This design comes from an exercise in tuning for small area on the open sky130 flow, not from production work.
At most, simulation tests tie the RTL to the original design; equivalence was not proved.
The series may have gaps, and a smaller design here may also do less where the tests do not look.
Only the layout flow was run in runs 4 and 5; the RTL was not checked for function there.
The flow treats the clock pin as an ideal source, which a real chip does not have.
No activity file was given, so power comes from the tool's default toggle rates.

run_1/final_all.png
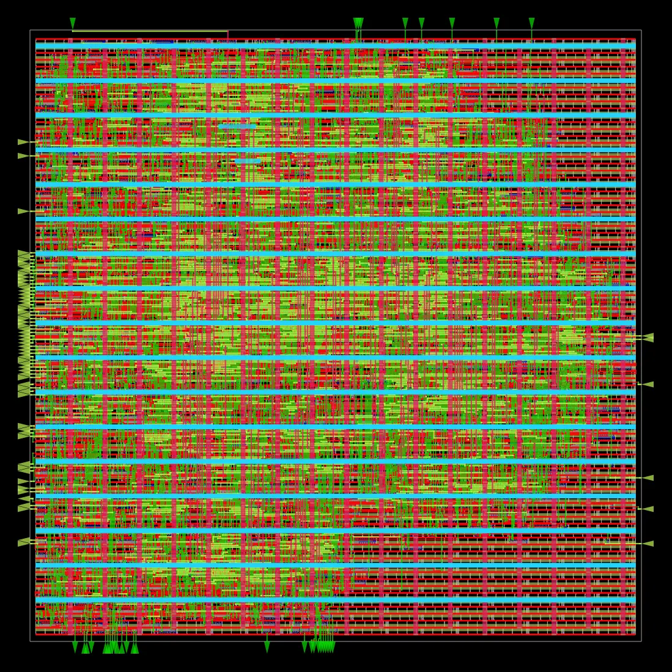
run_1/met3.png
(2 px per um)
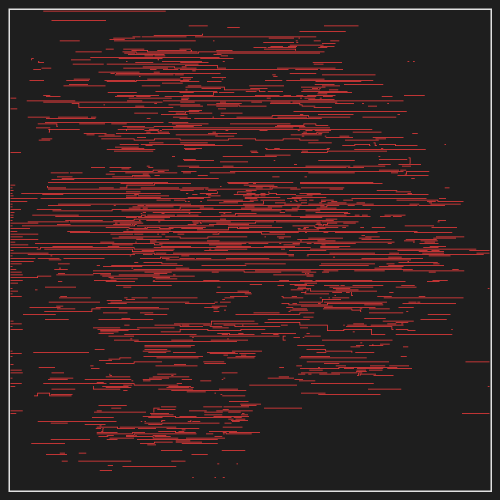
run_1/met2.png
(2 px per um)
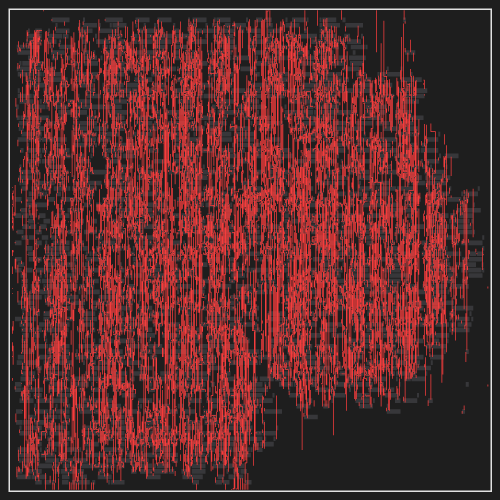
--- flow/design.v ---
module ev20aoi222( input a0, input s0, input a1, input s1, input a2, input s2,
                   output y );
	assign y = ~((a0 & s0) | (a1 & s1) | (a2 & s2));
endmodule
module ev20B3BUSA( input [4:0] inSel,
                   input [16*32-1:0] regs,
                   output [15:0] outputA );
	wire [32:0] sel;
	genvar i, b;
	generate
		for (i = 0; i < 32; i = i + 1) begin : dec
			assign sel[i] = (inSel == i);
		end
	endgenerate
	assign sel[32] = 1'b0;
	generate
		for (b = 0; b < 16; b = b + 1) begin : bt
			wire [32:0] d;
			wire [10:0] g;
			for (i = 0; i < 32; i = i + 1) begin : in
				assign d[i] = regs[16*i + b];
			end
			assign d[32] = 1'b0;
			for (i = 0; i < 11; i = i + 1) begin : grp
				ev20aoi222 u( .a0(d[3*i]), .s0(sel[3*i]), .a1(d[3*i+1]), .s1(sel[3*i+1]),
				              .a2(d[3*i+2]), .s2(sel[3*i+2]), .y(g[i]) );
			end
			assign outputA[b] = ~&g;
		end
	endgenerate
endmodule
module ev20B3BUSB( input [5:0] inSel,
                   input [16*36-1:0] regs,
                   output [15:0] outputB );
	wire [35:0] sel;
	genvar i, b;
	generate
		for (i = 0; i < 36; i = i + 1) begin : dec
			assign sel[i] = (inSel == i);
		end
		for (b = 0; b < 16; b = b + 1) begin : bt
			wire [35:0] d;
			wire [11:0] g;
			for (i = 0; i < 36; i = i + 1) begin : in
				assign d[i] = regs[16*i + b];
			end
			for (i = 0; i < 12; i = i + 1) begin : grp
				ev20aoi222 u( .a0(d[3*i]), .s0(sel[3*i]), .a1(d[3*i+1]), .s1(sel[3*i+1]),
				              .a2(d[3*i+2]), .s2(sel[3*i+2]), .y(g[i]) );
			end
			assign outputB[b] = ~&g;
		end
	endgenerate
endmodule
module ev20hold( input d, input en, input q, input en_n, output y );
	assign y = (d & en) | (q & en_n);
endmodule
module ev20registerBank( input CK5,
                         input [4:0] selA,
                         input [5:0] selB,
                         input [5:0] selC,
                         input [15:0] Cbus,
                         input [15:0] ToW,
                         input MR,
                         output [15:0] toA,
                         output [15:0] toB,
                         output [15:0] FromW );
	wire [16*36-1:0] regs;
	genvar i, b;
	generate
		for (i = 0; i < 36; i = i + 1) begin : r
			wire en = (i == 34) ? (MR | (selC == i)) : (selC == i);
			wire en_n = (i == 34) ? ~(MR | (selC == i)) : (selC != i);
			wire [15:0] d = (i == 34) ? (MR ? ToW : Cbus) : Cbus;
			wire [15:0] nx;
			reg [15:0] q;
			for (b = 0; b < 16; b = b + 1) begin : bt
				ev20hold h( .d(d[b]), .en(en), .q(q[b]), .en_n(en_n), .y(nx[b]) );
			end
			always @(negedge CK5)
				q <= nx;
			assign regs[16*i +: 16] = q;
		end
	endgenerate
	ev20B3BUSA busA( .inSel(selA), .regs(regs[16*32-1:0]), .outputA(toA) );
	ev20B3BUSB busB( .inSel(selB), .regs(regs), .outputB(toB) );
	assign FromW = regs[16*34 +: 16];
endmodule
--- flow/run.sh ---
#!/bin/bash
# synth_recipe.tcl (not shown) runs the flow's synth.tcl, then flattens the netlist and writes it again
# the make line also repeats each setting of config.mk as NAME=value (left out here)
make -C /OpenROAD-flow-scripts/flow DESIGN_CONFIG=/design/flow/config.mk WORK_HOME=/design/flow/orfs CLKGATE_MAP_FILE= SYNTH_SCRIPT=/design/flow/synth_recipe.tcl finish
--- flow/config.mk ---
export PLATFORM = sky130hd
export DESIGN_NAME = ev20registerBank
export DESIGN_NICKNAME = ev20registerBank
export VERILOG_FILES = /design/flow/design.v
export SDC_FILE = /design/flow/constraint.sdc
export NUM_CORES = 4
export LEC_CHECK = 0
export CAP_MARGIN = 20
export CORE_MARGIN = 2
export CORE_UTILIZATION = 40
export SLEW_MARGIN = 20
export SYNTH_HIERARCHICAL = 1
--- flow/constraint.sdc ---
create_clock -name core_clock -period 12.0 [get_ports {CK5}]
set_input_delay 2.4000 -clock core_clock [delete_from_list [all_inputs] [get_ports {CK5}]]
set_output_delay 2.4000 -clock core_clock [all_outputs]
set_load 0.01 [all_outputs]
==> run_results.csv, run 1 <==
group,metric,value,unit
setup_path,critPathBufInv,1,
yosys,syn_area,22300,um^2
cts,hold_buffers,0,
global_route,grt_max_degree,37,
setup_path,cpMaxStageDelayCell,"a222oi_1",
worst_hold_path,min_path_type,"reg2reg",
cts,post_cts_resized,0,
global_route,grt_overflow,0,
cts,clk_latency,640,ps
finish,nFillCells,5096,
drt,avgRoutedWirePerCell,29.6,um
yosys,synth_top_area_share,51.7,%
place,dp_hpwl,65.5,mm
cts,numCtsBuffers,67,
global_route,grt_pass1_vias,24479,
yosys,syn_inst,1877,
yosys,synth_cell_types,31,
timing,tns,0,ps
yosys,synth.top_cells.by_count,"a22o_1 (576), dfxtp_1 (576), a222oi_1 (368), nor2_1 (104), nand4_1 (80)",
timing,final_max_slew_viol_count,0,
drt,route.detailed.drc,0,
setup_path,worstSetupEndpointType,"primary output",
floorplan,die-width,240,um
global_route,grt_usage,35.3,%
power,ir_worst_vdd,0.141,mV
cts,clk_path_buf_depth,3,
power,power.leakage,14.0,nW
setup_path,max_stage_delay,1010,ps
yosys,avgSynthCellArea,11.9,um^2
cts,clk_pin_slew_worst_paths,40,ps
finish,largest_register_ffs,576,
place,dp.cells,2850,
timing,final-hold-violation-count,0,
floorplan,coreArea,55100,um^2
drt,via_per_inst,7.05,
finish,diodes,0,
setup_path,critPathLaunchType,"flop",
power,p_per_area,210,nW/um^2
place,place_congestion,1.00,
drt,vias,24931,
cts,cts_setup_buffers,0,
job,cap_violations,0,
finish,area_growth,32.3,%
status,status,"finished clean",
finish,final_nets,2797,
finish,drive_gt1_share,10.3,%
floorplan,io_pins,99,
setup_path,critPathRequiredTime,9600,ps
timing,worst_pin_slew,1220,ps
yosys,synth_top_area_cell,"dfxtp_1",
floorplan,initial_core_util,40.5,%
drt,ant_nets,0,
timing,setup_viol,0,
## Picture notes: final_all.png
Routed WL: 105 mm
Post-Layout Cell Count: 3535
fin area: 29500 um^2
Die H: 240 um

## Picture notes: met3.png
The layer carries 15100 um of wire. The longest straight run is 147 um. The wires run mostly horizontal. The layer holds 14% of the routed length. 688 nets have wire on it.

## Picture notes: met2.png
The layer carries 42.8 mm of wire. The longest straight run is 144 um.

-- run 1: logic make-up after synthesis --
kind of cell    Yosys count  share of synthesized area, %
compound gates          946                          39.2
buf+inv                  21                         0.387
flops                   576                          51.7
mux                      16                         0.807
other cells               1                        0.0168
simple gates            317                          7.96
-- run 1: area by class of cell --
type	count	area [um^2]	area share, %
flip-flops and latches	576	11500	39.1
multi-input cells	1311	10900	36.8
clock inverters	617	2680	9.09
clock buffers	69	1730	5.85
well taps	748	936	3.17
repair buffers	214	1780	6.01
-- run 1: through the flow --
step | cell area [um^2] | utilization, % | worst slack [ps] | hold WS [ps]
final | 29500 | 53.6 | 125 | 472
after global placement | 25100 | 45.5 | 1160 | 456
after floorplan | 22400 | - | 2150 | 442
after detailed placement | 25100 | 45.6 | 1080 | 456
after global routing | 29500 | 53.6 | 146 | 484
after CTS | 29500 | 53.6 | 449 | 471
-- run 1: where the power goes --
group          switching, mW  internal (mW)
Sequential             0.307           2.31
Clock                   1.41           1.54
Combinational          0.301          0.348
Total                   2.01           4.20
-- run 1: Yosys stat by module (local to each module, per instance) --
module / flip-flops and latches / cell area [um^2]
ev20B3BUSA: 0 / 606
ev20aoi222: 0 / 10.0
ev20registerBank: 576 / 12300
ev20B3BUSB: 0 / 678
ev20hold: 0 / 8.76
-- run 1: metal layers --
metal	global-route usage, %	wire length, um
met2	47.0	42800
met4	22.0	5900
met5	0	21
met1	46.2	41000
met3	15.3	15100
-- run 1: cells in the final DEF (no fill, tap or decap), types with 6 or more instances in the layout --
cell	instances
inv_1	582
nand4bb_1	6
buf_4	115
nand3_1	17
nand4_1	80
nor2_1	85
clkinvlp_2	15
a222oi_1	368
clkdlybuf4s50_1	82
dfxtp_1	576
or3_1	33
bufinv_16	11
nor2_2	19
mux2_2	16
a22o_1	576
buf_2	16
nand2b_1	6
conb_1	32
nand2_1	38
clkbuf_16	69
-- run 1: worst paths after layout --
kind	startpoint	endpoint	slack (ps)	cells past startpoint
max	r[9].q[15]	toA[15]	120	4
min	r[35].q[7]	r[35].q[7]	470	1
max reg2reg	r[8].q[6]	r[8].q[6]	11320	1
min reg2reg	r[35].q[7]	r[35].q[7]	470	1
==> run 2, diff against run 1 <==
--- a/flow/config.mk
+++ b/flow/config.mk
@@ -9,3 +9,5 @@
 export CORE_MARGIN = 2
-export CORE_UTILIZATION = 40
+export CORE_UTILIZATION = 60
+export CTS_BUF_LIST = sky130_fd_sc_hd__clkbuf_4 sky130_fd_sc_hd__clkbuf_8
+export CTS_CLUSTER_SIZE = 30
 export SLEW_MARGIN = 20
==> run_results.csv, run 2 <==
group,metric,value,unit
yosys,synth.top_cells.by_count,"a22o_1 (576), dfxtp_1 (576), a222oi_1 (368), nor2_1 (104), nand4_1 (80)",
floorplan,initial_core_util,61.0,%
place,placed_cell_area,24600,um^2
floorplan,die-width,197,um
timing,worst_pin_slew,1280,ps
yosys,ys_seq_area_share,51.7,%
yosys,ys.flop_type,"dfxtp_1",
setup_path,r2r_start,"r[24].q[4]",
yosys,async_reset_ff_share,0,%
finish,stdcell_area,28600,um^2
cts,clk_pin_slew_worst_paths,50,ps
place,port_buffers,98,
timing,final_max_slew_viol_count,0,
yosys,synth_top_area_share,51.7,%
drt,via_per_inst,7.85,
drt,ant_nets,0,
power,ir_worst_vdd,0.166,mV
setup_path,r2r_cells,1,
setup_path,critPathMaxFanout,3,
setup_path,critPathLaunchType,"flop",
worst_hold_path,min_path_cells,1,
global_route,grt_pass1_wl,150,mm
cts,numClockSinks,576,
timing,setup_viol,0,
setup_path,max_stage_delay,880,ps
power,p_per_area,202,nW/um^2
status,status,"finished clean",
floorplan,die_y,197,um
setup_path,cp_cell_sequence,"a222oi_1 -> nand4_1 -> or3_1 -> clkdlybuf4s50_1",
timing,tns,0,ps
global_route,antenna_found_initial,7,
timing,maxSlewHeadroom,14.5,%
power,power.leakage,13.8,nW
floorplan,rows,70,
global_route,grt_overflow,0,
finish,top_regs,"r.q x576",
setup_path,reg2reg_slack,11320,ps
floorplan,coreArea,36600,um^2
worst_hold_path,min_path_type,"reg2reg",
worst_hold_path,hold_end,"r[32].q[10]",
yosys,syn_area,22300,um^2
yosys,synth-edff-count,0,
timing,rsz0062_at_grt,"false",
cts,h-tree-depth,3,
finish,utilization,78.2,%
timing,hold_slack,472,ps
drt,route.detailed.drc,0,
finish,final_nets,2819,
drt,postRouteWirelength,104,mm
finish,top_register,"r.q",
worst_hold_path,hp-start,"r[32].q[10]",
finish,largest_register_ffs,576,
cts,clk_path_buf_depth,3,
place,place_congestion,1.04,
finish,drive_gt1_share,10.8,%
global_route,use_met3,27.4,%
yosys,avgSynthCellArea,11.9,um^2
setup_path,setup.worst_path.class,"reg2out",
global_route,grt_pass1_vias,25255,
drt,avgRoutedWirePerCell,31.6,um
cts,post_cts_resized,0,
yosys,ys_ff_latch,576,
global_route,grt_usage,51.7,%
global_route,grt_use_met2,69.6,%
place,dp_hpwl,61.8,mm
timing,skew,0,ps
yosys,syn_inst,1877,
yosys,synth_top_area_cell,"dfxtp_1",
timing,final-hold-violation-count,0,
floorplan,dieArea,38800,um^2
yosys,synth_cell_types,31,
setup_path,reg2reg_to,"r[24].q[4]",
floorplan,io_pins,99,
yosys,yosysWarnings,7,
finish,final_common_cell,"inv_1",
setup_path,cpMaxStageDelayCell,"a222oi_1",
drt,drt_iter0_markers,6948,
cts,hold_buffers,0,
job,cap_violations,0,
setup_path,critPathRequiredTime,9600,ps
drt,vias,25955,
finish,final_cell_mix,"inv_1 (617), a22o_1 (576), dfxtp_1 (576), a222oi_1 (368), buf_4 (101)",
cts,cts_setup_buffers,0,
finish,area_growth,28.2,%
global_route,met1_usage,62.9,%
setup_path,arrival,9470,ps
power,power,5.79,mW
yosys,yosys-top-cells-area,"dfxtp_1 (52%), a22o_1 (23%), a222oi_1 (17%)",
drt,first_pass_iters,22,
cts,cts_root_buf,"clkbuf_8",
global_route,busiest_layer,"met2",
setup_path,worstSetupEndpointType,"primary output",
cts,cts_tree,"done",
global_route,grt_max_degree,37,
==> run 2: logic make-up after synthesis <==
| logic type | Yosys count | synth area share, % |
|---|---|---|
| AOI/OAI and AO/OA | 946 | 39.2 |
| buffers and inverters | 21 | 0.387 |
| DFF | 576 | 51.7 |
| muxes | 16 | 0.807 |
| other | 1 | 0.0168 |
| and+or+nand+nor | 317 | 7.96 |
==> run 2: critical path, delay by kind of cell (launching register included) <==
kind	cells	cell delay, ps
and+or+nand+nor	2	1030
AOI/OAI and AO/OA	1	880
buffers and inverters	1	510
DFF	1	330
==> run 2: metrics by stage <==
stage | instances | setup slack, ps
2_1_floorplan | 1908 | 2150
3_3_place_gp | 2552 | 1040
3_5_place_dp | 2555 | 947
4_1_cts | 3295 | 434
5_1_grt | 3304 | 209
6_report | 3307 | 130
==> run 2: final cells by class <==
| type | count | area (um^2) |
|---|---|---|
| multi-input cells | 1311 | 10900 |
| flip-flops and latches | 576 | 11500 |
| repair buffers | 207 | 1700 |
| diodes | 4 | 10.0 |
| fillers | 2451 | 7990 |
| well taps | 468 | 586 |
| clock buffers | 98 | 1350 |
| clock inverters | 643 | 2560 |
==> run 2: per-module statistics from Yosys (local to each module, per instance) <==
module	cell area, um^2	copies in the design
ev20hold	8.76	576
ev20registerBank	12300	1
ev20B3BUSB	678	1
ev20B3BUSA	606	1
ev20aoi222	10.0	368
==> run 2: metal layers <==
| metal | up-vias | wire, um |
|---|---|---|
| met5 | - | 68 |
| met2 | 2779 | 41400 |
| met3 | 544 | 19500 |
| met1 | 12227 | 35600 |
| met4 | 6 | 7800 |
| li1 | 10399 | - |
==> run 2: power by group <==
group	switching, mW	total (mW)	internal [mW]	leakage [nW]
sequential	0.313	2.62	2.31	4.80
combinational	0.306	0.654	0.348	4.97
clock	1.41	2.51	1.10	4.06
==> run 2: worst max-delay path by stage <==
stage	start	end	slack (ps)	cells past startpoint
global placement	selC[3]	r[32].q[13]	1040	4
finish	r[9].q[8]	toA[8]	130	4
detailed placement	selC[3]	r[35].q[2]	950	4
floorplan	selC[0]	r[0].q[0]	2150	5
CTS	r[12].q[9]	toA[9]	430	4
global route	r[9].q[8]	toA[8]	210	4
run_2/met2.png
(2 px per um)
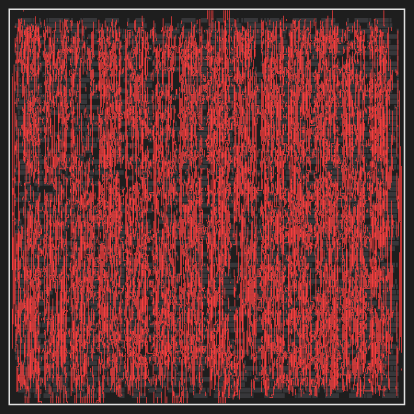
2529 nets have wire on it. The wires run mostly vertical. The layer carries 41.4 mm of wire. The longest straight run is 120 um. The layer holds 40% of the routed length.

run_2/final_clocks.png
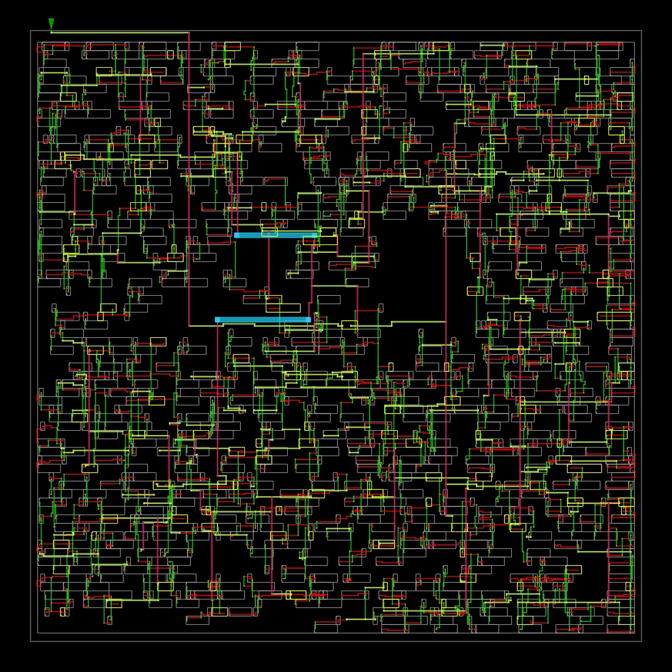
clock-net power: 2.51 mW
sequential cells: 576
clock latency (worst-skew pair): 700 ps
CTS Buf Count: 96

run_2/met3.png
(3 px per um)
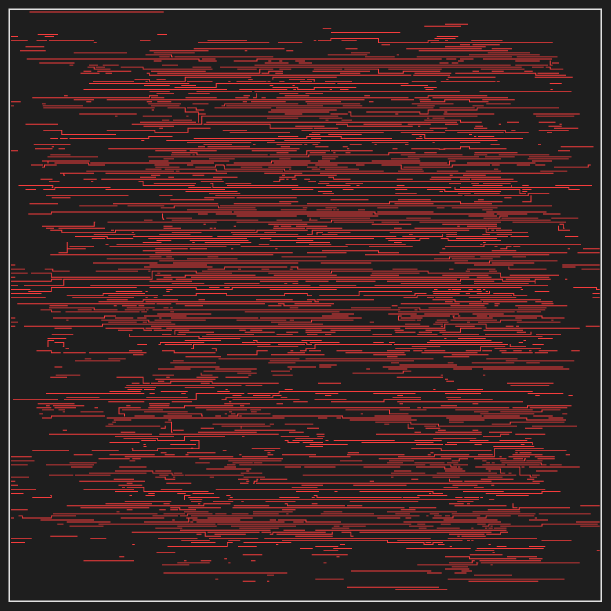
791 nets have wire on it. The layer holds 19% of the routed length. The wires run mostly horizontal. The longest straight run is 113 um.

==> run 3, diff against run 2 <==
==> flow/flow/run.sh (new file) <==
#!/bin/bash
# Own flow: the standard layout (standard.sh) with these changes:
#  - the clock inverter is not cloned per register (pre_cts.tcl); CTS builds the
#    tree below the one inverter, with clkbuf_16 and no dummy loads;
#  - ports are buffered with buf_1.
# Every tool's output is in orfs/logs/...; make's own output goes to flow_make.log.
set -euo pipefail
W=$PWD
F=$W/flow
bash standard.sh \
  PRE_CTS_TCL=$F/pre_cts.tcl \
  "BUFFER_PORTS_ARGS=-buffer_cell sky130_fd_sc_hd__buf_1" \
  "CTS_ARGS=-sink_clustering_enable -repair_clock_nets -dont_use_dummy_load -buf_list sky130_fd_sc_hd__clkbuf_16 -sink_clustering_size 25 -sink_clustering_max_diameter 100" \
  finish > $W/flow_make.log 2>&1
==> flow/flow/pre_cts.tcl (new file) <==
# The registers load on the falling edge of CK5, so synthesis puts one inverter
# on the clock. Keep that single inverter as the root of the clock tree instead
# of cloning it next to every register (one inverter per flip-flop).
proc repair_clock_inverters {args} { puts "repair_clock_inverters: kept the single clock inverter" }
==> flow/standard.sh (new file) <==
#!/bin/bash
# synth_recipe.tcl (not shown) runs the flow's synth.tcl, then flattens the netlist and writes it again
# the make line also repeats each setting of config.mk as NAME=value (left out here)
make -C /OpenROAD-flow-scripts/flow DESIGN_CONFIG=/design/flow/config.mk WORK_HOME=/design/flow/orfs CLKGATE_MAP_FILE= SYNTH_SCRIPT=/design/flow/synth_recipe.tcl "${@:-finish}"
--- a/flow/config.mk
+++ b/flow/config.mk
@@ -10,4 +10,3 @@
 export CORE_UTILIZATION = 60
-export CTS_BUF_LIST = sky130_fd_sc_hd__clkbuf_4 sky130_fd_sc_hd__clkbuf_8
-export CTS_CLUSTER_SIZE = 30
+export GPL_TIMING_DRIVEN = 0
 export SLEW_MARGIN = 20
removed: flow/run.sh
==> run_results.csv, run 3 <==
group,metric,value,unit
place,dp_hpwl,62.0,mm
worst_hold_path,hold_end,"r[33].q[2]",
timing,rsz0062_at_grt,"false",
floorplan,initial_core_util,61.0,%
finish,final_nets,2107,
global_route,antenna_found_initial,8,
yosys,ys_ff_latch,576,
yosys,async_reset_ff_share,0,%
setup_path,cpMaxStageDelayCell,"a222oi_1",
setup_path,critPathLaunchType,"flop",
yosys,synth-edff-count,0,
finish,stdcell_area,24800,um^2
setup_path,critPathMaxFanout,3,
setup_path,reg2reg_to,"r[34].q[8]",
global_route,grt_usage,46.4,%
timing,hold_slack,481,ps
setup_path,worstSetupEndpointType,"primary output",
yosys,synth_cell_types,31,
power,power.leakage,9.61,nW
yosys,syn_inst,1877,
worst_hold_path,min_path_type,"reg2reg",
worst_hold_path,hp-start,"r[33].q[2]",
global_route,grt_overflow,0,
floorplan,die_y,197,um
cts,clk_pin_slew_worst_paths,90,ps
global_route,grt_max_degree,34,
global_route,grt_pass1_wl,135,mm
status,status,"finished clean",
cts,cts_tree,"done",
finish,largest_register_ffs,576,
floorplan,io_pins,99,
timing,maxSlewHeadroom,12.4,%
timing,setup_ws,354,ps
setup_path,r2r_start,"r[34].q[8]",
yosys,synth_top_area_share,51.7,%
setup_path,cp_cell_sequence,"a222oi_1 -> nand4_1 -> or3_1 -> buf_1",
floorplan,coreArea,36600,um^2
yosys,syn_area,22300,um^2
cts,hold_buffers,0,
floorplan,dieArea,38800,um^2
finish,final_cell_mix,"a22o_1 (576), dfxtp_1 (576), a222oi_1 (368), nor2_2 (95), nand4_1 (80)",
yosys,ys_seq_area_share,51.7,%
finish,top_regs,"r.q x576",
drt,first_pass_iters,14,
yosys,synth.top_cells.by_count,"a22o_1 (576), dfxtp_1 (576), a222oi_1 (368), nor2_1 (104), nand4_1 (80)",
cts,post_cts_resized,0,
finish,area_growth,11.3,%
finish,utilization,67.8,%
worst_hold_path,min_path_cells,1,
setup_path,critPathRequiredTime,9600,ps
timing,setup_viol,0,
finish,fin_cells,2531,
setup_path,arrival,9250,ps
yosys,yosysWarnings,7,
power,p_per_area,170,nW/um^2
setup_path,setup.worst_path.class,"reg2out",
place,port_buffers,95,
timing,worst_pin_slew,1310,ps
cts,numClockSinks,576,
place,placed_cell_area,24100,um^2
finish,drive_gt1_share,9.79,%
yosys,yosys-top-cells-area,"dfxtp_1 (52%), a22o_1 (23%), a222oi_1 (17%)",
drt,via_per_inst,8.84,
place,place_congestion,1.08,
timing,final-hold-violation-count,0,
setup_path,reg2reg_slack,11300,ps
place,dp.cells,2493,
setup_path,max_stage_delay,1010,ps
floorplan,rows,70,
drt,route.detailed.drc,0,
drt,ant_nets,0,
floorplan,die-width,197,um
job,cap_violations,0,
cts,clk_latency,920,ps
power,power,4.23,mW
drt,vias,22370,
finish,top_register,"r.q",
timing,tns,0,ps
drt,drt_iter0_markers,5842,
[run 3: changes by cell type in the layout (fill, tap and decap cells not counted), sizes merged]
cell / delta
clkinvlp: -19
clkdlybuf4s50: -82
clkbuf: -59
clkinv: -1
buf: +2
inv: -618
bufinv: -4
diode: +5
[run 3: how the worst max path moves through the flow]
stage	startpoint	to	cells after the start
2_1_floorplan	selC[0]	r[0].q[0]	5
5_1_grt	r[9].q[14]	toB[14]	4
3_5_place_dp	selC[2]	r[30].q[5]	5
6_report	r[15].q[15]	toA[15]	4
4_1_cts	r[12].q[9]	toA[9]	4
3_3_place_gp	selC[2]	r[1].q[6]	5
[run 3: worst max-delay path: cells and delay by family (launching register included)]
| kind | cells | cell delay, ps |
|---|---|---|
| flops | 1 | 340 |
| buf+inv | 1 | 150 |
| compound gates | 1 | 1010 |
| simple gates | 2 | 830 |
[run 3: report_power, final]
part / internal (mW) / total (mW) / switching (mW)
clock: 0.402 / 1.02 / 0.619
combinational: 0.320 / 0.615 / 0.295
sequential: 2.29 / 2.59 / 0.301
total: 3.01 / 4.23 / 1.21
[run 3: kinds of logic after synthesis]
| family | Yosys count | share of synthesized area (%) |
|---|---|---|
| AOI/OAI and AO/OA | 946 | 39.2 |
| and+or+nand+nor | 317 | 7.96 |
| muxes | 16 | 0.807 |
| buffers and inverters | 21 | 0.387 |
| DFF | 576 | 51.7 |
| other | 1 | 0.0168 |
[run 3: final cells by class]
type                            instances  area, um^2
Sequential cell                       576       11500
Fill cell                            2795       11800
Antenna cell                            9        22.5
Timing Repair Buffer                  119         870
Buffer                                 20        82.6
Inverter                                1        3.75
Multi-Input combinational cell       1311       11100
Clock buffer                           27         676
Tap cell                              468         586
[run 3: routing by layer]
layer | GRT usage (%) | vias up | wire length, um
met1 | 62.9 | 10898 | 33900
met4 | 24.4 | 2 | 6360
met2 | 65.5 | 2238 | 38300
li1 | - | 8896 | -
met3 | 15.1 | 336 | 15700
met5 | 1.66 | - | 85
[run 3: per-module statistics from Yosys (local to each module, per instance)]
module	cells	times used	area [um^2]
ev20hold	1	576	8.76
ev20B3BUSB	116	1	678
ev20aoi222	1	368	10.0
ev20B3BUSA	112	1	606
ev20registerBank	705	1	12300
run_3/final_clocks.png
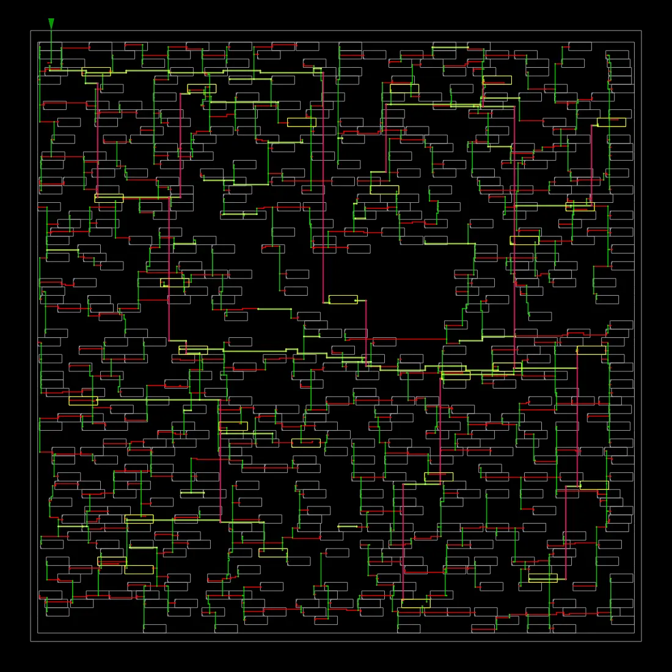
CTS Buf Count: 27
worst clock skew: 0 ps
clock-net power: 1.02 mW

run_3/met2.png
(2 px per um)
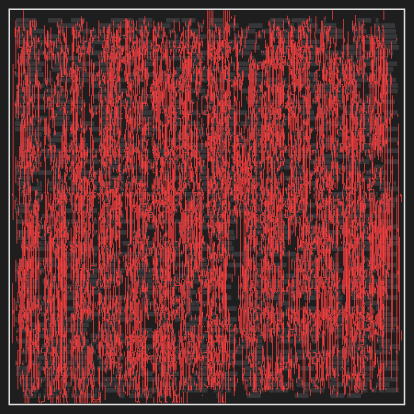
The longest straight run is 98.3 um. The layer holds 41% of the routed length.

run_3/met3.png
(3 px per um)
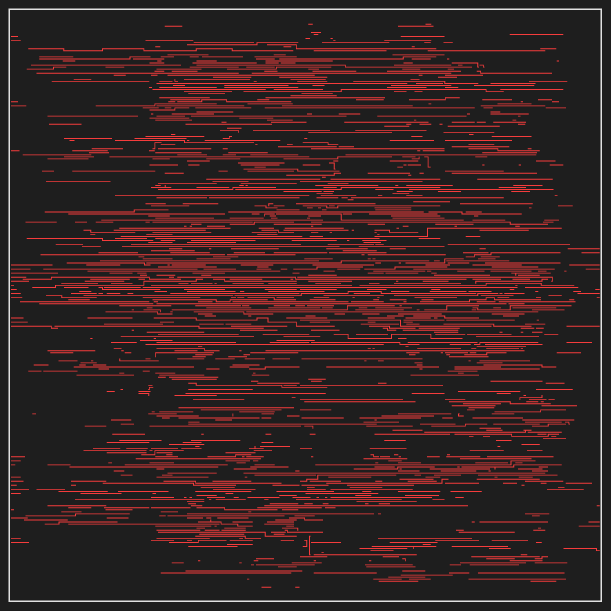
The layer carries 15700 um of wire. The layer holds 17% of the routed length. The wires run mostly horizontal. 625 nets have wire on it.

==> run 4, diff against run 3 <==
==> flow/design.v (replaced) <==
module ev20B3BUSA( input [4:0] inSel,
                   input [16*32-1:0] regs,
                   output [15:0] outputA );
	wire [15:0] l0 [0:15];
	wire [15:0] l1 [0:7];
	wire [15:0] l2 [0:3];
	wire [15:0] l3 [0:1];
	genvar i;
	generate
		for (i = 0; i < 16; i = i + 1) begin : lvl0
			assign l0[i] = inSel[0] ? regs[16*(2*i+1) +: 16] : regs[16*(2*i) +: 16];
		end
		for (i = 0; i < 8; i = i + 1) begin : lvl1
			assign l1[i] = inSel[1] ? l0[2*i+1] : l0[2*i];
		end
		for (i = 0; i < 4; i = i + 1) begin : lvl2
			assign l2[i] = inSel[2] ? l1[2*i+1] : l1[2*i];
		end
		for (i = 0; i < 2; i = i + 1) begin : lvl3
			assign l3[i] = inSel[3] ? l2[2*i+1] : l2[2*i];
		end
	endgenerate
	assign outputA = inSel[4] ? l3[1] : l3[0];
endmodule
module ev20B3BUSB( input [5:0] inSel,
                   input [16*36-1:0] regs,
                   output reg [15:0] outputB );
	always @(*) begin
		if (inSel < 6'd36)
			outputB = regs[16*inSel +: 16];
		else
			outputB = 16'h0000;
	end
endmodule
module ev20registerBank( input CK5,
                         input [4:0] selA,
                         input [5:0] selB,
                         input [5:0] selC,
                         input [15:0] Cbus,
                         input [15:0] ToW,
                         input MR,
                         output [15:0] toA,
                         output [15:0] toB,
                         output [15:0] FromW );
	wire [63:0] eq = 64'd1 << selC;
	wire enableW = MR | eq[34];
	wire [15:0] Win = MR ? ToW : Cbus;
	wire [16*36-1:0] regs;
	genvar i;
	generate
		for (i = 0; i < 36; i = i + 1) begin : r
			wire en = (i == 34) ? enableW : eq[i];
			wire [15:0] d = (i == 34) ? Win : Cbus;
			reg [15:0] first;
			reg [15:0] second;
			always @(posedge CK5)
				if (en) first <= d;
			always @(negedge CK5)
				if (en) second <= first;
			assign regs[16*i +: 16] = second;
		end
	endgenerate
	ev20B3BUSA busA( .inSel(selA), .regs(regs[16*32-1:0]), .outputA(toA) );
	ev20B3BUSB busB( .inSel(selB), .regs(regs), .outputB(toB) );
	assign FromW = regs[16*34 +: 16];
endmodule
==> flow/run.sh (new file) <==
#!/bin/bash
# synth_recipe.tcl (not shown) runs the flow's synth.tcl, then flattens the netlist and writes it again
# the make line also repeats each setting of config.mk as NAME=value (left out here)
make -C /OpenROAD-flow-scripts/flow DESIGN_CONFIG=/design/flow/config.mk WORK_HOME=/design/flow/orfs CLKGATE_MAP_FILE= SYNTH_SCRIPT=/design/flow/synth_recipe.tcl finish
--- a/flow/config.mk
+++ b/flow/config.mk
@@ -9,5 +9,3 @@
 export CORE_MARGIN = 2
-export CORE_UTILIZATION = 60
-export GPL_TIMING_DRIVEN = 0
+export CORE_UTILIZATION = 40
 export SLEW_MARGIN = 20
-export SYNTH_HIERARCHICAL = 1
removed: flow/flow/run.sh
removed: flow/flow/pre_cts.tcl
removed: flow/standard.sh
==> run_results.csv, run 4 <==
group,metric,value,unit
status,status,"finished clean",
yosys,synth-edff-count,1152,
setup_path,worstSetupEndpointType,"primary output",
job,cap_violations,0,
place,place_congestion,0.824,
setup_path,cpMaxStageDelayCell,"a221oi_1",
worst_hold_path,min_path_type,"in2reg",
yosys,synthAdderAreaFrac,0,%
drt,route.detailed.drc,0,
yosys,yosysWarnings,3,
timing,hold_slack,2280,ps
place,port_buffers,98,
finish,area_growth,21.1,%
yosys,syn_area,43900,um^2
setup_path,critPathBufInv,1,
yosys,ys_ff_latch,1152,
setup_path,cpLargestDelayFamily,"compound AO/OA/AOI/OAI gates",
yosys,yosys-top-cells-area,"edfxtp_1 (79%), mux4_2 (14%), mux2_2 (1.6%)",
global_route,grt_max_degree,87,
timing,setup_ws,308,ps
global_route,antenna_found_initial,5,
yosys,synth_cell_types,40,
timing,tns,0,ps
global_route,grt_usage,19.6,%
worst_hold_path,min_path_cells,1,
power,power,9.48,mW
drt,first_pass_iters,6,
timing,final-hold-violation-count,0,
cts,hold_buffers,0,
global_route,grt_pass1_wl,158,mm
floorplan,die-width,335,um
setup_path,cp_cell_sequence,"mux4_2 -> mux2_2 -> a221oi_1 -> o31ai_1 -> clkdlybuf4s50_1",
setup_path,critPathMaxFanout,2,
global_route,grt_overflow,0,
finish,multi_input_area,8990,um^2
yosys,ys_seq_area_share,78.8,%
drt,drt_iter0_markers,2522,
floorplan,io_pins,99,
finish,nFillCells,8809,
cts,clk_pin_slew_worst_paths,60,ps
finish,final_nets,2672,
power,p_per_area,178,nW/um^2
yosys,syn_inst,1870,
finish,utilization,48.9,%
yosys,muxShareOfSynthArea,16.8,%
cts,post_cts_resized,0,
floorplan,initial_core_util,40.3,%
worst_hold_path,hp-start,"Cbus[5]",
cts,cts_tree,"done",
worst_hold_path,hold_end,"r[32].first[5]",
drt,vias,22417,
finish,diodes,0,
place,dp_hpwl,65.6,mm
setup_path,critPathRequiredTime,9600,ps
yosys,synth_top_family_by_area,"multiplexers",
timing,rsz0062_at_grt,"false",
-- run 4: cell count changes in the layout (fill, tap and decap cells not counted), sizes merged, moves of 52 or more --
cell | before | now
edfxtp | 0 | 1152
inv | 1 | 606
a22o | 576 | 0
dfxtp | 576 | 0
a222oi | 368 | 0
mux4 | 0 | 274
clkbuf | 41 | 155
clkdlybuf4s50 | 0 | 85
nand4 | 80 | 6
nor2 | 104 | 32
mux2i | 0 | 52
-- run 4: area by class of cell --
type | instances | share of cell area (%)
clock buffers | 154 | 6.39
clock inverters | 647 | 5.45
inverters | 4 | 0.0282
multi-input cells | 600 | 16.9
flip-flops and latches | 1152 | 65.0
well taps | 1414 | 3.32
repair buffers | 169 | 2.90
-- run 4: layer usage --
layer  vias up  wire [um]  track usage (%)
met5         -         29                0
met3       151       8600             3.93
li1       9518          -                -
met2       908      52600             31.3
met4         4       2260             4.82
met1     11836      45900             27.6
-- run 4: kinds of logic (layout without fill, tap and decap cells) --
logic type	count (synthesis)	after routing
DFF	1152	1152
muxes	388	388
buffers and inverters	118	974
and+or+nand+nor	111	111
AOI/OAI and AO/OA	101	101
-- run 4: per-stage QoR --
step | instance area (um^2) | std cells
finish | 53200 | 4140
global route | 53200 | 4140
CTS | 53200 | 4140
detailed placement | 46900 | 3340
global placement | 46900 | 3340
floorplan | 43900 | 1870
-- run 4: how the worst max path moves through the flow --
stage                    startpoint               end  cells after the start
finish              r[10].second[9]            toB[9]                      5
global route        r[10].second[9]            toB[9]                      5
CTS                  r[7].second[2]            toB[2]                      5
detailed placement          selC[1]  r[25].second[15]                      3
global placement            selC[1]  r[25].second[15]                      3
floorplan                   selC[3]    r[8].second[0]                      4
-- run 4: where the power goes --
part	internal (mW)	total (mW)	switching, mW
Clock	2.52	4.57	2.05
Sequential	4.46	4.47	0.0107
Combinational	0.176	0.439	0.263
Total	7.16	9.48	2.32
run_4/met2.png
(1.5 px per um)
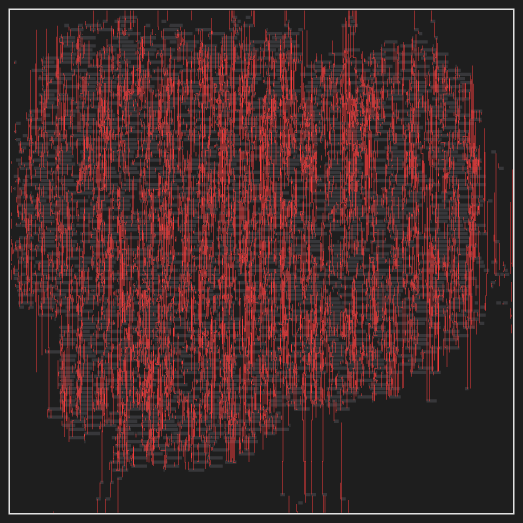
The layer carries 52.6 mm of wire. The layer holds 48% of the routed length. The longest straight run is 144 um. 2436 nets have wire on it.

run_4/final_clocks.png
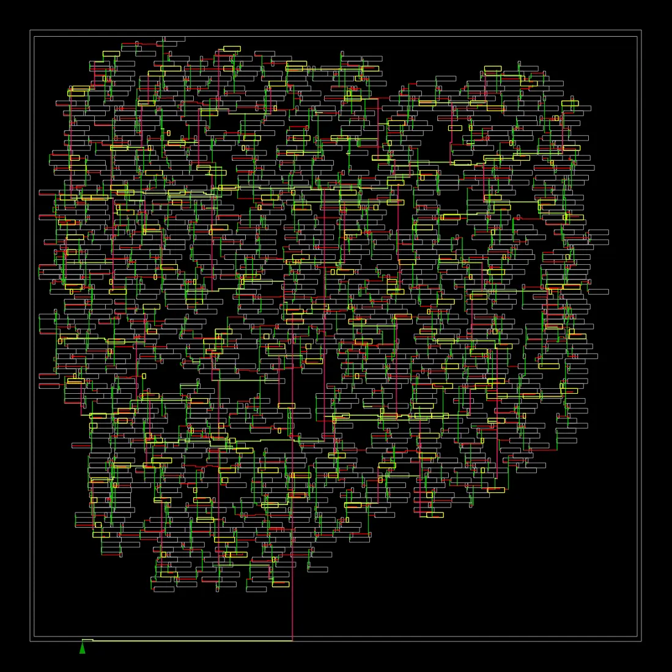
clock sink total: 1152
worst clock skew: 28.0 ps
clock latency (worst-skew pair): 720 ps
clock-net power: 4.57 mW
CTS Buf Count: 118

run_4/final_all.png
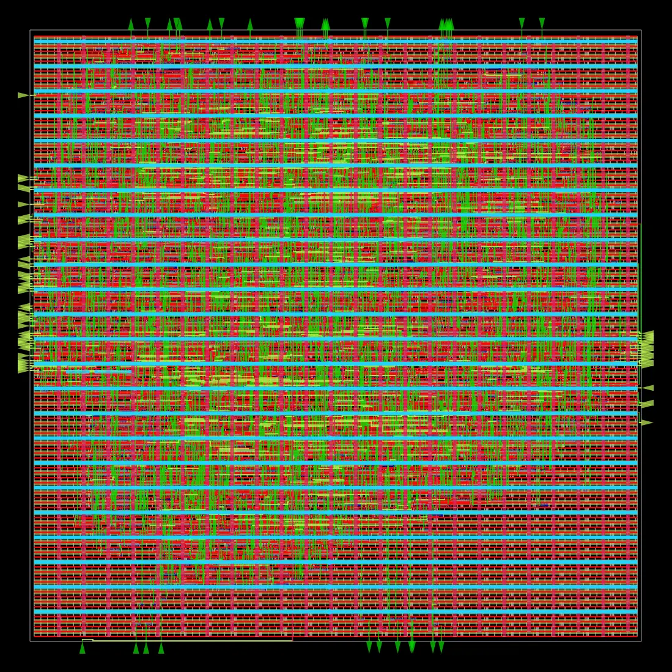
fin area: 53200 um^2
Die H: 335 um
# rows: 121
die area: 112000 um^2
Routed WL: 109 mm

--- run 5 (changed files replaced; the others as in run 4) ---
removed: flow/run.sh
==> flow/design.v <==
module ev20aoi222( input a0, input s0, input a1, input s1, input a2, input s2,
                   output y );
	assign y = ~((a0 & s0) | (a1 & s1) | (a2 & s2));
endmodule
module ev20aoi22( input a0, input s0, input a1, input s1, output y );
	assign y = ~((a0 & s0) | (a1 & s1));
endmodule
module ev20B3BUSA( input [4:0] inSel,
                   input [16*32-1:0] regs,
                   input pol,
                   output [15:0] outputA );
	wire [31:0] sel;
	genvar i, b;
	generate
		for (i = 0; i < 32; i = i + 1) begin : dec
			assign sel[i] = (inSel == i);
		end
		for (b = 0; b < 16; b = b + 1) begin : bt
			wire [31:0] d;
			wire [10:0] g;
			for (i = 0; i < 32; i = i + 1) begin : in
				assign d[i] = regs[16*i + b];
			end
			for (i = 0; i < 10; i = i + 1) begin : grp
				ev20aoi222 u( .a0(d[3*i]), .s0(sel[3*i]), .a1(d[3*i+1]), .s1(sel[3*i+1]),
				              .a2(d[3*i+2]), .s2(sel[3*i+2]), .y(g[i]) );
			end
			ev20aoi22 ul( .a0(d[30]), .s0(sel[30]), .a1(d[31]), .s1(sel[31]), .y(g[10]) );
			assign outputA[b] = (~&g) ^ pol;
		end
	endgenerate
endmodule
module ev20B3BUSB( input [5:0] inSel,
                   input [16*36-1:0] regs,
                   input pol,
                   output [15:0] outputB );
	wire [35:0] sel;
	wire polv = pol & (inSel < 6'd36);
	genvar i, b;
	generate
		for (i = 0; i < 36; i = i + 1) begin : dec
			assign sel[i] = (inSel == i);
		end
		for (b = 0; b < 16; b = b + 1) begin : bt
			wire [35:0] d;
			wire [11:0] g;
			for (i = 0; i < 36; i = i + 1) begin : in
				assign d[i] = regs[16*i + b];
			end
			for (i = 0; i < 12; i = i + 1) begin : grp
				ev20aoi222 u( .a0(d[3*i]), .s0(sel[3*i]), .a1(d[3*i+1]), .s1(sel[3*i+1]),
				              .a2(d[3*i+2]), .s2(sel[3*i+2]), .y(g[i]) );
			end
			assign outputB[b] = (~&g) ^ polv;
		end
	endgenerate
endmodule
module ev20hold( input dn, input en, input s, input en_n, output y );
	assign y = ~((s | en) & (dn | en_n));
endmodule
module ev20registerBank( input CK5,
                         input [4:0] selA,
                         input [5:0] selB,
                         input [5:0] selC,
                         input [15:0] Cbus,
                         input [15:0] ToW,
                         input MR,
                         output [15:0] toA,
                         output [15:0] toB,
                         output [15:0] FromW );
	reg pol;
	always @(negedge CK5)
		pol <= ~pol;
	wire [15:0] dnC = Cbus ^ {16{pol}};
	wire [15:0] dnW = (MR ? ToW : Cbus) ^ {16{pol}};
	wire [16*36-1:0] regs;
	genvar i, b;
	generate
		for (i = 0; i < 36; i = i + 1) begin : r
			wire en = (i == 34) ? (MR | (selC == i)) : (selC == i);
			wire en_n = (i == 34) ? ~(MR | (selC == i)) : (selC != i);
			wire [15:0] dn = (i == 34) ? dnW : dnC;
			wire [15:0] nx;
			reg [15:0] q;
			for (b = 0; b < 16; b = b + 1) begin : bt
				ev20hold h( .dn(dn[b]), .en(en), .s(q[b]), .en_n(en_n), .y(nx[b]) );
			end
			always @(negedge CK5)
				q <= nx;
			assign regs[16*i +: 16] = q;
		end
	endgenerate
	ev20B3BUSA busA( .inSel(selA), .regs(regs[16*32-1:0]), .pol(pol), .outputA(toA) );
	ev20B3BUSB busB( .inSel(selB), .regs(regs), .pol(pol), .outputB(toB) );
	assign FromW = regs[16*34 +: 16] ^ {16{pol}};
endmodule
==> flow/flow/run.sh <==
#!/bin/bash
# Own flow: the standard layout (standard.sh, standard synthesis) with:
#  - ports buffered with buf_1;
#  - before repair_design, gates put back to their smallest size (pre_resize.tcl);
#  - the clock inverter (the registers load on the falling edge) kept as the one
#    root of the clock tree instead of being cloned next to every register
#    (pre_cts.tcl); CTS builds the tree below it with clkbuf_16, no dummy loads.
# Each tool's full log is in orfs/logs/...; make's own output is in flow_make.log.
set -euo pipefail
W=$PWD
F=$W/flow
bash standard.sh \
  PRE_RESIZE_TCL=$F/pre_resize.tcl \
  PRE_CTS_TCL=$F/pre_cts.tcl \
  "BUFFER_PORTS_ARGS=-buffer_cell sky130_fd_sc_hd__buf_1" \
  "CTS_ARGS=-sink_clustering_enable -repair_clock_nets -dont_use_dummy_load -buf_list sky130_fd_sc_hd__clkbuf_16 -sink_clustering_size 25 -sink_clustering_max_diameter 100" \
  finish > $W/flow_make.log 2>&1
==> flow/flow/pre_cts.tcl <==
# The registers load on the falling edge of CK5, so synthesis puts one inverter
# on the clock. Keep that single inverter as the root of the clock tree instead
# of cloning it next to every register (one inverter per flip-flop).
proc repair_clock_inverters {args} { puts "repair_clock_inverters: kept the single clock inverter" }
==> flow/flow/pre_resize.tcl <==
# Before repair_design: Yosys/ABC sized some gates up for loads it guessed.
# Put every combinational gate back to its smallest size and keep repair_design
# to drive strengths up to 2, so it repairs slew and capacitance with small
# buffers and sizes where the placed loads need them. Setup timing is
# repaired after CTS as usual (this don't-use list only holds for this step).
set_dont_use [get_lib_cells {sky130_fd_sc_hd__*_4 sky130_fd_sc_hd__*_6 sky130_fd_sc_hd__*_8 sky130_fd_sc_hd__*_12 sky130_fd_sc_hd__*_16}]
set n 0
foreach inst [get_cells *] {
  set m [get_property $inst ref_name]
  if {[regexp {^(sky130_fd_sc_hd__[a-z0-9]+)_([0-9]+)$} $m -> base sz] && $sz > 1} {
    if {[string match *clk* $base] || [string match *tap* $base] || [string match *df* $base] || [string match *conb* $base]} continue
    set lc [get_lib_cells -quiet ${base}_1]
    if {$lc == ""} { set lc [get_lib_cells -quiet ${base}_0] }
    if {$lc != ""} { replace_cell $inst $lc; incr n }
  }
}
puts "pre_resize: downsized $n instances"
==> flow/standard.sh <==
#!/bin/bash
# synth_recipe.tcl (not shown) runs the flow's synth.tcl, then flattens the netlist and writes it again
# the make line also repeats each setting of config.mk as NAME=value (left out here)
make -C /OpenROAD-flow-scripts/flow DESIGN_CONFIG=/design/flow/config.mk WORK_HOME=/design/flow/orfs CLKGATE_MAP_FILE= SYNTH_SCRIPT=/design/flow/synth_recipe.tcl "${@:-finish}"
==> flow/config.mk <==
export PLATFORM = sky130hd
export DESIGN_NAME = ev20registerBank
export DESIGN_NICKNAME = ev20registerBank
export VERILOG_FILES = /design/flow/design.v
export SDC_FILE = /design/flow/constraint.sdc
export NUM_CORES = 4
export LEC_CHECK = 0
export CAP_MARGIN = 0
export CORE_MARGIN = 2
export CORE_UTILIZATION = 50
export GPL_TIMING_DRIVEN = 0
export SLEW_MARGIN = 0
export SYNTH_HIERARCHICAL = 1
==> run_results.csv, run 5 <==
group,metric,value,unit
job,cap_violations,2,
place,place_congestion,1.05,
yosys,synth_top_family_by_area,"compound AO/OA/AOI/OAI gates",
global_route,grt_max_degree,26,
finish,stdcell_area,23600,um^2
timing,tns,0,ps
setup_path,cpMaxStageDelayCell,"a222oi_1",
global_route,grt_usage,42.4,%
yosys,syn_area,21600,um^2
yosys,synth_cell_types,39,
drt,first_pass_iters,13,
yosys,yosysWarnings,7,
cts,numCtsBuffers,27,
cts,numClockSinks,577,
finish,fin_cells,2720,
setup_path,critPathMaxFanout,3,
floorplan,die_y,212,um
power,p_sw,1.34,mW
power,power,4.39,mW
place,port_buffers,95,
setup_path,critPathRequiredTime,9600,ps
cts,cts_tree,"done",
timing,final-hold-violation-count,0,
place,dp.cells,2690,
status,status,"finished with violations",
yosys,synth-edff-count,0,
power,clock_power_share,23.6,%
finish,area_growth,9.23,%
yosys,ys_seq_area_share,53.5,%
cts,hold_buffers,0,
worst_hold_path,min_path_type,"reg2reg",
finish,final_nets,2187,
timing,rsz0062_at_grt,"false",
status,so.violations,"capacitance limit, slew limit",
yosys,syn_inst,1976,
timing,setup_ws,25.8,ps
timing,hold_slack,453,ps
setup_path,critPathLaunchType,"flop",
yosys,muxShareOfSynthArea,0.741,%
power,swShare,30.5,%
yosys,ys_ff_latch,577,
power,combPwrFrac,14.4,%
power,ir_worst_vdd,0.134,mV
setup_path,worstSetupEndpointType,"primary output",
drt,postRouteWirelength,98.9,mm
timing,skew,59.3,ps
floorplan,rows,76,
drt,drt_iter0_markers,5508,
timing,final_max_slew_viol_count,34,
cts,clk_latency,970,ps
global_route,grt_overflow,0,
global_route,grt_pass1_wl,139,mm
floorplan,die-width,212,um
place,placed_cell_area,22800,um^2
finish,utilization,55.0,%
finish,nFillCells,3869,
drt,vias,22320,
power,internal_power,3.05,mW
cts,clk_pin_slew_worst_paths,110,ps
floorplan,io_pins,99,
setup_path,cp_cell_sequence,"a222oi_1 -> nand4_1 -> nor3_1 -> xor2_1 -> buf_1",
cts,post_cts_resized,0,
global_route,antenna_found_initial,0,
power,p_per_area,186,nW/um^2
yosys,yosys-top-cells-area,"dfxtp_1 (53%), o22ai_1 (17%), a222oi_1 (16%)",
run 5: changes by cell type after synthesis, moves of 26 or more:
cell / change
mux4_2: -274
a222oi_1: +352
clkbuf_1: -26
xor2_1: +48
edfxtp_1: -1152
o22ai_1: +566
xnor2_1: +32
nand4_1: +74
mux2i_1: -36
dfxtp_1: +577
mux2_2: -62
nor2_1: +75
run 5: power groups by stage:
stage               sequential, mW  clock, mW  combinational, mW
floorplan                     2.67      0.290              0.410
global placement              2.73      0.290              0.575
detailed placement            2.75      0.290              0.602
CTS                           2.71       1.03              0.601
global route                  2.78       1.09              0.662
finish                        2.72       1.04              0.631
run 5: cells by family (layout without fill, tap and decap cells):
group,count (synthesis),after routing
compound gates,947,947
xor+xnor,80,80
flops,577,577
mux,16,16
buf+inv,32,190
other cells,0,1
simple gates,324,324
run 5: metal layers:
| metal | track usage [%] | vias to the layer above | share of wire [%] | wire (um) |
|---|---|---|---|---|
| li1 | - | 9159 | - | - |
| met1 | 60.8 | 10975 | 39 | 38200 |
| met2 | 58.4 | 1930 | 41 | 40200 |
| met3 | 11.5 | 254 | 15 | 14500 |
| met4 | 20.1 | 2 | 5.9 | 5830 |
| met5 | 2.11 | - | 0.13 | 124 |
run 5: final cells by class:
| cell class | count | area (um^2) | area share (%) |
|---|---|---|---|
| inverters | 3 | 11.3 | 0.0477 |
| diodes | 1 | 2.50 | 0.0106 |
| well taps | 585 | 732 | 3.10 |
| clock buffers | 27 | 676 | 2.86 |
| flip-flops and latches | 577 | 11600 | 48.9 |
| repair buffers | 131 | 542 | 2.30 |
| multi-input cells | 1367 | 9980 | 42.3 |
| plain buffers | 29 | 109 | 0.461 |
run 5: Yosys stat by module (local to each module, per instance):
module	cell area, um^2	flops+latches	times used
ev20aoi22	12.5	0	16
ev20B3BUSB	807	0	1
ev20registerBank	12700	577	1
ev20aoi222	10.0	0	352
ev20B3BUSA	731	0	1
ev20hold	6.26	0	576
run 5: worst max-delay path: cells and delay by family, from the launching register on:
family / cells / cell delay, ps
buf+inv: 1 / 170
xor+xnor: 1 / 210
compound gates: 1 / 800
flops: 1 / 350
simple gates: 2 / 1070
run 5: worst paths after layout:
check	end	cells after the start	start	slack, ps
max	toB[5]	5	r[15].q[5]	30
min reg2reg	r[33].q[9]	1	r[33].q[9]	450
min	r[33].q[9]	1	r[33].q[9]	450
max reg2reg	r[17].q[11]	5	pol	8600
run_5/met2.png
(2 px per um)
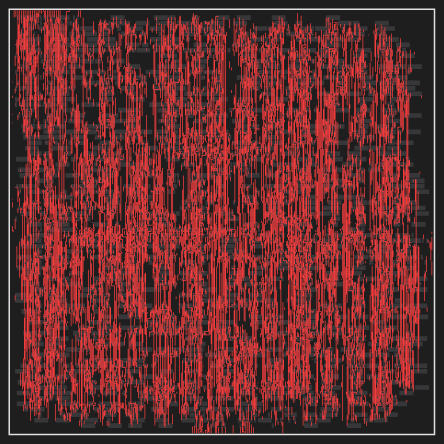
The layer holds 41% of the routed length. The longest straight run is 135 um.

run_5/met1.png
(3 px per um) Supply wires on this layer in grey.
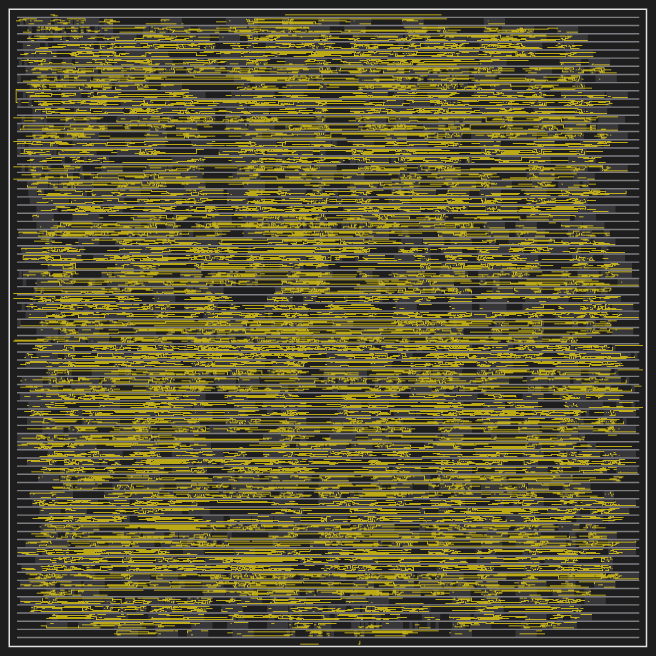
The longest straight run is 83.3 um. The layer holds 39% of the routed length.

run_5/met3.png
(3 px per um)
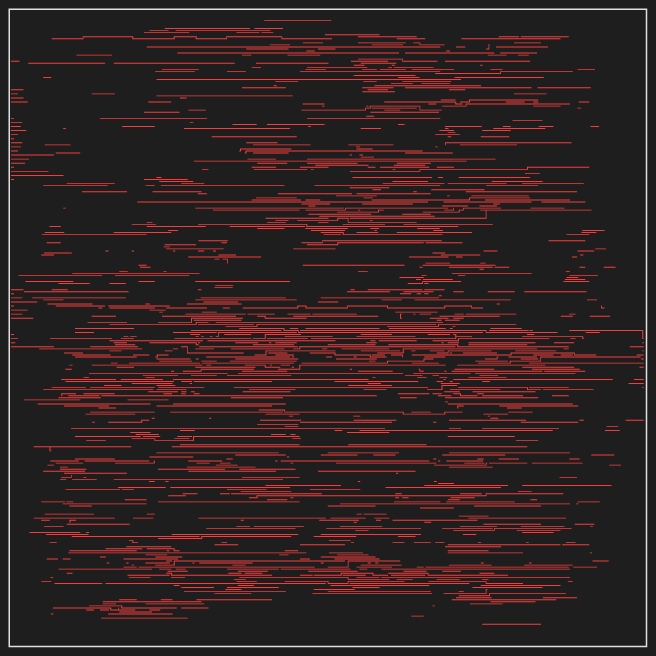
The layer holds 15% of the routed length. The longest straight run is 118 um. The layer carries 14500 um of wire. 569 nets have wire on it.

==> run 6, diff against run 5 <==
--- a/flow/design.v
+++ b/flow/design.v
@@ -37,3 +37,3 @@
 	wire [35:0] sel;
-	wire polv = pol & (inSel < 6'd36);
+	wire polv = pol & (inSel < 6'd36) & (inSel != 6'd34);
 	genvar i, b;
@@ -60,2 +60,5 @@
 endmodule
+module ev20holdw( input d, input en, input q, input en_n, output y );
+	assign y = (d & en) | (q & en_n);
+endmodule
 module ev20registerBank( input CK5,
@@ -74,3 +77,3 @@
 	wire [15:0] dnC = Cbus ^ {16{pol}};
-	wire [15:0] dnW = (MR ? ToW : Cbus) ^ {16{pol}};
+	wire [15:0] dW = MR ? ToW : Cbus;
 	wire [16*36-1:0] regs;
@@ -81,3 +84,2 @@
 			wire en_n = (i == 34) ? ~(MR | (selC == i)) : (selC != i);
-			wire [15:0] dn = (i == 34) ? dnW : dnC;
 			wire [15:0] nx;
@@ -85,3 +87,7 @@
 			for (b = 0; b < 16; b = b + 1) begin : bt
-				ev20hold h( .dn(dn[b]), .en(en), .s(q[b]), .en_n(en_n), .y(nx[b]) );
+				if (i == 34) begin : w
+					ev20holdw h( .d(dW[b]), .en(en), .q(q[b]), .en_n(en_n), .y(nx[b]) );
+				end else begin : p
+					ev20hold h( .dn(dnC[b]), .en(en), .s(q[b]), .en_n(en_n), .y(nx[b]) );
+				end
 			end
@@ -94,3 +100,3 @@
 	ev20B3BUSB busB( .inSel(selB), .regs(regs), .pol(pol), .outputB(toB) );
-	assign FromW = regs[16*34 +: 16] ^ {16{pol}};
+	assign FromW = regs[16*34 +: 16];
 endmodule
--- a/flow/flow/pre_resize.tcl
+++ b/flow/flow/pre_resize.tcl
@@ -5,3 +5,3 @@
 # repaired after CTS as usual (this don't-use list only holds for this step).
-set_dont_use [get_lib_cells {sky130_fd_sc_hd__*_4 sky130_fd_sc_hd__*_6 sky130_fd_sc_hd__*_8 sky130_fd_sc_hd__*_12 sky130_fd_sc_hd__*_16}]
+set_dont_use [get_lib_cells {sky130_fd_sc_hd__*_6 sky130_fd_sc_hd__*_8 sky130_fd_sc_hd__*_12 sky130_fd_sc_hd__*_16}]
 set n 0
--- a/flow/config.mk
+++ b/flow/config.mk
@@ -7,3 +7,3 @@
 export LEC_CHECK = 0
-export CAP_MARGIN = 0
+export CAP_MARGIN = 15
 export CORE_MARGIN = 2
@@ -11,3 +11,3 @@
 export GPL_TIMING_DRIVEN = 0
-export SLEW_MARGIN = 0
+export SLEW_MARGIN = 15
 export SYNTH_HIERARCHICAL = 1
==> run_results.csv, run 6 <==
group,metric,value,unit
place,place_congestion,1.04,
global_route,grt_pass1_wl,137,mm
worst_hold_path,min_path_type,"reg2reg",
global_route,grt_max_degree,26,
cts,clk_latency,970,ps
yosys,syn_inst,1940,
place,port_buffers,95,
floorplan,die-width,211,um
timing,rsz0062_at_grt,"false",
yosys,muxShareOfSynthArea,0.843,%
power,internal_power,3.05,mW
setup_path,critPathRequiredTime,9600,ps
status,status,"finished with violations",
finish,final_nets,2157,
drt,first_pass_iters,13,
yosys,synth_top_family_by_area,"compound AO/OA/AOI/OAI gates",
cts,numClockSinks,577,
floorplan,rows,75,
global_route,grt_pass1_vias,19834,
timing,tns,-47.2,ps
power,p_sw,1.34,mW
setup_path,reg2reg_slack,8670,ps
timing,final-hold-violation-count,0,
place,dp.cells,2612,
timing,skew,57.9,ps
power,combPwrFrac,14.4,%
setup_path,cp_cell_sequence,"a222oi_1 -> nand4_1 -> nor3_1 -> xnor2_1 -> buf_1",
status,so.violations,"setup timing",
power,ir_worst_vdd,0.121,mV
power,p_seq_share,62.0,%
global_route,grt_overflow,0,
worst_hold_path,hold_end,"r[32].q[10]",
yosys,synth_cell_types,38,
yosys,syn_area,21400,um^2
setup_path,reg2reg_to,"r[21].q[6]",
floorplan,io_pins,99,
finish,stdcell_area,23700,um^2
yosys,synthSimpleGateAreaFrac,7.88,%
global_route,antenna_found_initial,0,
setup_path,r2r_start,"pol",
setup_path,cpMaxStageDelayCell,"a222oi_1",
setup_path,r2r_cells,5,
place,dp_hpwl,68.0,mm
yosys,yosysWarnings,7,
drt,postRouteWirelength,97.4,mm
finish,area_growth,10.8,%
cts,hold_buffers,0,
global_route,grt_usage,41.8,%
yosys,ys_ff_latch,577,
drt,drt_iter0_markers,5254,
finish,nFillCells,3759,
yosys,yosys-top-cells-area,"dfxtp_1 (54%), a222oi_1 (16%), o22ai_1 (16%)",
timing,setup_ws,-47.2,ps
worst_hold_path,hp-start,"r[32].q[10]",
job,cap_violations,0,
floorplan,die_y,211,um
timing,final_max_slew_viol_count,0,
timing,worst_pin_slew,1340,ps
yosys,ys_seq_area_share,54.0,%
power,p_per_area,185,nW/um^2
yosys,synth-edff-count,0,
cts,post_cts_resized,0,
finish,diodes,0,
power,power,4.39,mW
cts,clk_pin_slew_worst_paths,110,ps
drt,vias,22112,
setup_path,critPathMaxFanout,3,
finish,fin_cells,2643,
timing,setup_viol,1,
worst_hold_path,min_path_cells,1,
setup_path,worstSetupEndpointType,"primary output",
place,placed_cell_area,22900,um^2
power,swShare,30.5,%
-- run 6: layout make-up --
cell class / count / area [um^2] / area share [%]
inverter: 2 / 7.51 / 0.0317
timing repair buffer: 137 / 629 / 2.66
multi-input combinational: 1336 / 10000 / 42.4
clock buffer: 27 / 676 / 2.85
buffer: 25 / 96.3 / 0.407
sequential: 577 / 11600 / 48.8
tap: 539 / 674 / 2.85
-- run 6: how the worst max path moves through the flow --
stage                startpoint           to  slack [ps]  cells past startpoint
floorplan               selC[5]  r[16].q[15]        1990                      3
global placement        Cbus[0]   r[16].q[0]          90                      3
detailed placement      selC[3]  r[11].q[11]         760                      5
CTS                 r[12].q[14]      toA[14]         130                      5
global route        r[12].q[14]      toA[14]          90                      5
finish              r[15].q[14]      toA[14]         -50                      5
-- run 6: metal layers --
metal / wire length, um / GRT usage, %
met5: 77 / 1.67
met4: 5290 / 18.4
met3: 14800 / 13.6
met2: 40400 / 59.0
met1: 36800 / 58.0
-- run 6: critical path, delay by kind of cell, from the launching register on --
family                    cells  cell delay (ps)
and+or+nand+nor               2             1070
AOI/OAI and AO/OA             1              870
DFF                           1              340
xor gates and xnor gates      1              210
buffers and inverters         1              170
-- run 6: power groups by stage --
stage | clock (mW) | sequential [mW] | combinational, mW
floorplan | 0.290 | 2.67 | 0.402
global placement | 0.290 | 2.73 | 0.572
detailed placement | 0.290 | 2.75 | 0.605
CTS | 1.04 | 2.71 | 0.602
global route | 1.10 | 2.77 | 0.661
finish | 1.03 | 2.72 | 0.633
-- run 6: cells by family (layout without fill, tap and decap cells) --
kind of cell	Yosys count	in the layout
compound gates	947	947
flops	577	577
simple gates	325	325
xor+xnor	48	48
buf+inv	27	191
mux	16	16
-- run 6: modules after synthesis (local to each module, per instance) --
| module | area (um^2) | copies in the design | flip-flops and latches |
|---|---|---|---|
| ev20registerBank | 12500 | 1 | 577 |
| ev20B3BUSA | 731 | 1 | 0 |
| ev20aoi22 | 12.5 | 16 | 0 |
| ev20holdw | 8.76 | 16 | 0 |
| ev20aoi222 | 10.0 | 352 | 0 |
| ev20hold | 6.26 | 560 | 0 |
| ev20B3BUSB | 812 | 1 | 0 |
-- run 6: through the flow --
stage	setup slack (ps)	hold slack (ps)	utilization, %
after floorplan	1990	421	-
after global placement	93.8	429	53.3
after detailed placement	764	438	54.5
after CTS	126	452	56.1
after global routing	92.8	461	56.3
final	-47.2	453	56.3
run_6/final_clocks.png
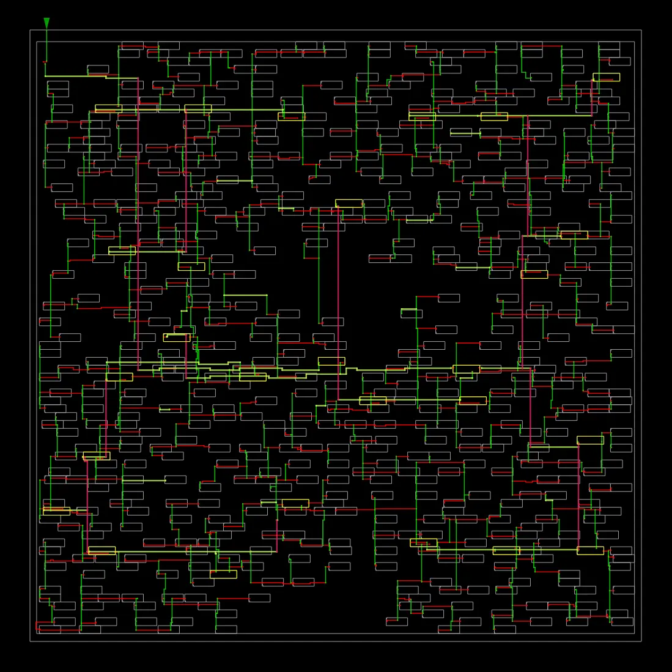
CTS Buf Count: 27
clock-net power: 1.03 mW
CLK BUF: 27

run_6/met4.png
(2 px per um) Supply wires on this layer in grey.
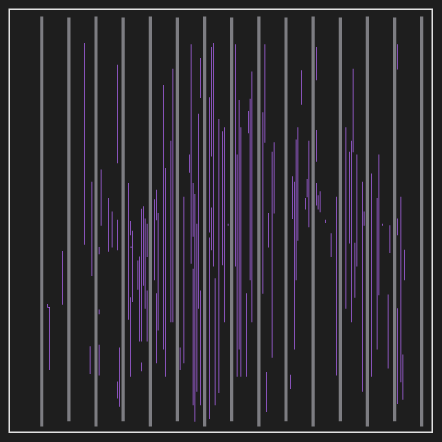
92 nets have wire on it. The longest straight run is 137 um. The layer carries 5290 um of wire. The layer holds 5.4% of the routed length.

run_6/met1.png
(3 px per um) Supply wires on this layer in grey.
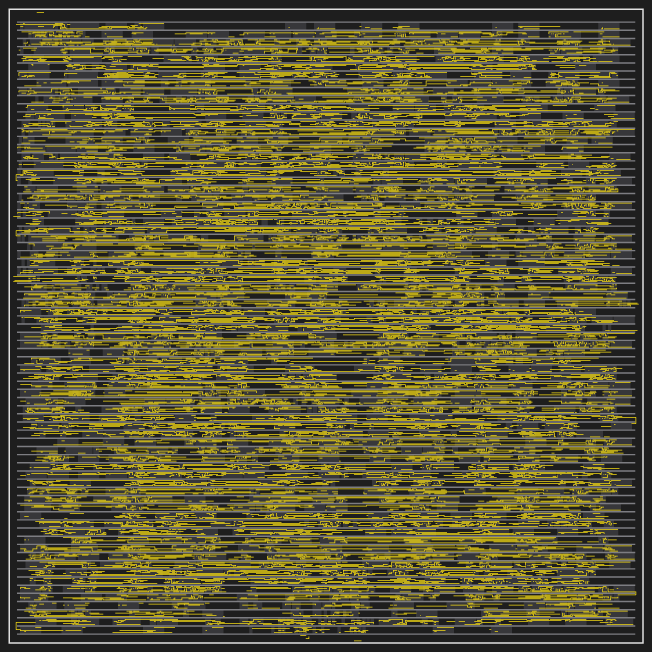
The wires run mostly horizontal. The layer carries 36.8 mm of wire.

==> run 7, diff against run 6 <==
--- a/flow/flow/run.sh
+++ b/flow/flow/run.sh
@@ -6,3 +6,3 @@
 #    root of the clock tree instead of being cloned next to every register
-#    (pre_cts.tcl); CTS builds the tree below it with clkbuf_16, no dummy loads.
+#    (pre_cts.tcl), as a clkinv_4; CTS builds the tree below it with clkbuf_16, no dummy loads.
 # Each tool's full log is in orfs/logs/...; make's own output is in flow_make.log.
==> flow/flow/pre_cts.tcl (replaced) <==
# The registers load on the falling edge of CK5, so synthesis puts one inverter
# on the clock. Keep that single inverter as the root of the clock tree instead
# of cloning it next to every register (one inverter per flip-flop), and give
# it the drive of a clkinv_4 for the clock tree it now drives.
proc repair_clock_inverters {args} { puts "repair_clock_inverters: kept the single clock inverter" }
set ck [[ord::get_db_block] findNet CK5]
foreach it [$ck getITerms] {
  set inst [$it getInst]
  if {[string match sky130_fd_sc_hd__*inv_* [[$inst getMaster] getName]]} {
    puts "pre_cts: clock inverter [$inst getName] [[$inst getMaster] getName] -> clkinv_4"
    replace_cell [get_cells [$inst getName]] [get_lib_cells sky130_fd_sc_hd__clkinv_4]
  }
}
--- a/flow/flow/pre_resize.tcl
+++ b/flow/flow/pre_resize.tcl
@@ -2,3 +2,3 @@
 # Put every combinational gate back to its smallest size and keep repair_design
-# to drive strengths up to 2, so it repairs slew and capacitance with small
+# to drive strengths up to 4, so it repairs slew and capacitance with small
 # buffers and sizes where the placed loads need them. Setup timing is
--- a/flow/config.mk
+++ b/flow/config.mk
@@ -7,3 +7,3 @@
 export LEC_CHECK = 0
-export CAP_MARGIN = 15
+export CAP_MARGIN = 20
 export CORE_MARGIN = 2
@@ -11,3 +11,4 @@
 export GPL_TIMING_DRIVEN = 0
-export SLEW_MARGIN = 15
+export SETUP_SLACK_MARGIN = 0.6
+export SLEW_MARGIN = 20
 export SYNTH_HIERARCHICAL = 1
==> run_results.csv, run 7 <==
group,metric,value,unit
finish,diodes,0,
yosys,synth_top_family_by_area,"compound AO/OA/AOI/OAI gates",
yosys,synth-edff-count,0,
global_route,grt_pass1_vias,19900,
power,combPwrFrac,14.5,%
yosys,synth_cell_types,38,
worst_hold_path,hp-start,"r[32].q[1]",
power,p_sw,1.34,mW
setup_path,reg2reg_slack,8680,ps
setup_path,reg2reg_to,"r[21].q[6]",
yosys,syn_area,21400,um^2
setup_path,r2r_start,"pol",
finish,stdcell_area,23700,um^2
finish,nFillCells,3733,
finish,top_register,"r.q",
worst_hold_path,hold_end,"r[32].q[1]",
finish,final_cell_mix,"dfxtp_1 (577), o22ai_1 (560), a222oi_1 (352), buf_1 (102), nor2_2 (100)",
global_route,grt_max_degree,26,
place,dp_hpwl,67.6,mm
drt,avgRoutedWirePerCell,37.0,um
worst_hold_path,min_path_cells,1,
global_route,antenna_found_initial,2,
job,cap_violations,0,
worst_hold_path,min_path_type,"reg2reg",
finish,area_growth,11.1,%
cts,clk_pin_slew_worst_paths,100,ps
timing,skew,58.4,ps
setup_path,cp_cell_sequence,"a222oi_1 -> nand4_1 -> nor3_4 -> xnor2_1 -> buf_1",
setup_path,critPathRequiredTime,9600,ps
setup_path,critPathBufInv,1,
finish,final_nets,2141,
cts,hold_buffers,0,
yosys,synth-xor-area-share,1.97,%
power,internal_power,3.06,mW
floorplan,rows,75,
power,swShare,30.5,%
setup_path,endpoint,"toA[11]",
place,port_buffers,95,
timing,tns,0,ps
timing,setup_viol,0,
yosys,yosysWarnings,7,
drt,route.detailed.drc,0,
global_route,grt_usage,41.9,%
floorplan,dieArea,44400,um^2
timing,worst_pin_slew,1260,ps
place,dp.cells,2600,
power,clock_power_share,23.5,%
timing,final-hold-violation-count,0,
setup_path,cpMaxStageDelayCell,"a222oi_1",
drt,vias,22072,
cts,numCtsBuffers,27,
power,ir_worst_vdd,0.125,mV
finish,largest_register_ffs,576,
floorplan,die_y,211,um
floorplan,coreArea,42000,um^2
floorplan,die-width,211,um
yosys,async_reset_ff_share,0,%
power,power.leakage,7.79,nW
yosys,synthAdderAreaFrac,0,%
yosys,syn_inst,1940,
global_route,grt_overflow,0,
yosys,avgSynthCellArea,11.0,um^2
drt,postRouteWirelength,97.3,mm
power,p_per_area,185,nW/um^2
place,place_congestion,1.04,
yosys,yosysMostFrequentCell,"dfxtp_1",
yosys,ys_seq_area_share,54.0,%
setup_path,worstSetupEndpointType,"primary output",
drt,drt_iter0_markers,4976,
power,p_seq_share,61.9,%
setup_path,r2r_cells,5,
cts,numClockSinks,577,
setup_path,cpLargestDelayFamily,"compound AO/OA/AOI/OAI gates",
yosys,muxShareOfSynthArea,0.843,%
drt,first_pass_iters,14,
floorplan,io_pins,99,
setup_path,crit_start,"r[15].q[11]",
yosys,ys.flop_type,"dfxtp_1",
timing,final_max_slew_viol_count,0,
drt,via_per_inst,8.40,
setup_path,path_depth,5,
yosys,ys_ff_latch,577,
status,status,"finished clean",
timing,rsz0062_at_grt,"true",
global_route,grt_pass1_wl,138,mm
place,placed_cell_area,22900,um^2
setup_path,critPathMaxFanout,3,
finish,fin_cells,2627,
yosys,yosys-top-cells-area,"dfxtp_1 (54%), a222oi_1 (16%), o22ai_1 (16%)",
cts,clk_latency,700,ps
yosys,synthSimpleGateAreaFrac,7.88,%
power,power,4.39,mW
setup_path,critPathLaunchType,"flop",
finish,final_common_cell,"dfxtp_1",
cts,cts_tree,"done",
-- run 7: cells by family after synthesis --
family | count (synthesis)
AOI/OAI and AO/OA | 947
DFF | 577
and+or+nand+nor | 325
xor gates and xnor gates | 48
buffers and inverters | 27
muxes | 16
-- run 7: through the flow --
| step | hold WS (ps) | setup WS, ps | util (%) |
|---|---|---|---|
| after global routing | 451 | 563 | 56.5 |
| after floorplan | 421 | 1990 | - |
| after CTS | 443 | 606 | 56.2 |
| after detailed placement | 438 | 753 | 54.6 |
| final | 446 | 355 | 56.5 |
| after global placement | 429 | 93.8 | 53.3 |
-- run 7: worst reg2reg max path, delay by kind of cell (launching register included) --
family,cells,cell delay [ps]
AO/OA/AOI/OAI,1,140
buffers and inverters,3,1730
flip-flops,1,640
XOR/XNOR,1,670
-- run 7: metal layers --
layer	vias to the layer above	track usage, %	wire, um
met5	-	1.22	25
met4	4	20.2	5860
met3	244	12.7	13500
met2	1749	58.7	39700
met1	10997	58.5	38100
li1	9078	-	-
-- run 7: repair_timing --
action / CTS / global route
setup buffers: 0 / 0
gates cloned: 0 / 0
endpoints found under the hold margin: 0 / 0
gates resized for setup: 4 / 9
setup endpoints to repair: 5 / 7
pin swaps: 2 / 12
-- run 7: cell type report --
type                    instances  area, um^2  area share, %
multi-input cells            1336       10200           42.9
repair buffers                121         541           2.28
plain buffers                  25        97.6          0.411
well taps                     539         674           2.84
inverters                       2        12.5         0.0527
clock buffers                  27         676           2.85
flip-flops and latches        577       11600           48.7
-- run 7: Yosys stat by module (local to each module, per instance) --
module / cells inside / flip-flops and latches / cell area (um^2)
ev20B3BUSB: 141 / 0 / 812
ev20registerBank: 725 / 577 / 12500
ev20holdw: 1 / 0 / 8.76
ev20hold: 1 / 0 / 6.26
ev20aoi222: 1 / 0 / 10.0
ev20B3BUSA: 130 / 0 / 731
ev20aoi22: 1 / 0 / 12.5
-- run 7: power by group through the flow --
| stage | registers [mW] | clock network (mW) | logic (mW) |
|---|---|---|---|
| global placement | 2.73 | 0.290 | 0.572 |
| finish | 2.72 | 1.03 | 0.639 |
| detailed placement | 2.75 | 0.290 | 0.606 |
| global route | 2.78 | 1.09 | 0.670 |
| floorplan | 2.67 | 0.290 | 0.402 |
| CTS | 2.71 | 1.03 | 0.605 |
run_7/met3.png
(3 px per um)
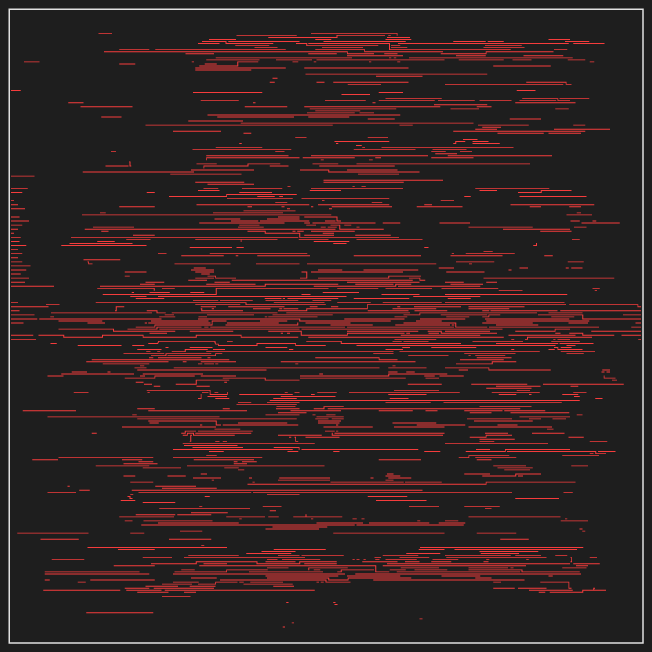
The layer carries 13500 um of wire. 530 nets have wire on it. The wires run mostly horizontal. The layer holds 14% of the routed length.

run_7/met4.png
(2 px per um) Supply wires on this layer in grey.
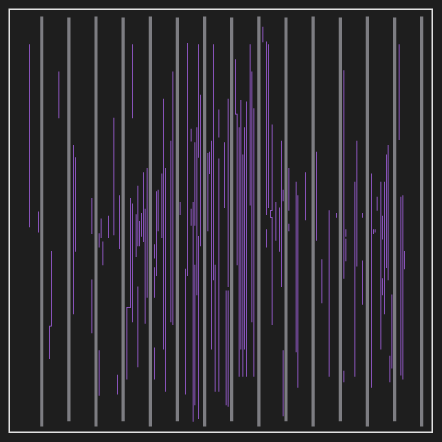
The wires run mostly vertical. The longest straight run is 137 um.

run_7/met2.png
(2 px per um)
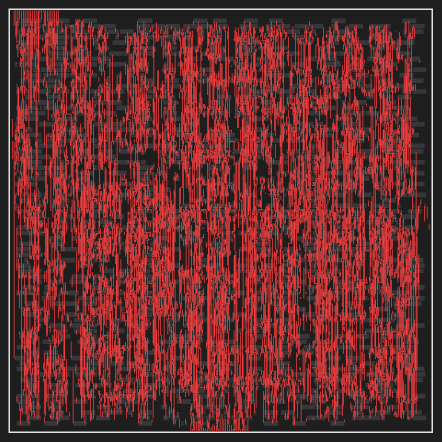
2027 nets have wire on it. The longest straight run is 108 um. The wires run mostly vertical. The layer holds 41% of the routed length.

==> run 8, diff against run 7 <==
--- a/flow/config.mk
+++ b/flow/config.mk
@@ -7,3 +7,3 @@
 export LEC_CHECK = 0
-export CAP_MARGIN = 20
+export CAP_MARGIN = 15
 export CORE_MARGIN = 2
@@ -11,4 +11,4 @@
 export GPL_TIMING_DRIVEN = 0
-export SETUP_SLACK_MARGIN = 0.6
-export SLEW_MARGIN = 20
+export SETUP_SLACK_MARGIN = 0.3
+export SLEW_MARGIN = 15
 export SYNTH_HIERARCHICAL = 1
==> run_results.csv, run 8 <==
group,metric,value,unit
timing,setup_ws,236,ps
setup_path,critPathMaxFanout,3,
cts,clk_pin_slew_worst_paths,110,ps
cts,hold_buffers,0,
yosys,yosys-top-cells-area,"dfxtp_1 (54%), a222oi_1 (16%), o22ai_1 (16%)",
global_route,grt_overflow,0,
finish,largest_register_ffs,576,
global_route,grt_pass1_wl,137,mm
drt,route.detailed.drc,0,
yosys,ys_ff_latch,577,
setup_path,r2r_start,"pol",
drt,postRouteWirelength,97.3,mm
finish,final_cell_mix,"dfxtp_1 (577), o22ai_1 (560), a222oi_1 (352), buf_1 (104), nand4_1 (80)",
worst_hold_path,min_path_cells,1,
floorplan,coreArea,42000,um^2
place,port_buffers,95,
setup_path,cpLargestDelayFamily,"simple AND/OR/NAND/NOR gates",
setup_path,critPathRequiredTime,9600,ps
finish,area_growth,10.8,%
place,dp_hpwl,68.0,mm
place,dp.cells,2612,
finish,final_common_cell,"dfxtp_1",
setup_path,cpMaxStageDelayCell,"a222oi_1",
global_route,grt_pass1_vias,19834,
timing,hold_slack,453,ps
floorplan,die-width,211,um
finish,top_regs,"r.q x576, pol x1",
cts,post_cts_resized,0,
global_route,grt_usage,41.8,%
global_route,antenna_found_initial,0,
place,dp_slack,764,ps
yosys,syn_inst,1940,
finish,stdcell_area,23700,um^2
timing,rsz0062_at_grt,"false",
timing,tns,0,ps
setup_path,reg2reg_to,"r[21].q[6]",
cts,cts_setup_buffers,0,
worst_hold_path,hold_end,"r[32].q[10]",
setup_path,critPathBufInv,1,
timing,setup_viol,0,
timing,final-hold-violation-count,0,
floorplan,io_pins,99,
drt,drt_iter0_markers,5251,
power,ir_worst_vdd,0.121,mV
setup_path,worstSetupEndpointType,"primary output",
power,p_per_area,185,nW/um^2
floorplan,dieArea,44400,um^2
job,cap_violations,0,
yosys,yosysWarnings,7,
setup_path,critPathLaunchType,"flop",
timing,final_max_slew_viol_count,0,
floorplan,rows,75,
yosys,avgSynthCellArea,11.0,um^2
place,place_congestion,1.04,
yosys,ys.flop_type,"dfxtp_1",
power,power.leakage,7.86,nW
drt,first_pass_iters,14,
floorplan,die_y,211,um
setup_path,r2r_cells,5,
status,status,"finished clean",
worst_hold_path,hp-start,"r[32].q[10]",
cts,cts_tree,"done",
finish,fin_cells,2643,
timing,worst_pin_slew,1290,ps
finish,diodes,0,
yosys,async_reset_ff_share,0,%
yosys,yosysMostFrequentCell,"dfxtp_1",
yosys,ys_seq_area_share,54.0,%
[run 8: cell types whose count changed in the layout (fill, tap and decap cells not counted), sizes merged]
cell,before,now
clkbuf,42,41
buf,131,148
[run 8: how the worst max path moves through the flow]
stage | startpoint | endpoint | slack [ps] | cells past startpoint
after detailed placement | selC[3] | r[11].q[11] | 760 | 5
final | r[15].q[14] | toA[14] | 240 | 5
after global placement | Cbus[0] | r[16].q[0] | 90 | 3
after floorplan | selC[5] | r[16].q[15] | 1990 | 3
after global routing | r[12].q[14] | toA[14] | 370 | 5
after CTS | r[12].q[14] | toA[14] | 430 | 5
[run 8: Yosys stat by module, one instance, submodules excluded]
module            flip-flops and latches  cell area, um^2  cells inside
ev20aoi22                              0             12.5             1
ev20B3BUSB                             0              812           141
ev20holdw                              0             8.76             1
ev20registerBank                     577            12500           725
ev20hold                               0             6.26             1
ev20aoi222                             0             10.0             1
ev20B3BUSA                             0              731           130
[run 8: per-layer routing]
| metal | vias up | share of wire (%) | track usage (%) |
|---|---|---|---|
| met1 | 11029 | 38 | 58.0 |
| met3 | 231 | 15 | 13.6 |
| met4 | 2 | 5.4 | 18.4 |
| met2 | 1843 | 41 | 59.0 |
| li1 | 9089 | - | - |
| met5 | - | 0.079 | 1.67 |
[run 8: kinds of logic (layout without fill, tap and decap cells)]
logic type             count (synthesis)  after routing  synth area share [%]
AND/OR/NAND/NOR                      325            325                  7.88
AO/OA/AOI/OAI                        947            947                  34.6
flip-flops                           577            577                  54.0
multiplexers                          16             16                 0.843
XOR/XNOR                              48             48                  1.97
buffers and inverters                 27            191                 0.650
[run 8: area by class of cell]
class | instances | area [um^2]
Fill cell | 3758 | 18400
Tap cell | 539 | 674
Sequential cell | 577 | 11600
Multi-Input combinational cell | 1336 | 10000
Inverter | 2 | 12.5
Buffer | 25 | 96.3
Clock buffer | 27 | 676
Timing Repair Buffer | 137 | 629
[run 8: power by group]
part | switching [mW] | internal, mW
logic | 0.360 | 0.273
registers | 0.348 | 2.38
clock network | 0.629 | 0.405
[run 8: worst register-to-register path, cell delays in order (launching register included)]
cell	delay [ps]
dfxtp_1	640
buf_2	600
buf_2	720
xor2_4	680
buf_4	430
o22ai_1	130
run_8/final_clocks.png
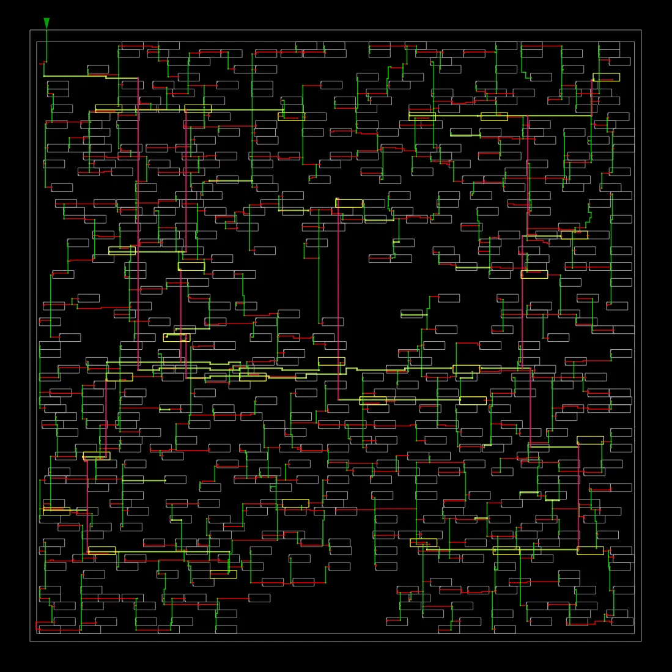
sequential cells: 577
worst clock skew: 57.0 ps
clock latency (worst-skew pair): 700 ps
clock sink total: 577

run_8/met1.png
(3 px per um) Supply wires on this layer in grey.
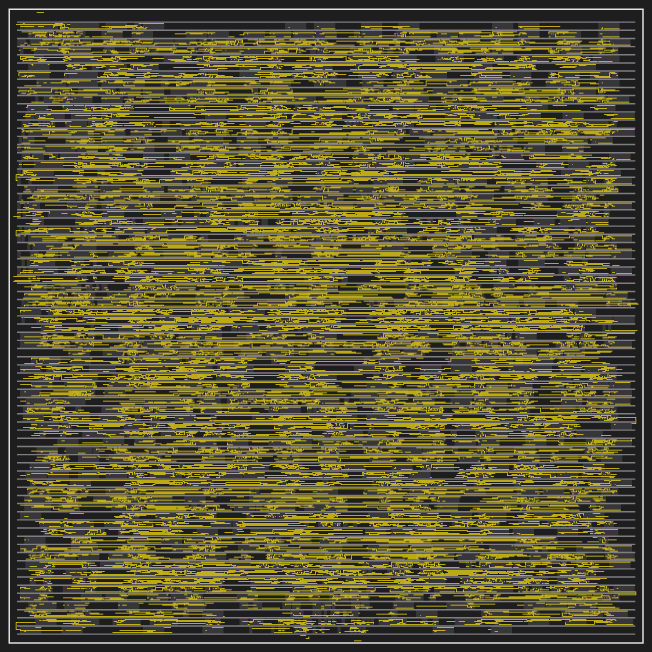
The layer holds 38% of the routed length. 2058 nets have wire on it. The layer carries 37.2 mm of wire. The wires run mostly horizontal.

run_8/met4.png
(2 px per um) Supply wires on this layer in grey.
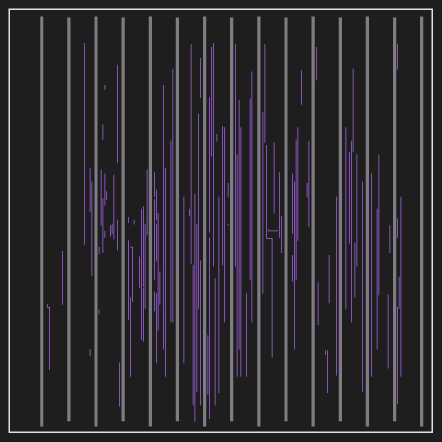
92 nets have wire on it. The wires run mostly vertical. The longest straight run is 132 um.

==> run 9, diff against run 8 <==
--- a/flow/flow/pre_resize.tcl
+++ b/flow/flow/pre_resize.tcl
@@ -6,2 +6,3 @@
 set_dont_use [get_lib_cells {sky130_fd_sc_hd__*_6 sky130_fd_sc_hd__*_8 sky130_fd_sc_hd__*_12 sky130_fd_sc_hd__*_16}]
+set_dont_use [get_lib_cells {sky130_fd_sc_hd__xor2_2 sky130_fd_sc_hd__xor2_4 sky130_fd_sc_hd__xnor2_2 sky130_fd_sc_hd__xnor2_4}]
 set n 0
==> run_results.csv, run 9 <==
group,metric,value,unit
timing,rsz0062_at_grt,"false",
finish,area_growth,10.3,%
cts,post_cts_resized,0,
timing,final-hold-violation-count,0,
floorplan,rows,75,
drt,top_layer,"met4",
floorplan,dieArea,44400,um^2
timing,setup_viol,0,
drt,route.detailed.drc,0,
floorplan,io_pins,99,
floorplan,die_y,211,um
global_route,grt_usage,42.1,%
floorplan,die-width,211,um
yosys,synth-compound-area-share,34.6,%
status,status,"finished clean",
drt,wl_met1,37.5,mm
yosys,syn_inst,1940,
yosys,ys_seq_area_share,54.0,%
setup_path,cpMaxStageDelayCell,"a222oi_1",
yosys,async_reset_ff_share,0,%
place,port_buffers,95,
yosys,synth_top_family_by_area,"compound AO/OA/AOI/OAI gates",
finish,diodes,0,
finish,largest_register_ffs,576,
timing,tns,0,ps
place,dp_slack,813,ps
yosys,muxShareOfSynthArea,0.843,%
cts,clk_pin_slew_worst_paths,110,ps
yosys,synthAdderAreaFrac,0,%
timing,worst_pin_slew,1380,ps
yosys,avgSynthCellArea,11.0,um^2
drt,drt_iter0_markers,5124,
timing,skew,55.7,ps
yosys,yosysMostFrequentCell,"dfxtp_1",
finish,final_common_cell,"dfxtp_1",
job,cap_violations,0,
setup_path,worstSetupEndpointType,"primary output",
global_route,grt_pass1_vias,19950,
power,p_per_area,186,nW/um^2
setup_path,critPathMaxFanout,3,
cts,clk_latency,690,ps
yosys,ys.flop_type,"dfxtp_1",
yosys,synth-xor-area-share,1.97,%
global_route,grt_pass1_wl,139,mm
place,place_congestion,1.04,
floorplan,coreArea,42000,um^2
finish,stdcell_area,23600,um^2
drt,met2_length,40.5,mm
timing,setup_ws,156,ps
-- run 9: cell counts after synthesis --
No cell type changed its count.
-- run 9: report_power, final --
part / total [mW] / switching (mW) / internal, mW / leakage (nW)
logic: 0.633 / 0.358 / 0.274 / 2.69
clock network: 1.03 / 0.626 / 0.405 / 0.337
registers: 2.72 / 0.350 / 2.38 / 4.95
-- run 9: logic make-up (layout without fill, tap and decap cells) --
family,Yosys count,in the layout
AOI/OAI and AO/OA,947,947
xor gates and xnor gates,48,48
buffers and inverters,27,238
DFF,577,577
muxes,16,16
and+or+nand+nor,325,325
-- run 9: final cells by class --
| cell class | count | area, um^2 |
|---|---|---|
| fill | 3788 | 18500 |
| sequential | 577 | 11600 |
| multi-input combinational | 1336 | 9750 |
| timing repair buffer | 184 | 822 |
| clock buffer | 27 | 676 |
| tap | 539 | 674 |
| buffer | 25 | 93.8 |
| inverter | 2 | 12.5 |
-- run 9: Yosys stat by module, one instance, submodules excluded --
| module | cells inside | copies in the design | flip-flops and latches |
|---|---|---|---|
| ev20B3BUSA | 130 | 1 | 0 |
| ev20aoi22 | 1 | 16 | 0 |
| ev20B3BUSB | 141 | 1 | 0 |
| ev20aoi222 | 1 | 352 | 0 |
| ev20registerBank | 725 | 1 | 577 |
| ev20hold | 1 | 560 | 0 |
| ev20holdw | 1 | 16 | 0 |
-- run 9: through the flow --
step / cells / hold WS [ps] / util [%]
finish: 2690 / 448 / 56.1
global route: 2690 / 463 / 56.1
CTS: 2688 / 448 / 55.9
detailed placement: 2661 / 437 / 54.3
global placement: 2574 / 429 / 53.3
floorplan: 1940 / 421 / -
-- run 9: worst paths after layout --
check	slack (ps)	start	cells after the start	endpoint
max	160	r[15].q[14]	5	toA[14]
max reg2reg	8340	pol	7	r[1].q[14]
min reg2reg	450	r[35].q[14]	1	r[35].q[14]
min	450	r[35].q[14]	1	r[35].q[14]
-- run 9: critical path: cells and delay by family (launching register included) --
family | cells | cell delay, ps
DFF | 1 | 340
AOI/OAI and AO/OA | 1 | 900
and+or+nand+nor | 2 | 1120
xor gates and xnor gates | 1 | 200
buffers and inverters | 1 | 170
-- run 9: routing by layer --
metal	vias up	track usage (%)
li1	9185	-
met4	0	17.4
met1	11026	58.6
met3	233	13.4
met2	1854	60.1
met5	-	0
run_9/met2.png
(2 px per um)
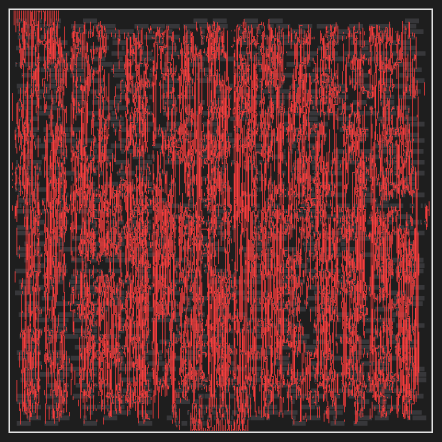
The longest straight run is 116 um. The wires run mostly vertical. 2078 nets have wire on it.

run_9/met3.png
(3 px per um)
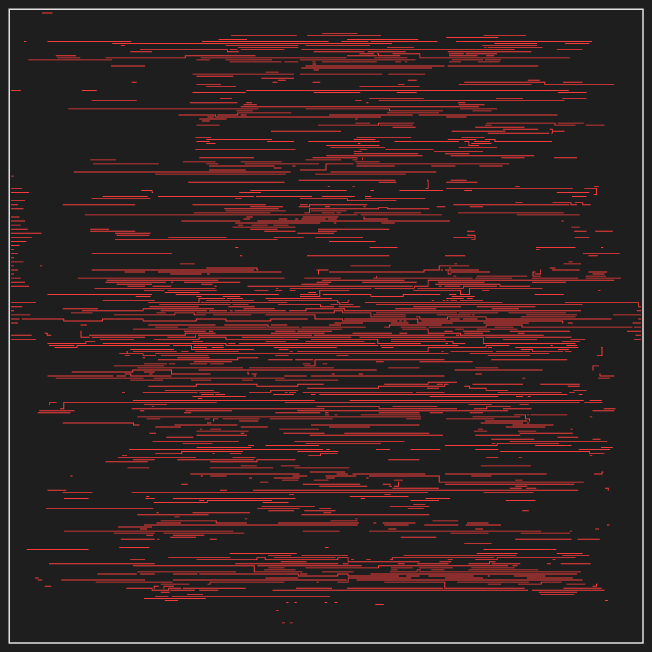
The longest straight run is 108 um. The wires run mostly horizontal. 610 nets have wire on it.

run_9/met1.png
(3 px per um) Supply wires on this layer in grey.
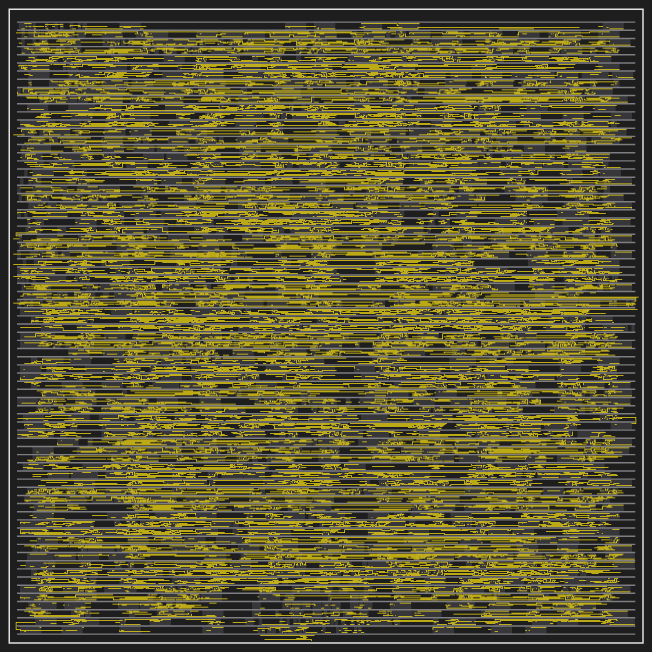
The layer carries 37.5 mm of wire. The wires run mostly horizontal. 2120 nets have wire on it. The longest straight run is 81.9 um.

==> run 10, diff against run 9 <==
--- a/flow/flow/run.sh
+++ b/flow/flow/run.sh
@@ -15,3 +15,3 @@
   "BUFFER_PORTS_ARGS=-buffer_cell sky130_fd_sc_hd__buf_1" \
-  "CTS_ARGS=-sink_clustering_enable -repair_clock_nets -dont_use_dummy_load -buf_list sky130_fd_sc_hd__clkbuf_16 -sink_clustering_size 25 -sink_clustering_max_diameter 100" \
+  "CTS_ARGS=-sink_clustering_enable -repair_clock_nets -dont_use_dummy_load -buf_list sky130_fd_sc_hd__clkbuf_16 -sink_clustering_size 27 -sink_clustering_max_diameter 100" \
   finish > $W/flow_make.log 2>&1
==> run_results.csv, run 10 <==
group,metric,value,unit
yosys,async_reset_ff_share,0,%
yosys,synth_cell_types,38,
global_route,grt_usage,42.1,%
global_route,grt_max_degree,28,
yosys,syn_inst,1940,
place,port_buffers,95,
timing,setup_ws,83.8,ps
yosys,synthSimpleGateAreaFrac,7.88,%
setup_path,worstSetupEndpointType,"primary output",
drt,postRouteWirelength,97.9,mm
drt,drt_iter0_markers,5346,
timing,final-hold-violation-count,0,
cts,clk_pin_slew_worst_paths,110,ps
place,dp_hpwl,69.0,mm
floorplan,io_pins,99,
global_route,grt_pass1_vias,19970,
drt,ant_nets,0,
setup_path,setup.worst_path.class,"reg2out",
floorplan,initial_core_util,50.8,%
drt,route.detailed.drc,0,
setup_path,critPathMaxFanout,3,
finish,nFillCells,3793,
yosys,synth-xor-area-share,1.97,%
finish,area_growth,10.1,%
timing,maxSlewHeadroom,6.15,%
place,place_congestion,1.04,
timing,hold_slack,450,ps
finish,drive_gt1_share,8.70,%
timing,setup_viol,0,
yosys,yosys-top-cells-area,"dfxtp_1 (54%), a222oi_1 (16%), o22ai_1 (16%)",
power,power.leakage,7.95,nW
drt,avgRoutedWirePerCell,36.4,um
drt,vias,22252,
yosys,synth_top_area_cell,"dfxtp_1",
place,placed_cell_area,22800,um^2
setup_path,arrival,9520,ps
finish,stdcell_area,23500,um^2
yosys,ys_seq_area_share,54.0,%
yosys,synth_top_area_share,54.0,%
cts,post_cts_resized,0,
setup_path,cpMaxStageDelayCell,"a222oi_1",
place,dp.cells,2661,
setup_path,critPathRequiredTime,9600,ps
yosys,synth_top_family_by_area,"compound AO/OA/AOI/OAI gates",
yosys,yosysMostFrequentCell,"dfxtp_1",
yosys,ys.flop_type,"dfxtp_1",
floorplan,rows,75,
finish,largest_register_ffs,576,
timing,skew,38.1,ps
cts,numCtsBuffers,25,
finish,fin_cells,2688,
finish,final_cell_mix,"dfxtp_1 (577), o22ai_1 (560), a222oi_1 (352), buf_1 (106), buf_2 (81)",
finish,utilization,56.0,%
global_route,grt_overflow,0,
cts,cts_tree,"done",
timing,rsz0062_at_grt,"false",
finish,top_regs,"r.q x576, pol x1",
setup_path,critPathLaunchType,"flop",
worst_hold_path,min_path_type,"reg2reg",
finish,top_register,"r.q",
yosys,yosysWarnings,7,
yosys,synth-edff-count,0,
drt,via_per_inst,8.28,
yosys,synth.top_cells.by_count,"dfxtp_1 (577), o22ai_1 (560), a222oi_1 (352), nor2_1 (107), nand4_1 (80)",
timing,final_max_slew_viol_count,0,
cts,hold_buffers,0,
floorplan,die-width,211,um
global_route,antenna_found_initial,0,
setup_path,cp_cell_sequence,"a222oi_1 -> nand4_1 -> nor3_1 -> xnor2_1 -> buf_1",
yosys,muxShareOfSynthArea,0.843,%
power,p_per_area,185,nW/um^2
timing,worst_pin_slew,1400,ps
drt,first_pass_iters,14,
floorplan,coreArea,42000,um^2
yosys,ys_ff_latch,577,
place,dp_slack,813,ps
power,power,4.35,mW
yosys,syn_area,21400,um^2
finish,final_nets,2202,
finish,diodes,0,
floorplan,die_y,211,um
status,status,"finished clean",
yosys,avgSynthCellArea,11.0,um^2
job,cap_violations,0,
cts,cts_setup_buffers,0,
cts,clk_latency,700,ps
power,ir_worst_vdd,0.115,mV
yosys,synthAdderAreaFrac,0,%
finish,final_common_cell,"dfxtp_1",
global_route,grt_pass1_wl,138,mm
cts,numClockSinks,577,
yosys,synth-compound-area-share,34.6,%
setup_path,max_stage_delay,940,ps
timing,tns,0,ps
floorplan,dieArea,44400,um^2
[run 10: per-module statistics from Yosys, one instance, submodules excluded]
module            flops+latches  copies in the design  cells
ev20registerBank            577                     1    725
ev20B3BUSB                    0                     1    141
ev20B3BUSA                    0                     1    130
ev20aoi22                     0                    16      1
ev20aoi222                    0                   352      1
ev20holdw                     0                    16      1
ev20hold                      0                   560      1
[run 10: final timing paths]
check,startpoint,end,slack (ps),cells past startpoint
hold reg to reg,r[32].q[9],r[32].q[9],450,1
hold / removal,r[32].q[9],r[32].q[9],450,1
setup / recovery,r[15].q[14],toA[14],80,5
setup reg to reg,pol,r[10].q[14],8230,7
[run 10: cell families after synthesis]
group                     after synthesis
muxes                                  16
DFF                                   577
AOI/OAI and AO/OA                     947
and+or+nand+nor                       325
xor gates and xnor gates               48
buffers and inverters                  27
[run 10: final cells by class]
| cell class | instances | area, um^2 | area share [%] |
|---|---|---|---|
| Sequential cell | 577 | 11600 | 49.1 |
| Multi-Input combinational cell | 1336 | 9750 | 41.4 |
| Timing Repair Buffer | 184 | 822 | 3.49 |
| Tap cell | 539 | 674 | 2.87 |
| Clock buffer | 25 | 626 | 2.66 |
| Buffer | 25 | 93.8 | 0.399 |
| Inverter | 2 | 12.5 | 0.0532 |
[run 10: power breakdown]
group	internal [mW]	switching, mW
Combinational	0.274	0.359
Clock	0.377	0.619
Sequential	2.38	0.349
Total	3.03	1.33
[run 10: routing by layer]
metal / share of wire [%] / vias to the layer above / GRT usage [%]
met5: 0.10 / - / 1.67
met4: 5.3 / 2 / 18.0
met3: 15 / 235 / 13.2
met2: 41 / 1854 / 59.7
met1: 38 / 10985 / 58.7
li1: - / 9176 / -
[run 10: critical path: cells and delay by family (launching register included)]
| family | cells | cell delay, ps |
|---|---|---|
| compound gates | 1 | 940 |
| xor+xnor | 1 | 200 |
| buf+inv | 1 | 180 |
| flops | 1 | 350 |
| simple gates | 2 | 1140 |
run_10/met2.png
(2 px per um)
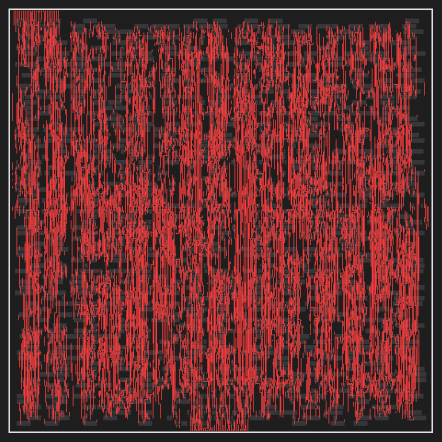
2077 nets have wire on it. The layer holds 41% of the routed length.

run_10/met4.png
(2 px per um) Supply wires on this layer in grey.
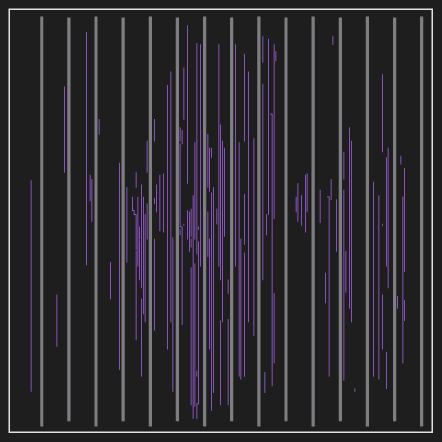
The wires run mostly vertical. 88 nets have wire on it. The longest straight run is 136 um. The layer carries 5220 um of wire.

run_10/met1.png
(3 px per um) Supply wires on this layer in grey.
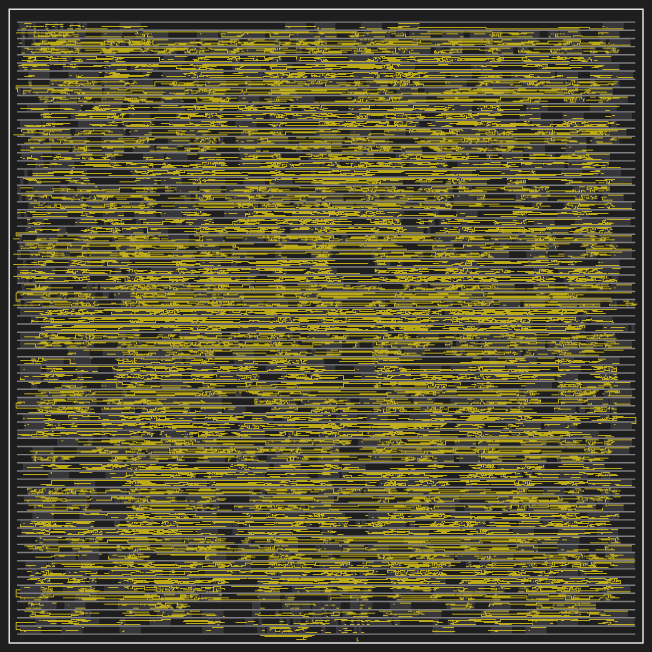
The wires run mostly horizontal. 2115 nets have wire on it. The longest straight run is 83.3 um. The layer carries 37.4 mm of wire.

==> run 11, diff against run 10 <==
--- a/flow/design.v
+++ b/flow/design.v
@@ -9,3 +9,2 @@
                    input [16*32-1:0] regs,
-                   input pol,
                    output [15:0] outputA );
@@ -17,2 +16,4 @@
 		end
+	endgenerate
+	generate
 		for (b = 0; b < 16; b = b + 1) begin : bt
@@ -28,3 +29,3 @@
 			ev20aoi22 ul( .a0(d[30]), .s0(sel[30]), .a1(d[31]), .s1(sel[31]), .y(g[10]) );
-			assign outputA[b] = (~&g) ^ pol;
+			assign outputA[b] = ~&g;
 		end
@@ -34,6 +35,4 @@
                    input [16*36-1:0] regs,
-                   input pol,
                    output [15:0] outputB );
 	wire [35:0] sel;
-	wire polv = pol & (inSel < 6'd36) & (inSel != 6'd34);
 	genvar i, b;
@@ -53,3 +52,3 @@
 			end
-			assign outputB[b] = (~&g) ^ polv;
+			assign outputB[b] = ~&g;
 		end
@@ -57,6 +56,3 @@
 endmodule
-module ev20hold( input dn, input en, input s, input en_n, output y );
-	assign y = ~((s | en) & (dn | en_n));
-endmodule
-module ev20holdw( input d, input en, input q, input en_n, output y );
+module ev20hold( input d, input en, input q, input en_n, output y );
 	assign y = (d & en) | (q & en_n);
@@ -73,7 +69,2 @@
                          output [15:0] FromW );
-	reg pol;
-	always @(negedge CK5)
-		pol <= ~pol;
-	wire [15:0] dnC = Cbus ^ {16{pol}};
-	wire [15:0] dW = MR ? ToW : Cbus;
 	wire [16*36-1:0] regs;
@@ -84,2 +75,3 @@
 			wire en_n = (i == 34) ? ~(MR | (selC == i)) : (selC != i);
+			wire [15:0] d = (i == 34) ? (MR ? ToW : Cbus) : Cbus;
 			wire [15:0] nx;
@@ -87,7 +79,3 @@
 			for (b = 0; b < 16; b = b + 1) begin : bt
-				if (i == 34) begin : w
-					ev20holdw h( .d(dW[b]), .en(en), .q(q[b]), .en_n(en_n), .y(nx[b]) );
-				end else begin : p
-					ev20hold h( .dn(dnC[b]), .en(en), .s(q[b]), .en_n(en_n), .y(nx[b]) );
-				end
+				ev20hold h( .d(d[b]), .en(en), .q(q[b]), .en_n(en_n), .y(nx[b]) );
 			end
@@ -98,4 +86,4 @@
 	endgenerate
-	ev20B3BUSA busA( .inSel(selA), .regs(regs[16*32-1:0]), .pol(pol), .outputA(toA) );
-	ev20B3BUSB busB( .inSel(selB), .regs(regs), .pol(pol), .outputB(toB) );
+	ev20B3BUSA busA( .inSel(selA), .regs(regs[16*32-1:0]), .outputA(toA) );
+	ev20B3BUSB busB( .inSel(selB), .regs(regs), .outputB(toB) );
 	assign FromW = regs[16*34 +: 16];
--- a/flow/flow/run.sh
+++ b/flow/flow/run.sh
@@ -15,3 +15,3 @@
   "BUFFER_PORTS_ARGS=-buffer_cell sky130_fd_sc_hd__buf_1" \
-  "CTS_ARGS=-sink_clustering_enable -repair_clock_nets -dont_use_dummy_load -buf_list sky130_fd_sc_hd__clkbuf_16 -sink_clustering_size 27 -sink_clustering_max_diameter 100" \
+  "CTS_ARGS=-sink_clustering_enable -repair_clock_nets -dont_use_dummy_load -buf_list sky130_fd_sc_hd__clkbuf_16 -sink_clustering_size 25 -sink_clustering_max_diameter 100" \
   finish > $W/flow_make.log 2>&1
==> run_results.csv, run 11 <==
group,metric,value,unit
timing,rsz0062_at_grt,"false",
place,port_buffers,95,
finish,top_regs,"r.q x576",
cts,cts_setup_buffers,0,
finish,regArea,11500,um^2
power,power.leakage,9.37,nW
place,placed_cell_area,23600,um^2
drt,avgRoutedWirePerCell,36.7,um
drt,postRouteWirelength,96.2,mm
yosys,synth.top_cells.by_count,"a22o_1 (576), dfxtp_1 (576), a222oi_1 (352), nor2_1 (104), nand4_1 (80)",
cts,numClockSinks,576,
yosys,synth_top_area_share,51.6,%
cts,clk_latency,700,ps
finish,nFillCells,3816,
finish,largest_register_ffs,576,
drt,route.detailed.drc,0,
setup_path,critPathMaxFanout,3,
finish,multi_input_area,10800,um^2
yosys,yosys-top-cells-area,"dfxtp_1 (52%), a22o_1 (23%), a222oi_1 (16%)",
worst_hold_path,min_path_type,"reg2reg",
drt,drt_iter0_markers,4793,
place,dp_hpwl,64.2,mm
finish,stdcell_area,24400,um^2
setup_path,critPathLaunchType,"flop",
global_route,grt_pass1_wl,137,mm
yosys,syn_area,22400,um^2
yosys,async_reset_ff_share,0,%
timing,tns,0,ps
cts,clk_pin_slew_worst_paths,100,ps
status,status,"finished clean",
cts,post_cts_resized,0,
timing,final_max_slew_viol_count,0,
timing,final-hold-violation-count,0,
timing,maxSlewHeadroom,16.6,%
cts,numCtsBuffers,27,
timing,setup_viol,0,
timing,worst_pin_slew,1250,ps
floorplan,io_pins,99,
drt,first_pass_iters,13,
power,ir_worst_vdd,0.108,mV
yosys,avgSynthCellArea,11.9,um^2
yosys,synth-edff-count,0,
place,dp_slack,1020,ps
drt,ant_nets,0,
finish,top_register,"r.q",
global_route,antenna_found_initial,8,
yosys,ys_seq_area_share,51.6,%
finish,final_cell_mix,"a22o_1 (576), dfxtp_1 (576), a222oi_1 (352), nor2_2 (90), buf_1 (85)",
yosys,yosysWarnings,7,
setup_path,critPathRequiredTime,9600,ps
timing,hold_slack,482,ps
global_route,grt_pass1_vias,19333,
cts,cts_tree,"done",
finish,drive_gt1_share,7.87,%
setup_path,worstSetupEndpointType,"primary output",
drt,via_per_inst,8.22,
==> run 11: per-layer routing <==
metal	vias up	track usage (%)	routed length, um
met2	1739	55.0	39400
met5	-	1.67	103
met3	203	11.5	13800
li1	8844	-	-
met4	2	17.8	5070
met1	10734	55.5	37800
==> run 11: kinds of logic after synthesis <==
| logic type | after synthesis | share of synthesized area, % |
|---|---|---|
| buffers and inverters | 21 | 0.386 |
| multiplexers | 16 | 0.806 |
| AO/OA/AOI/OAI | 946 | 39.3 |
| flip-flops | 576 | 51.6 |
| AND/OR/NAND/NOR | 317 | 7.94 |
==> run 11: modules after synthesis, one instance, submodules excluded <==
module / cells / copies in the design / flip-flops and latches
ev20registerBank: 705 / 1 / 576
ev20B3BUSB: 116 / 1 / 0
ev20B3BUSA: 111 / 1 / 0
ev20aoi22: 1 / 16 / 0
ev20aoi222: 1 / 352 / 0
ev20hold: 1 / 576 / 0
==> run 11: cell type report <==
class                   instances  share of cell area (%)
multi-input cells            1279                    44.4
clock buffers                  27                    2.77
well taps                     592                    3.03
diodes                          5                  0.0512
plain buffers                  20                   0.307
flip-flops and latches        576                    47.2
repair buffers                118                    2.23
inverters                       1                  0.0359
==> run 11: stage by stage <==
| step | util [%] | instances | total power, mW |
|---|---|---|---|
| final | 55.2 | 2618 | 4.21 |
| after global routing | 55.2 | 2616 | 4.35 |
| after CTS | 54.9 | 2608 | 4.18 |
| after floorplan | - | 1876 | 3.22 |
| after detailed placement | 53.4 | 2581 | 3.46 |
| after global placement | 53.0 | 2563 | 3.43 |
==> run 11: worst paths after layout <==
kind / start / end / slack, ps / cells past startpoint
setup reg to reg: r[26].q[14] / r[26].q[14] / 11320 / 1
hold reg to reg: r[33].q[11] / r[33].q[11] / 480 / 1
hold / removal: r[33].q[11] / r[33].q[11] / 480 / 1
setup / recovery: r[12].q[5] / toB[5] / 520 / 4
==> run 11: worst max-delay path, cell delays in order (launching register included) <==
cell and delay, ps:
dfxtp_1 340, a222oi_1 940, nand4_1 440, or3_1 500, buf_1 140
==> run 11: where the power goes <==
group | total, mW | switching, mW | internal (mW) | leakage [nW]
logic | 0.595 | 0.288 | 0.307 | 4.24
registers | 2.58 | 0.293 | 2.29 | 4.80
clock network | 1.04 | 0.632 | 0.405 | 0.337
run_11/met1.png
(3 px per um) Supply wires on this layer in grey.
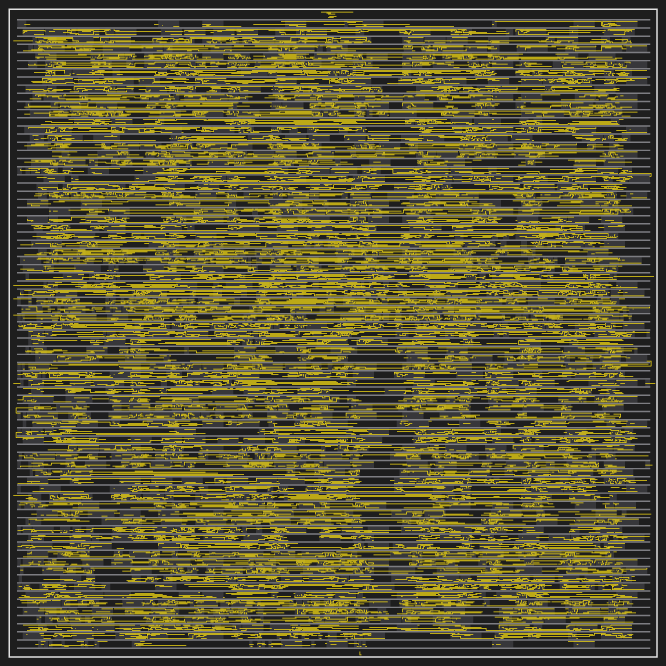
The layer carries 37.8 mm of wire. The longest straight run is 85.1 um. The wires run mostly horizontal.

run_11/met4.png
(2 px per um) Supply wires on this layer in grey.
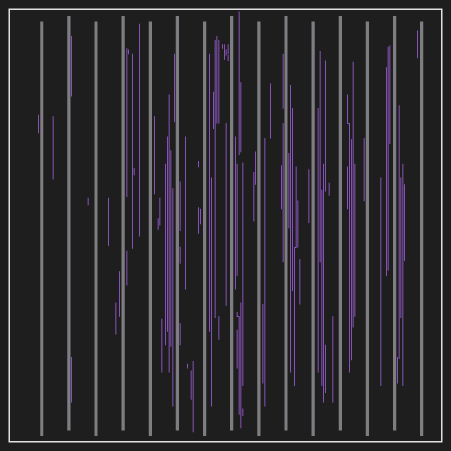
78 nets have wire on it. The layer carries 5070 um of wire. The longest straight run is 144 um.

run_11/final_all.png
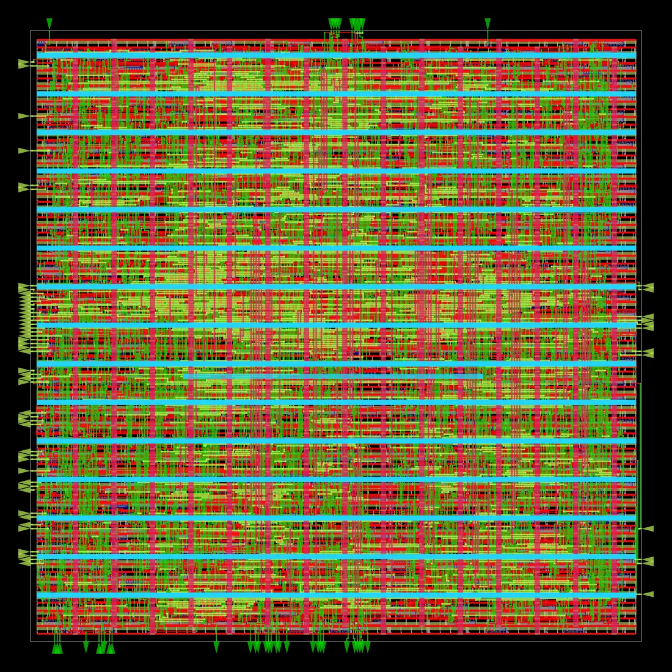
Die H: 215 um
die area: 46400 um^2
final core occ: 55.2%


==> notes/layouts.md <==
Pictures saved along the way, in no particular order.

M2 wires.
(2 px per um)
Plate I
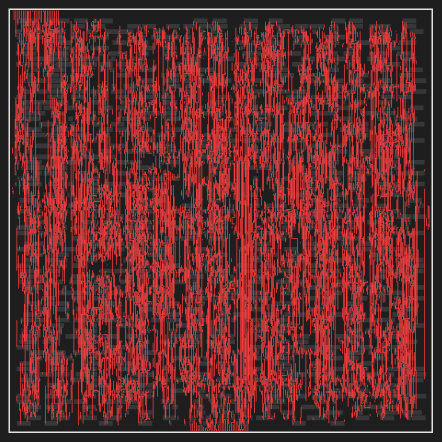
Plate II
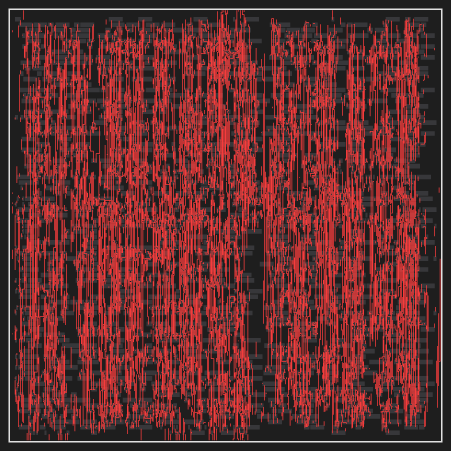
Run 11 is Plate II.
Run 8 is Plate I.

Key to Plate I:
The wires run mostly vertical. The layer holds 41% of the routed length. The layer carries 40.1 mm of wire. 2032 nets have wire on it. The longest straight run is 113 um.


==> gallery <==
Met1 routing.
shot_01.png
(3 px per um) Supply wires on this layer in grey.
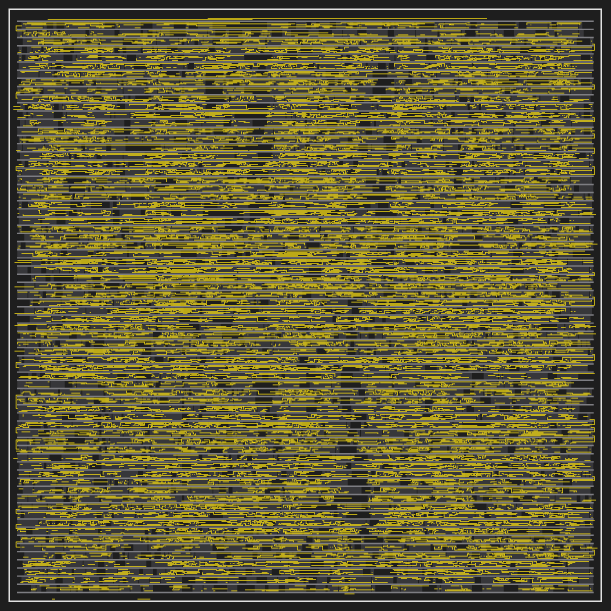
shot_02.png
(3 px per um) Supply wires on this layer in grey.
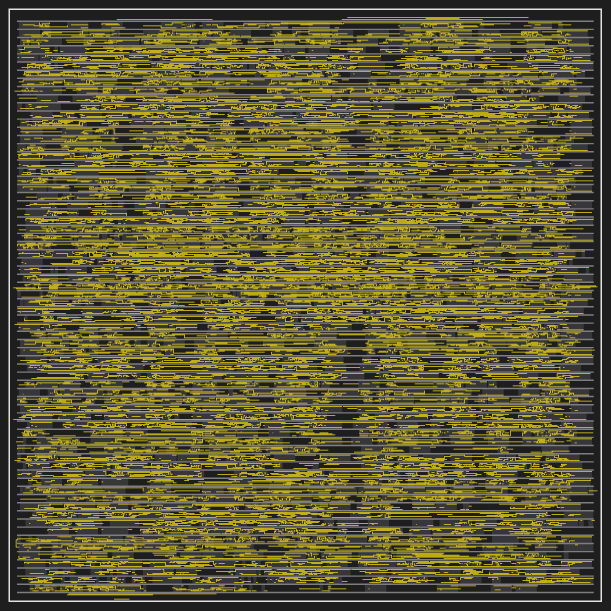
shot_03.png
(2 px per um) Supply wires on this layer in grey.
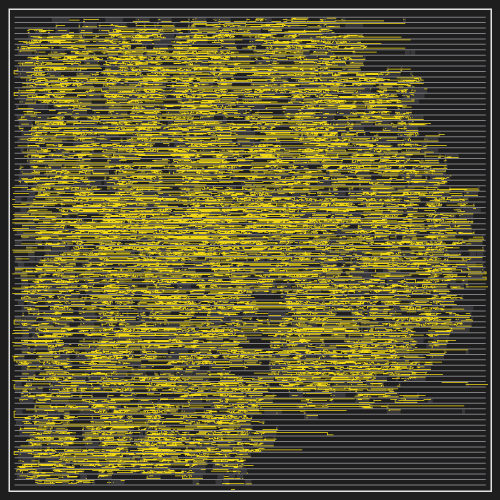
shot_04.png
(3 px per um) Supply wires on this layer in grey.
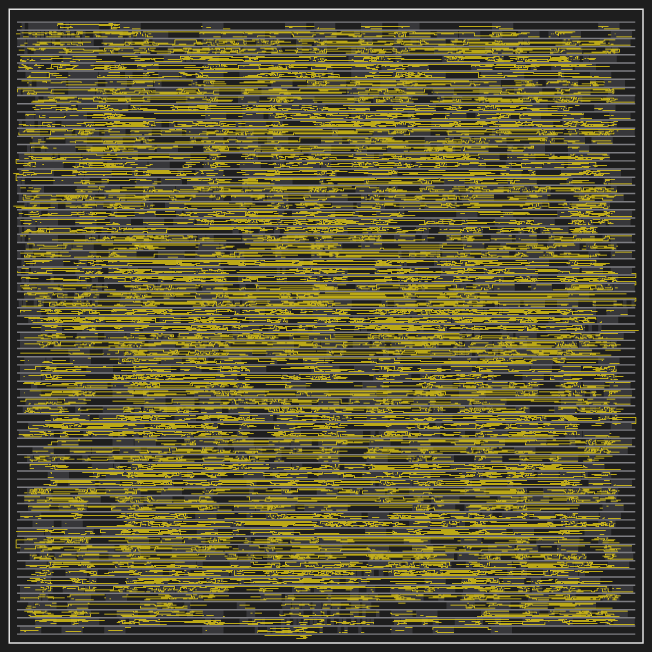
shot_03.png: run 1
shot_01.png: run 2
shot_02.png: run 3
shot_04.png: run 7
Of these, largest die: shot_03.png

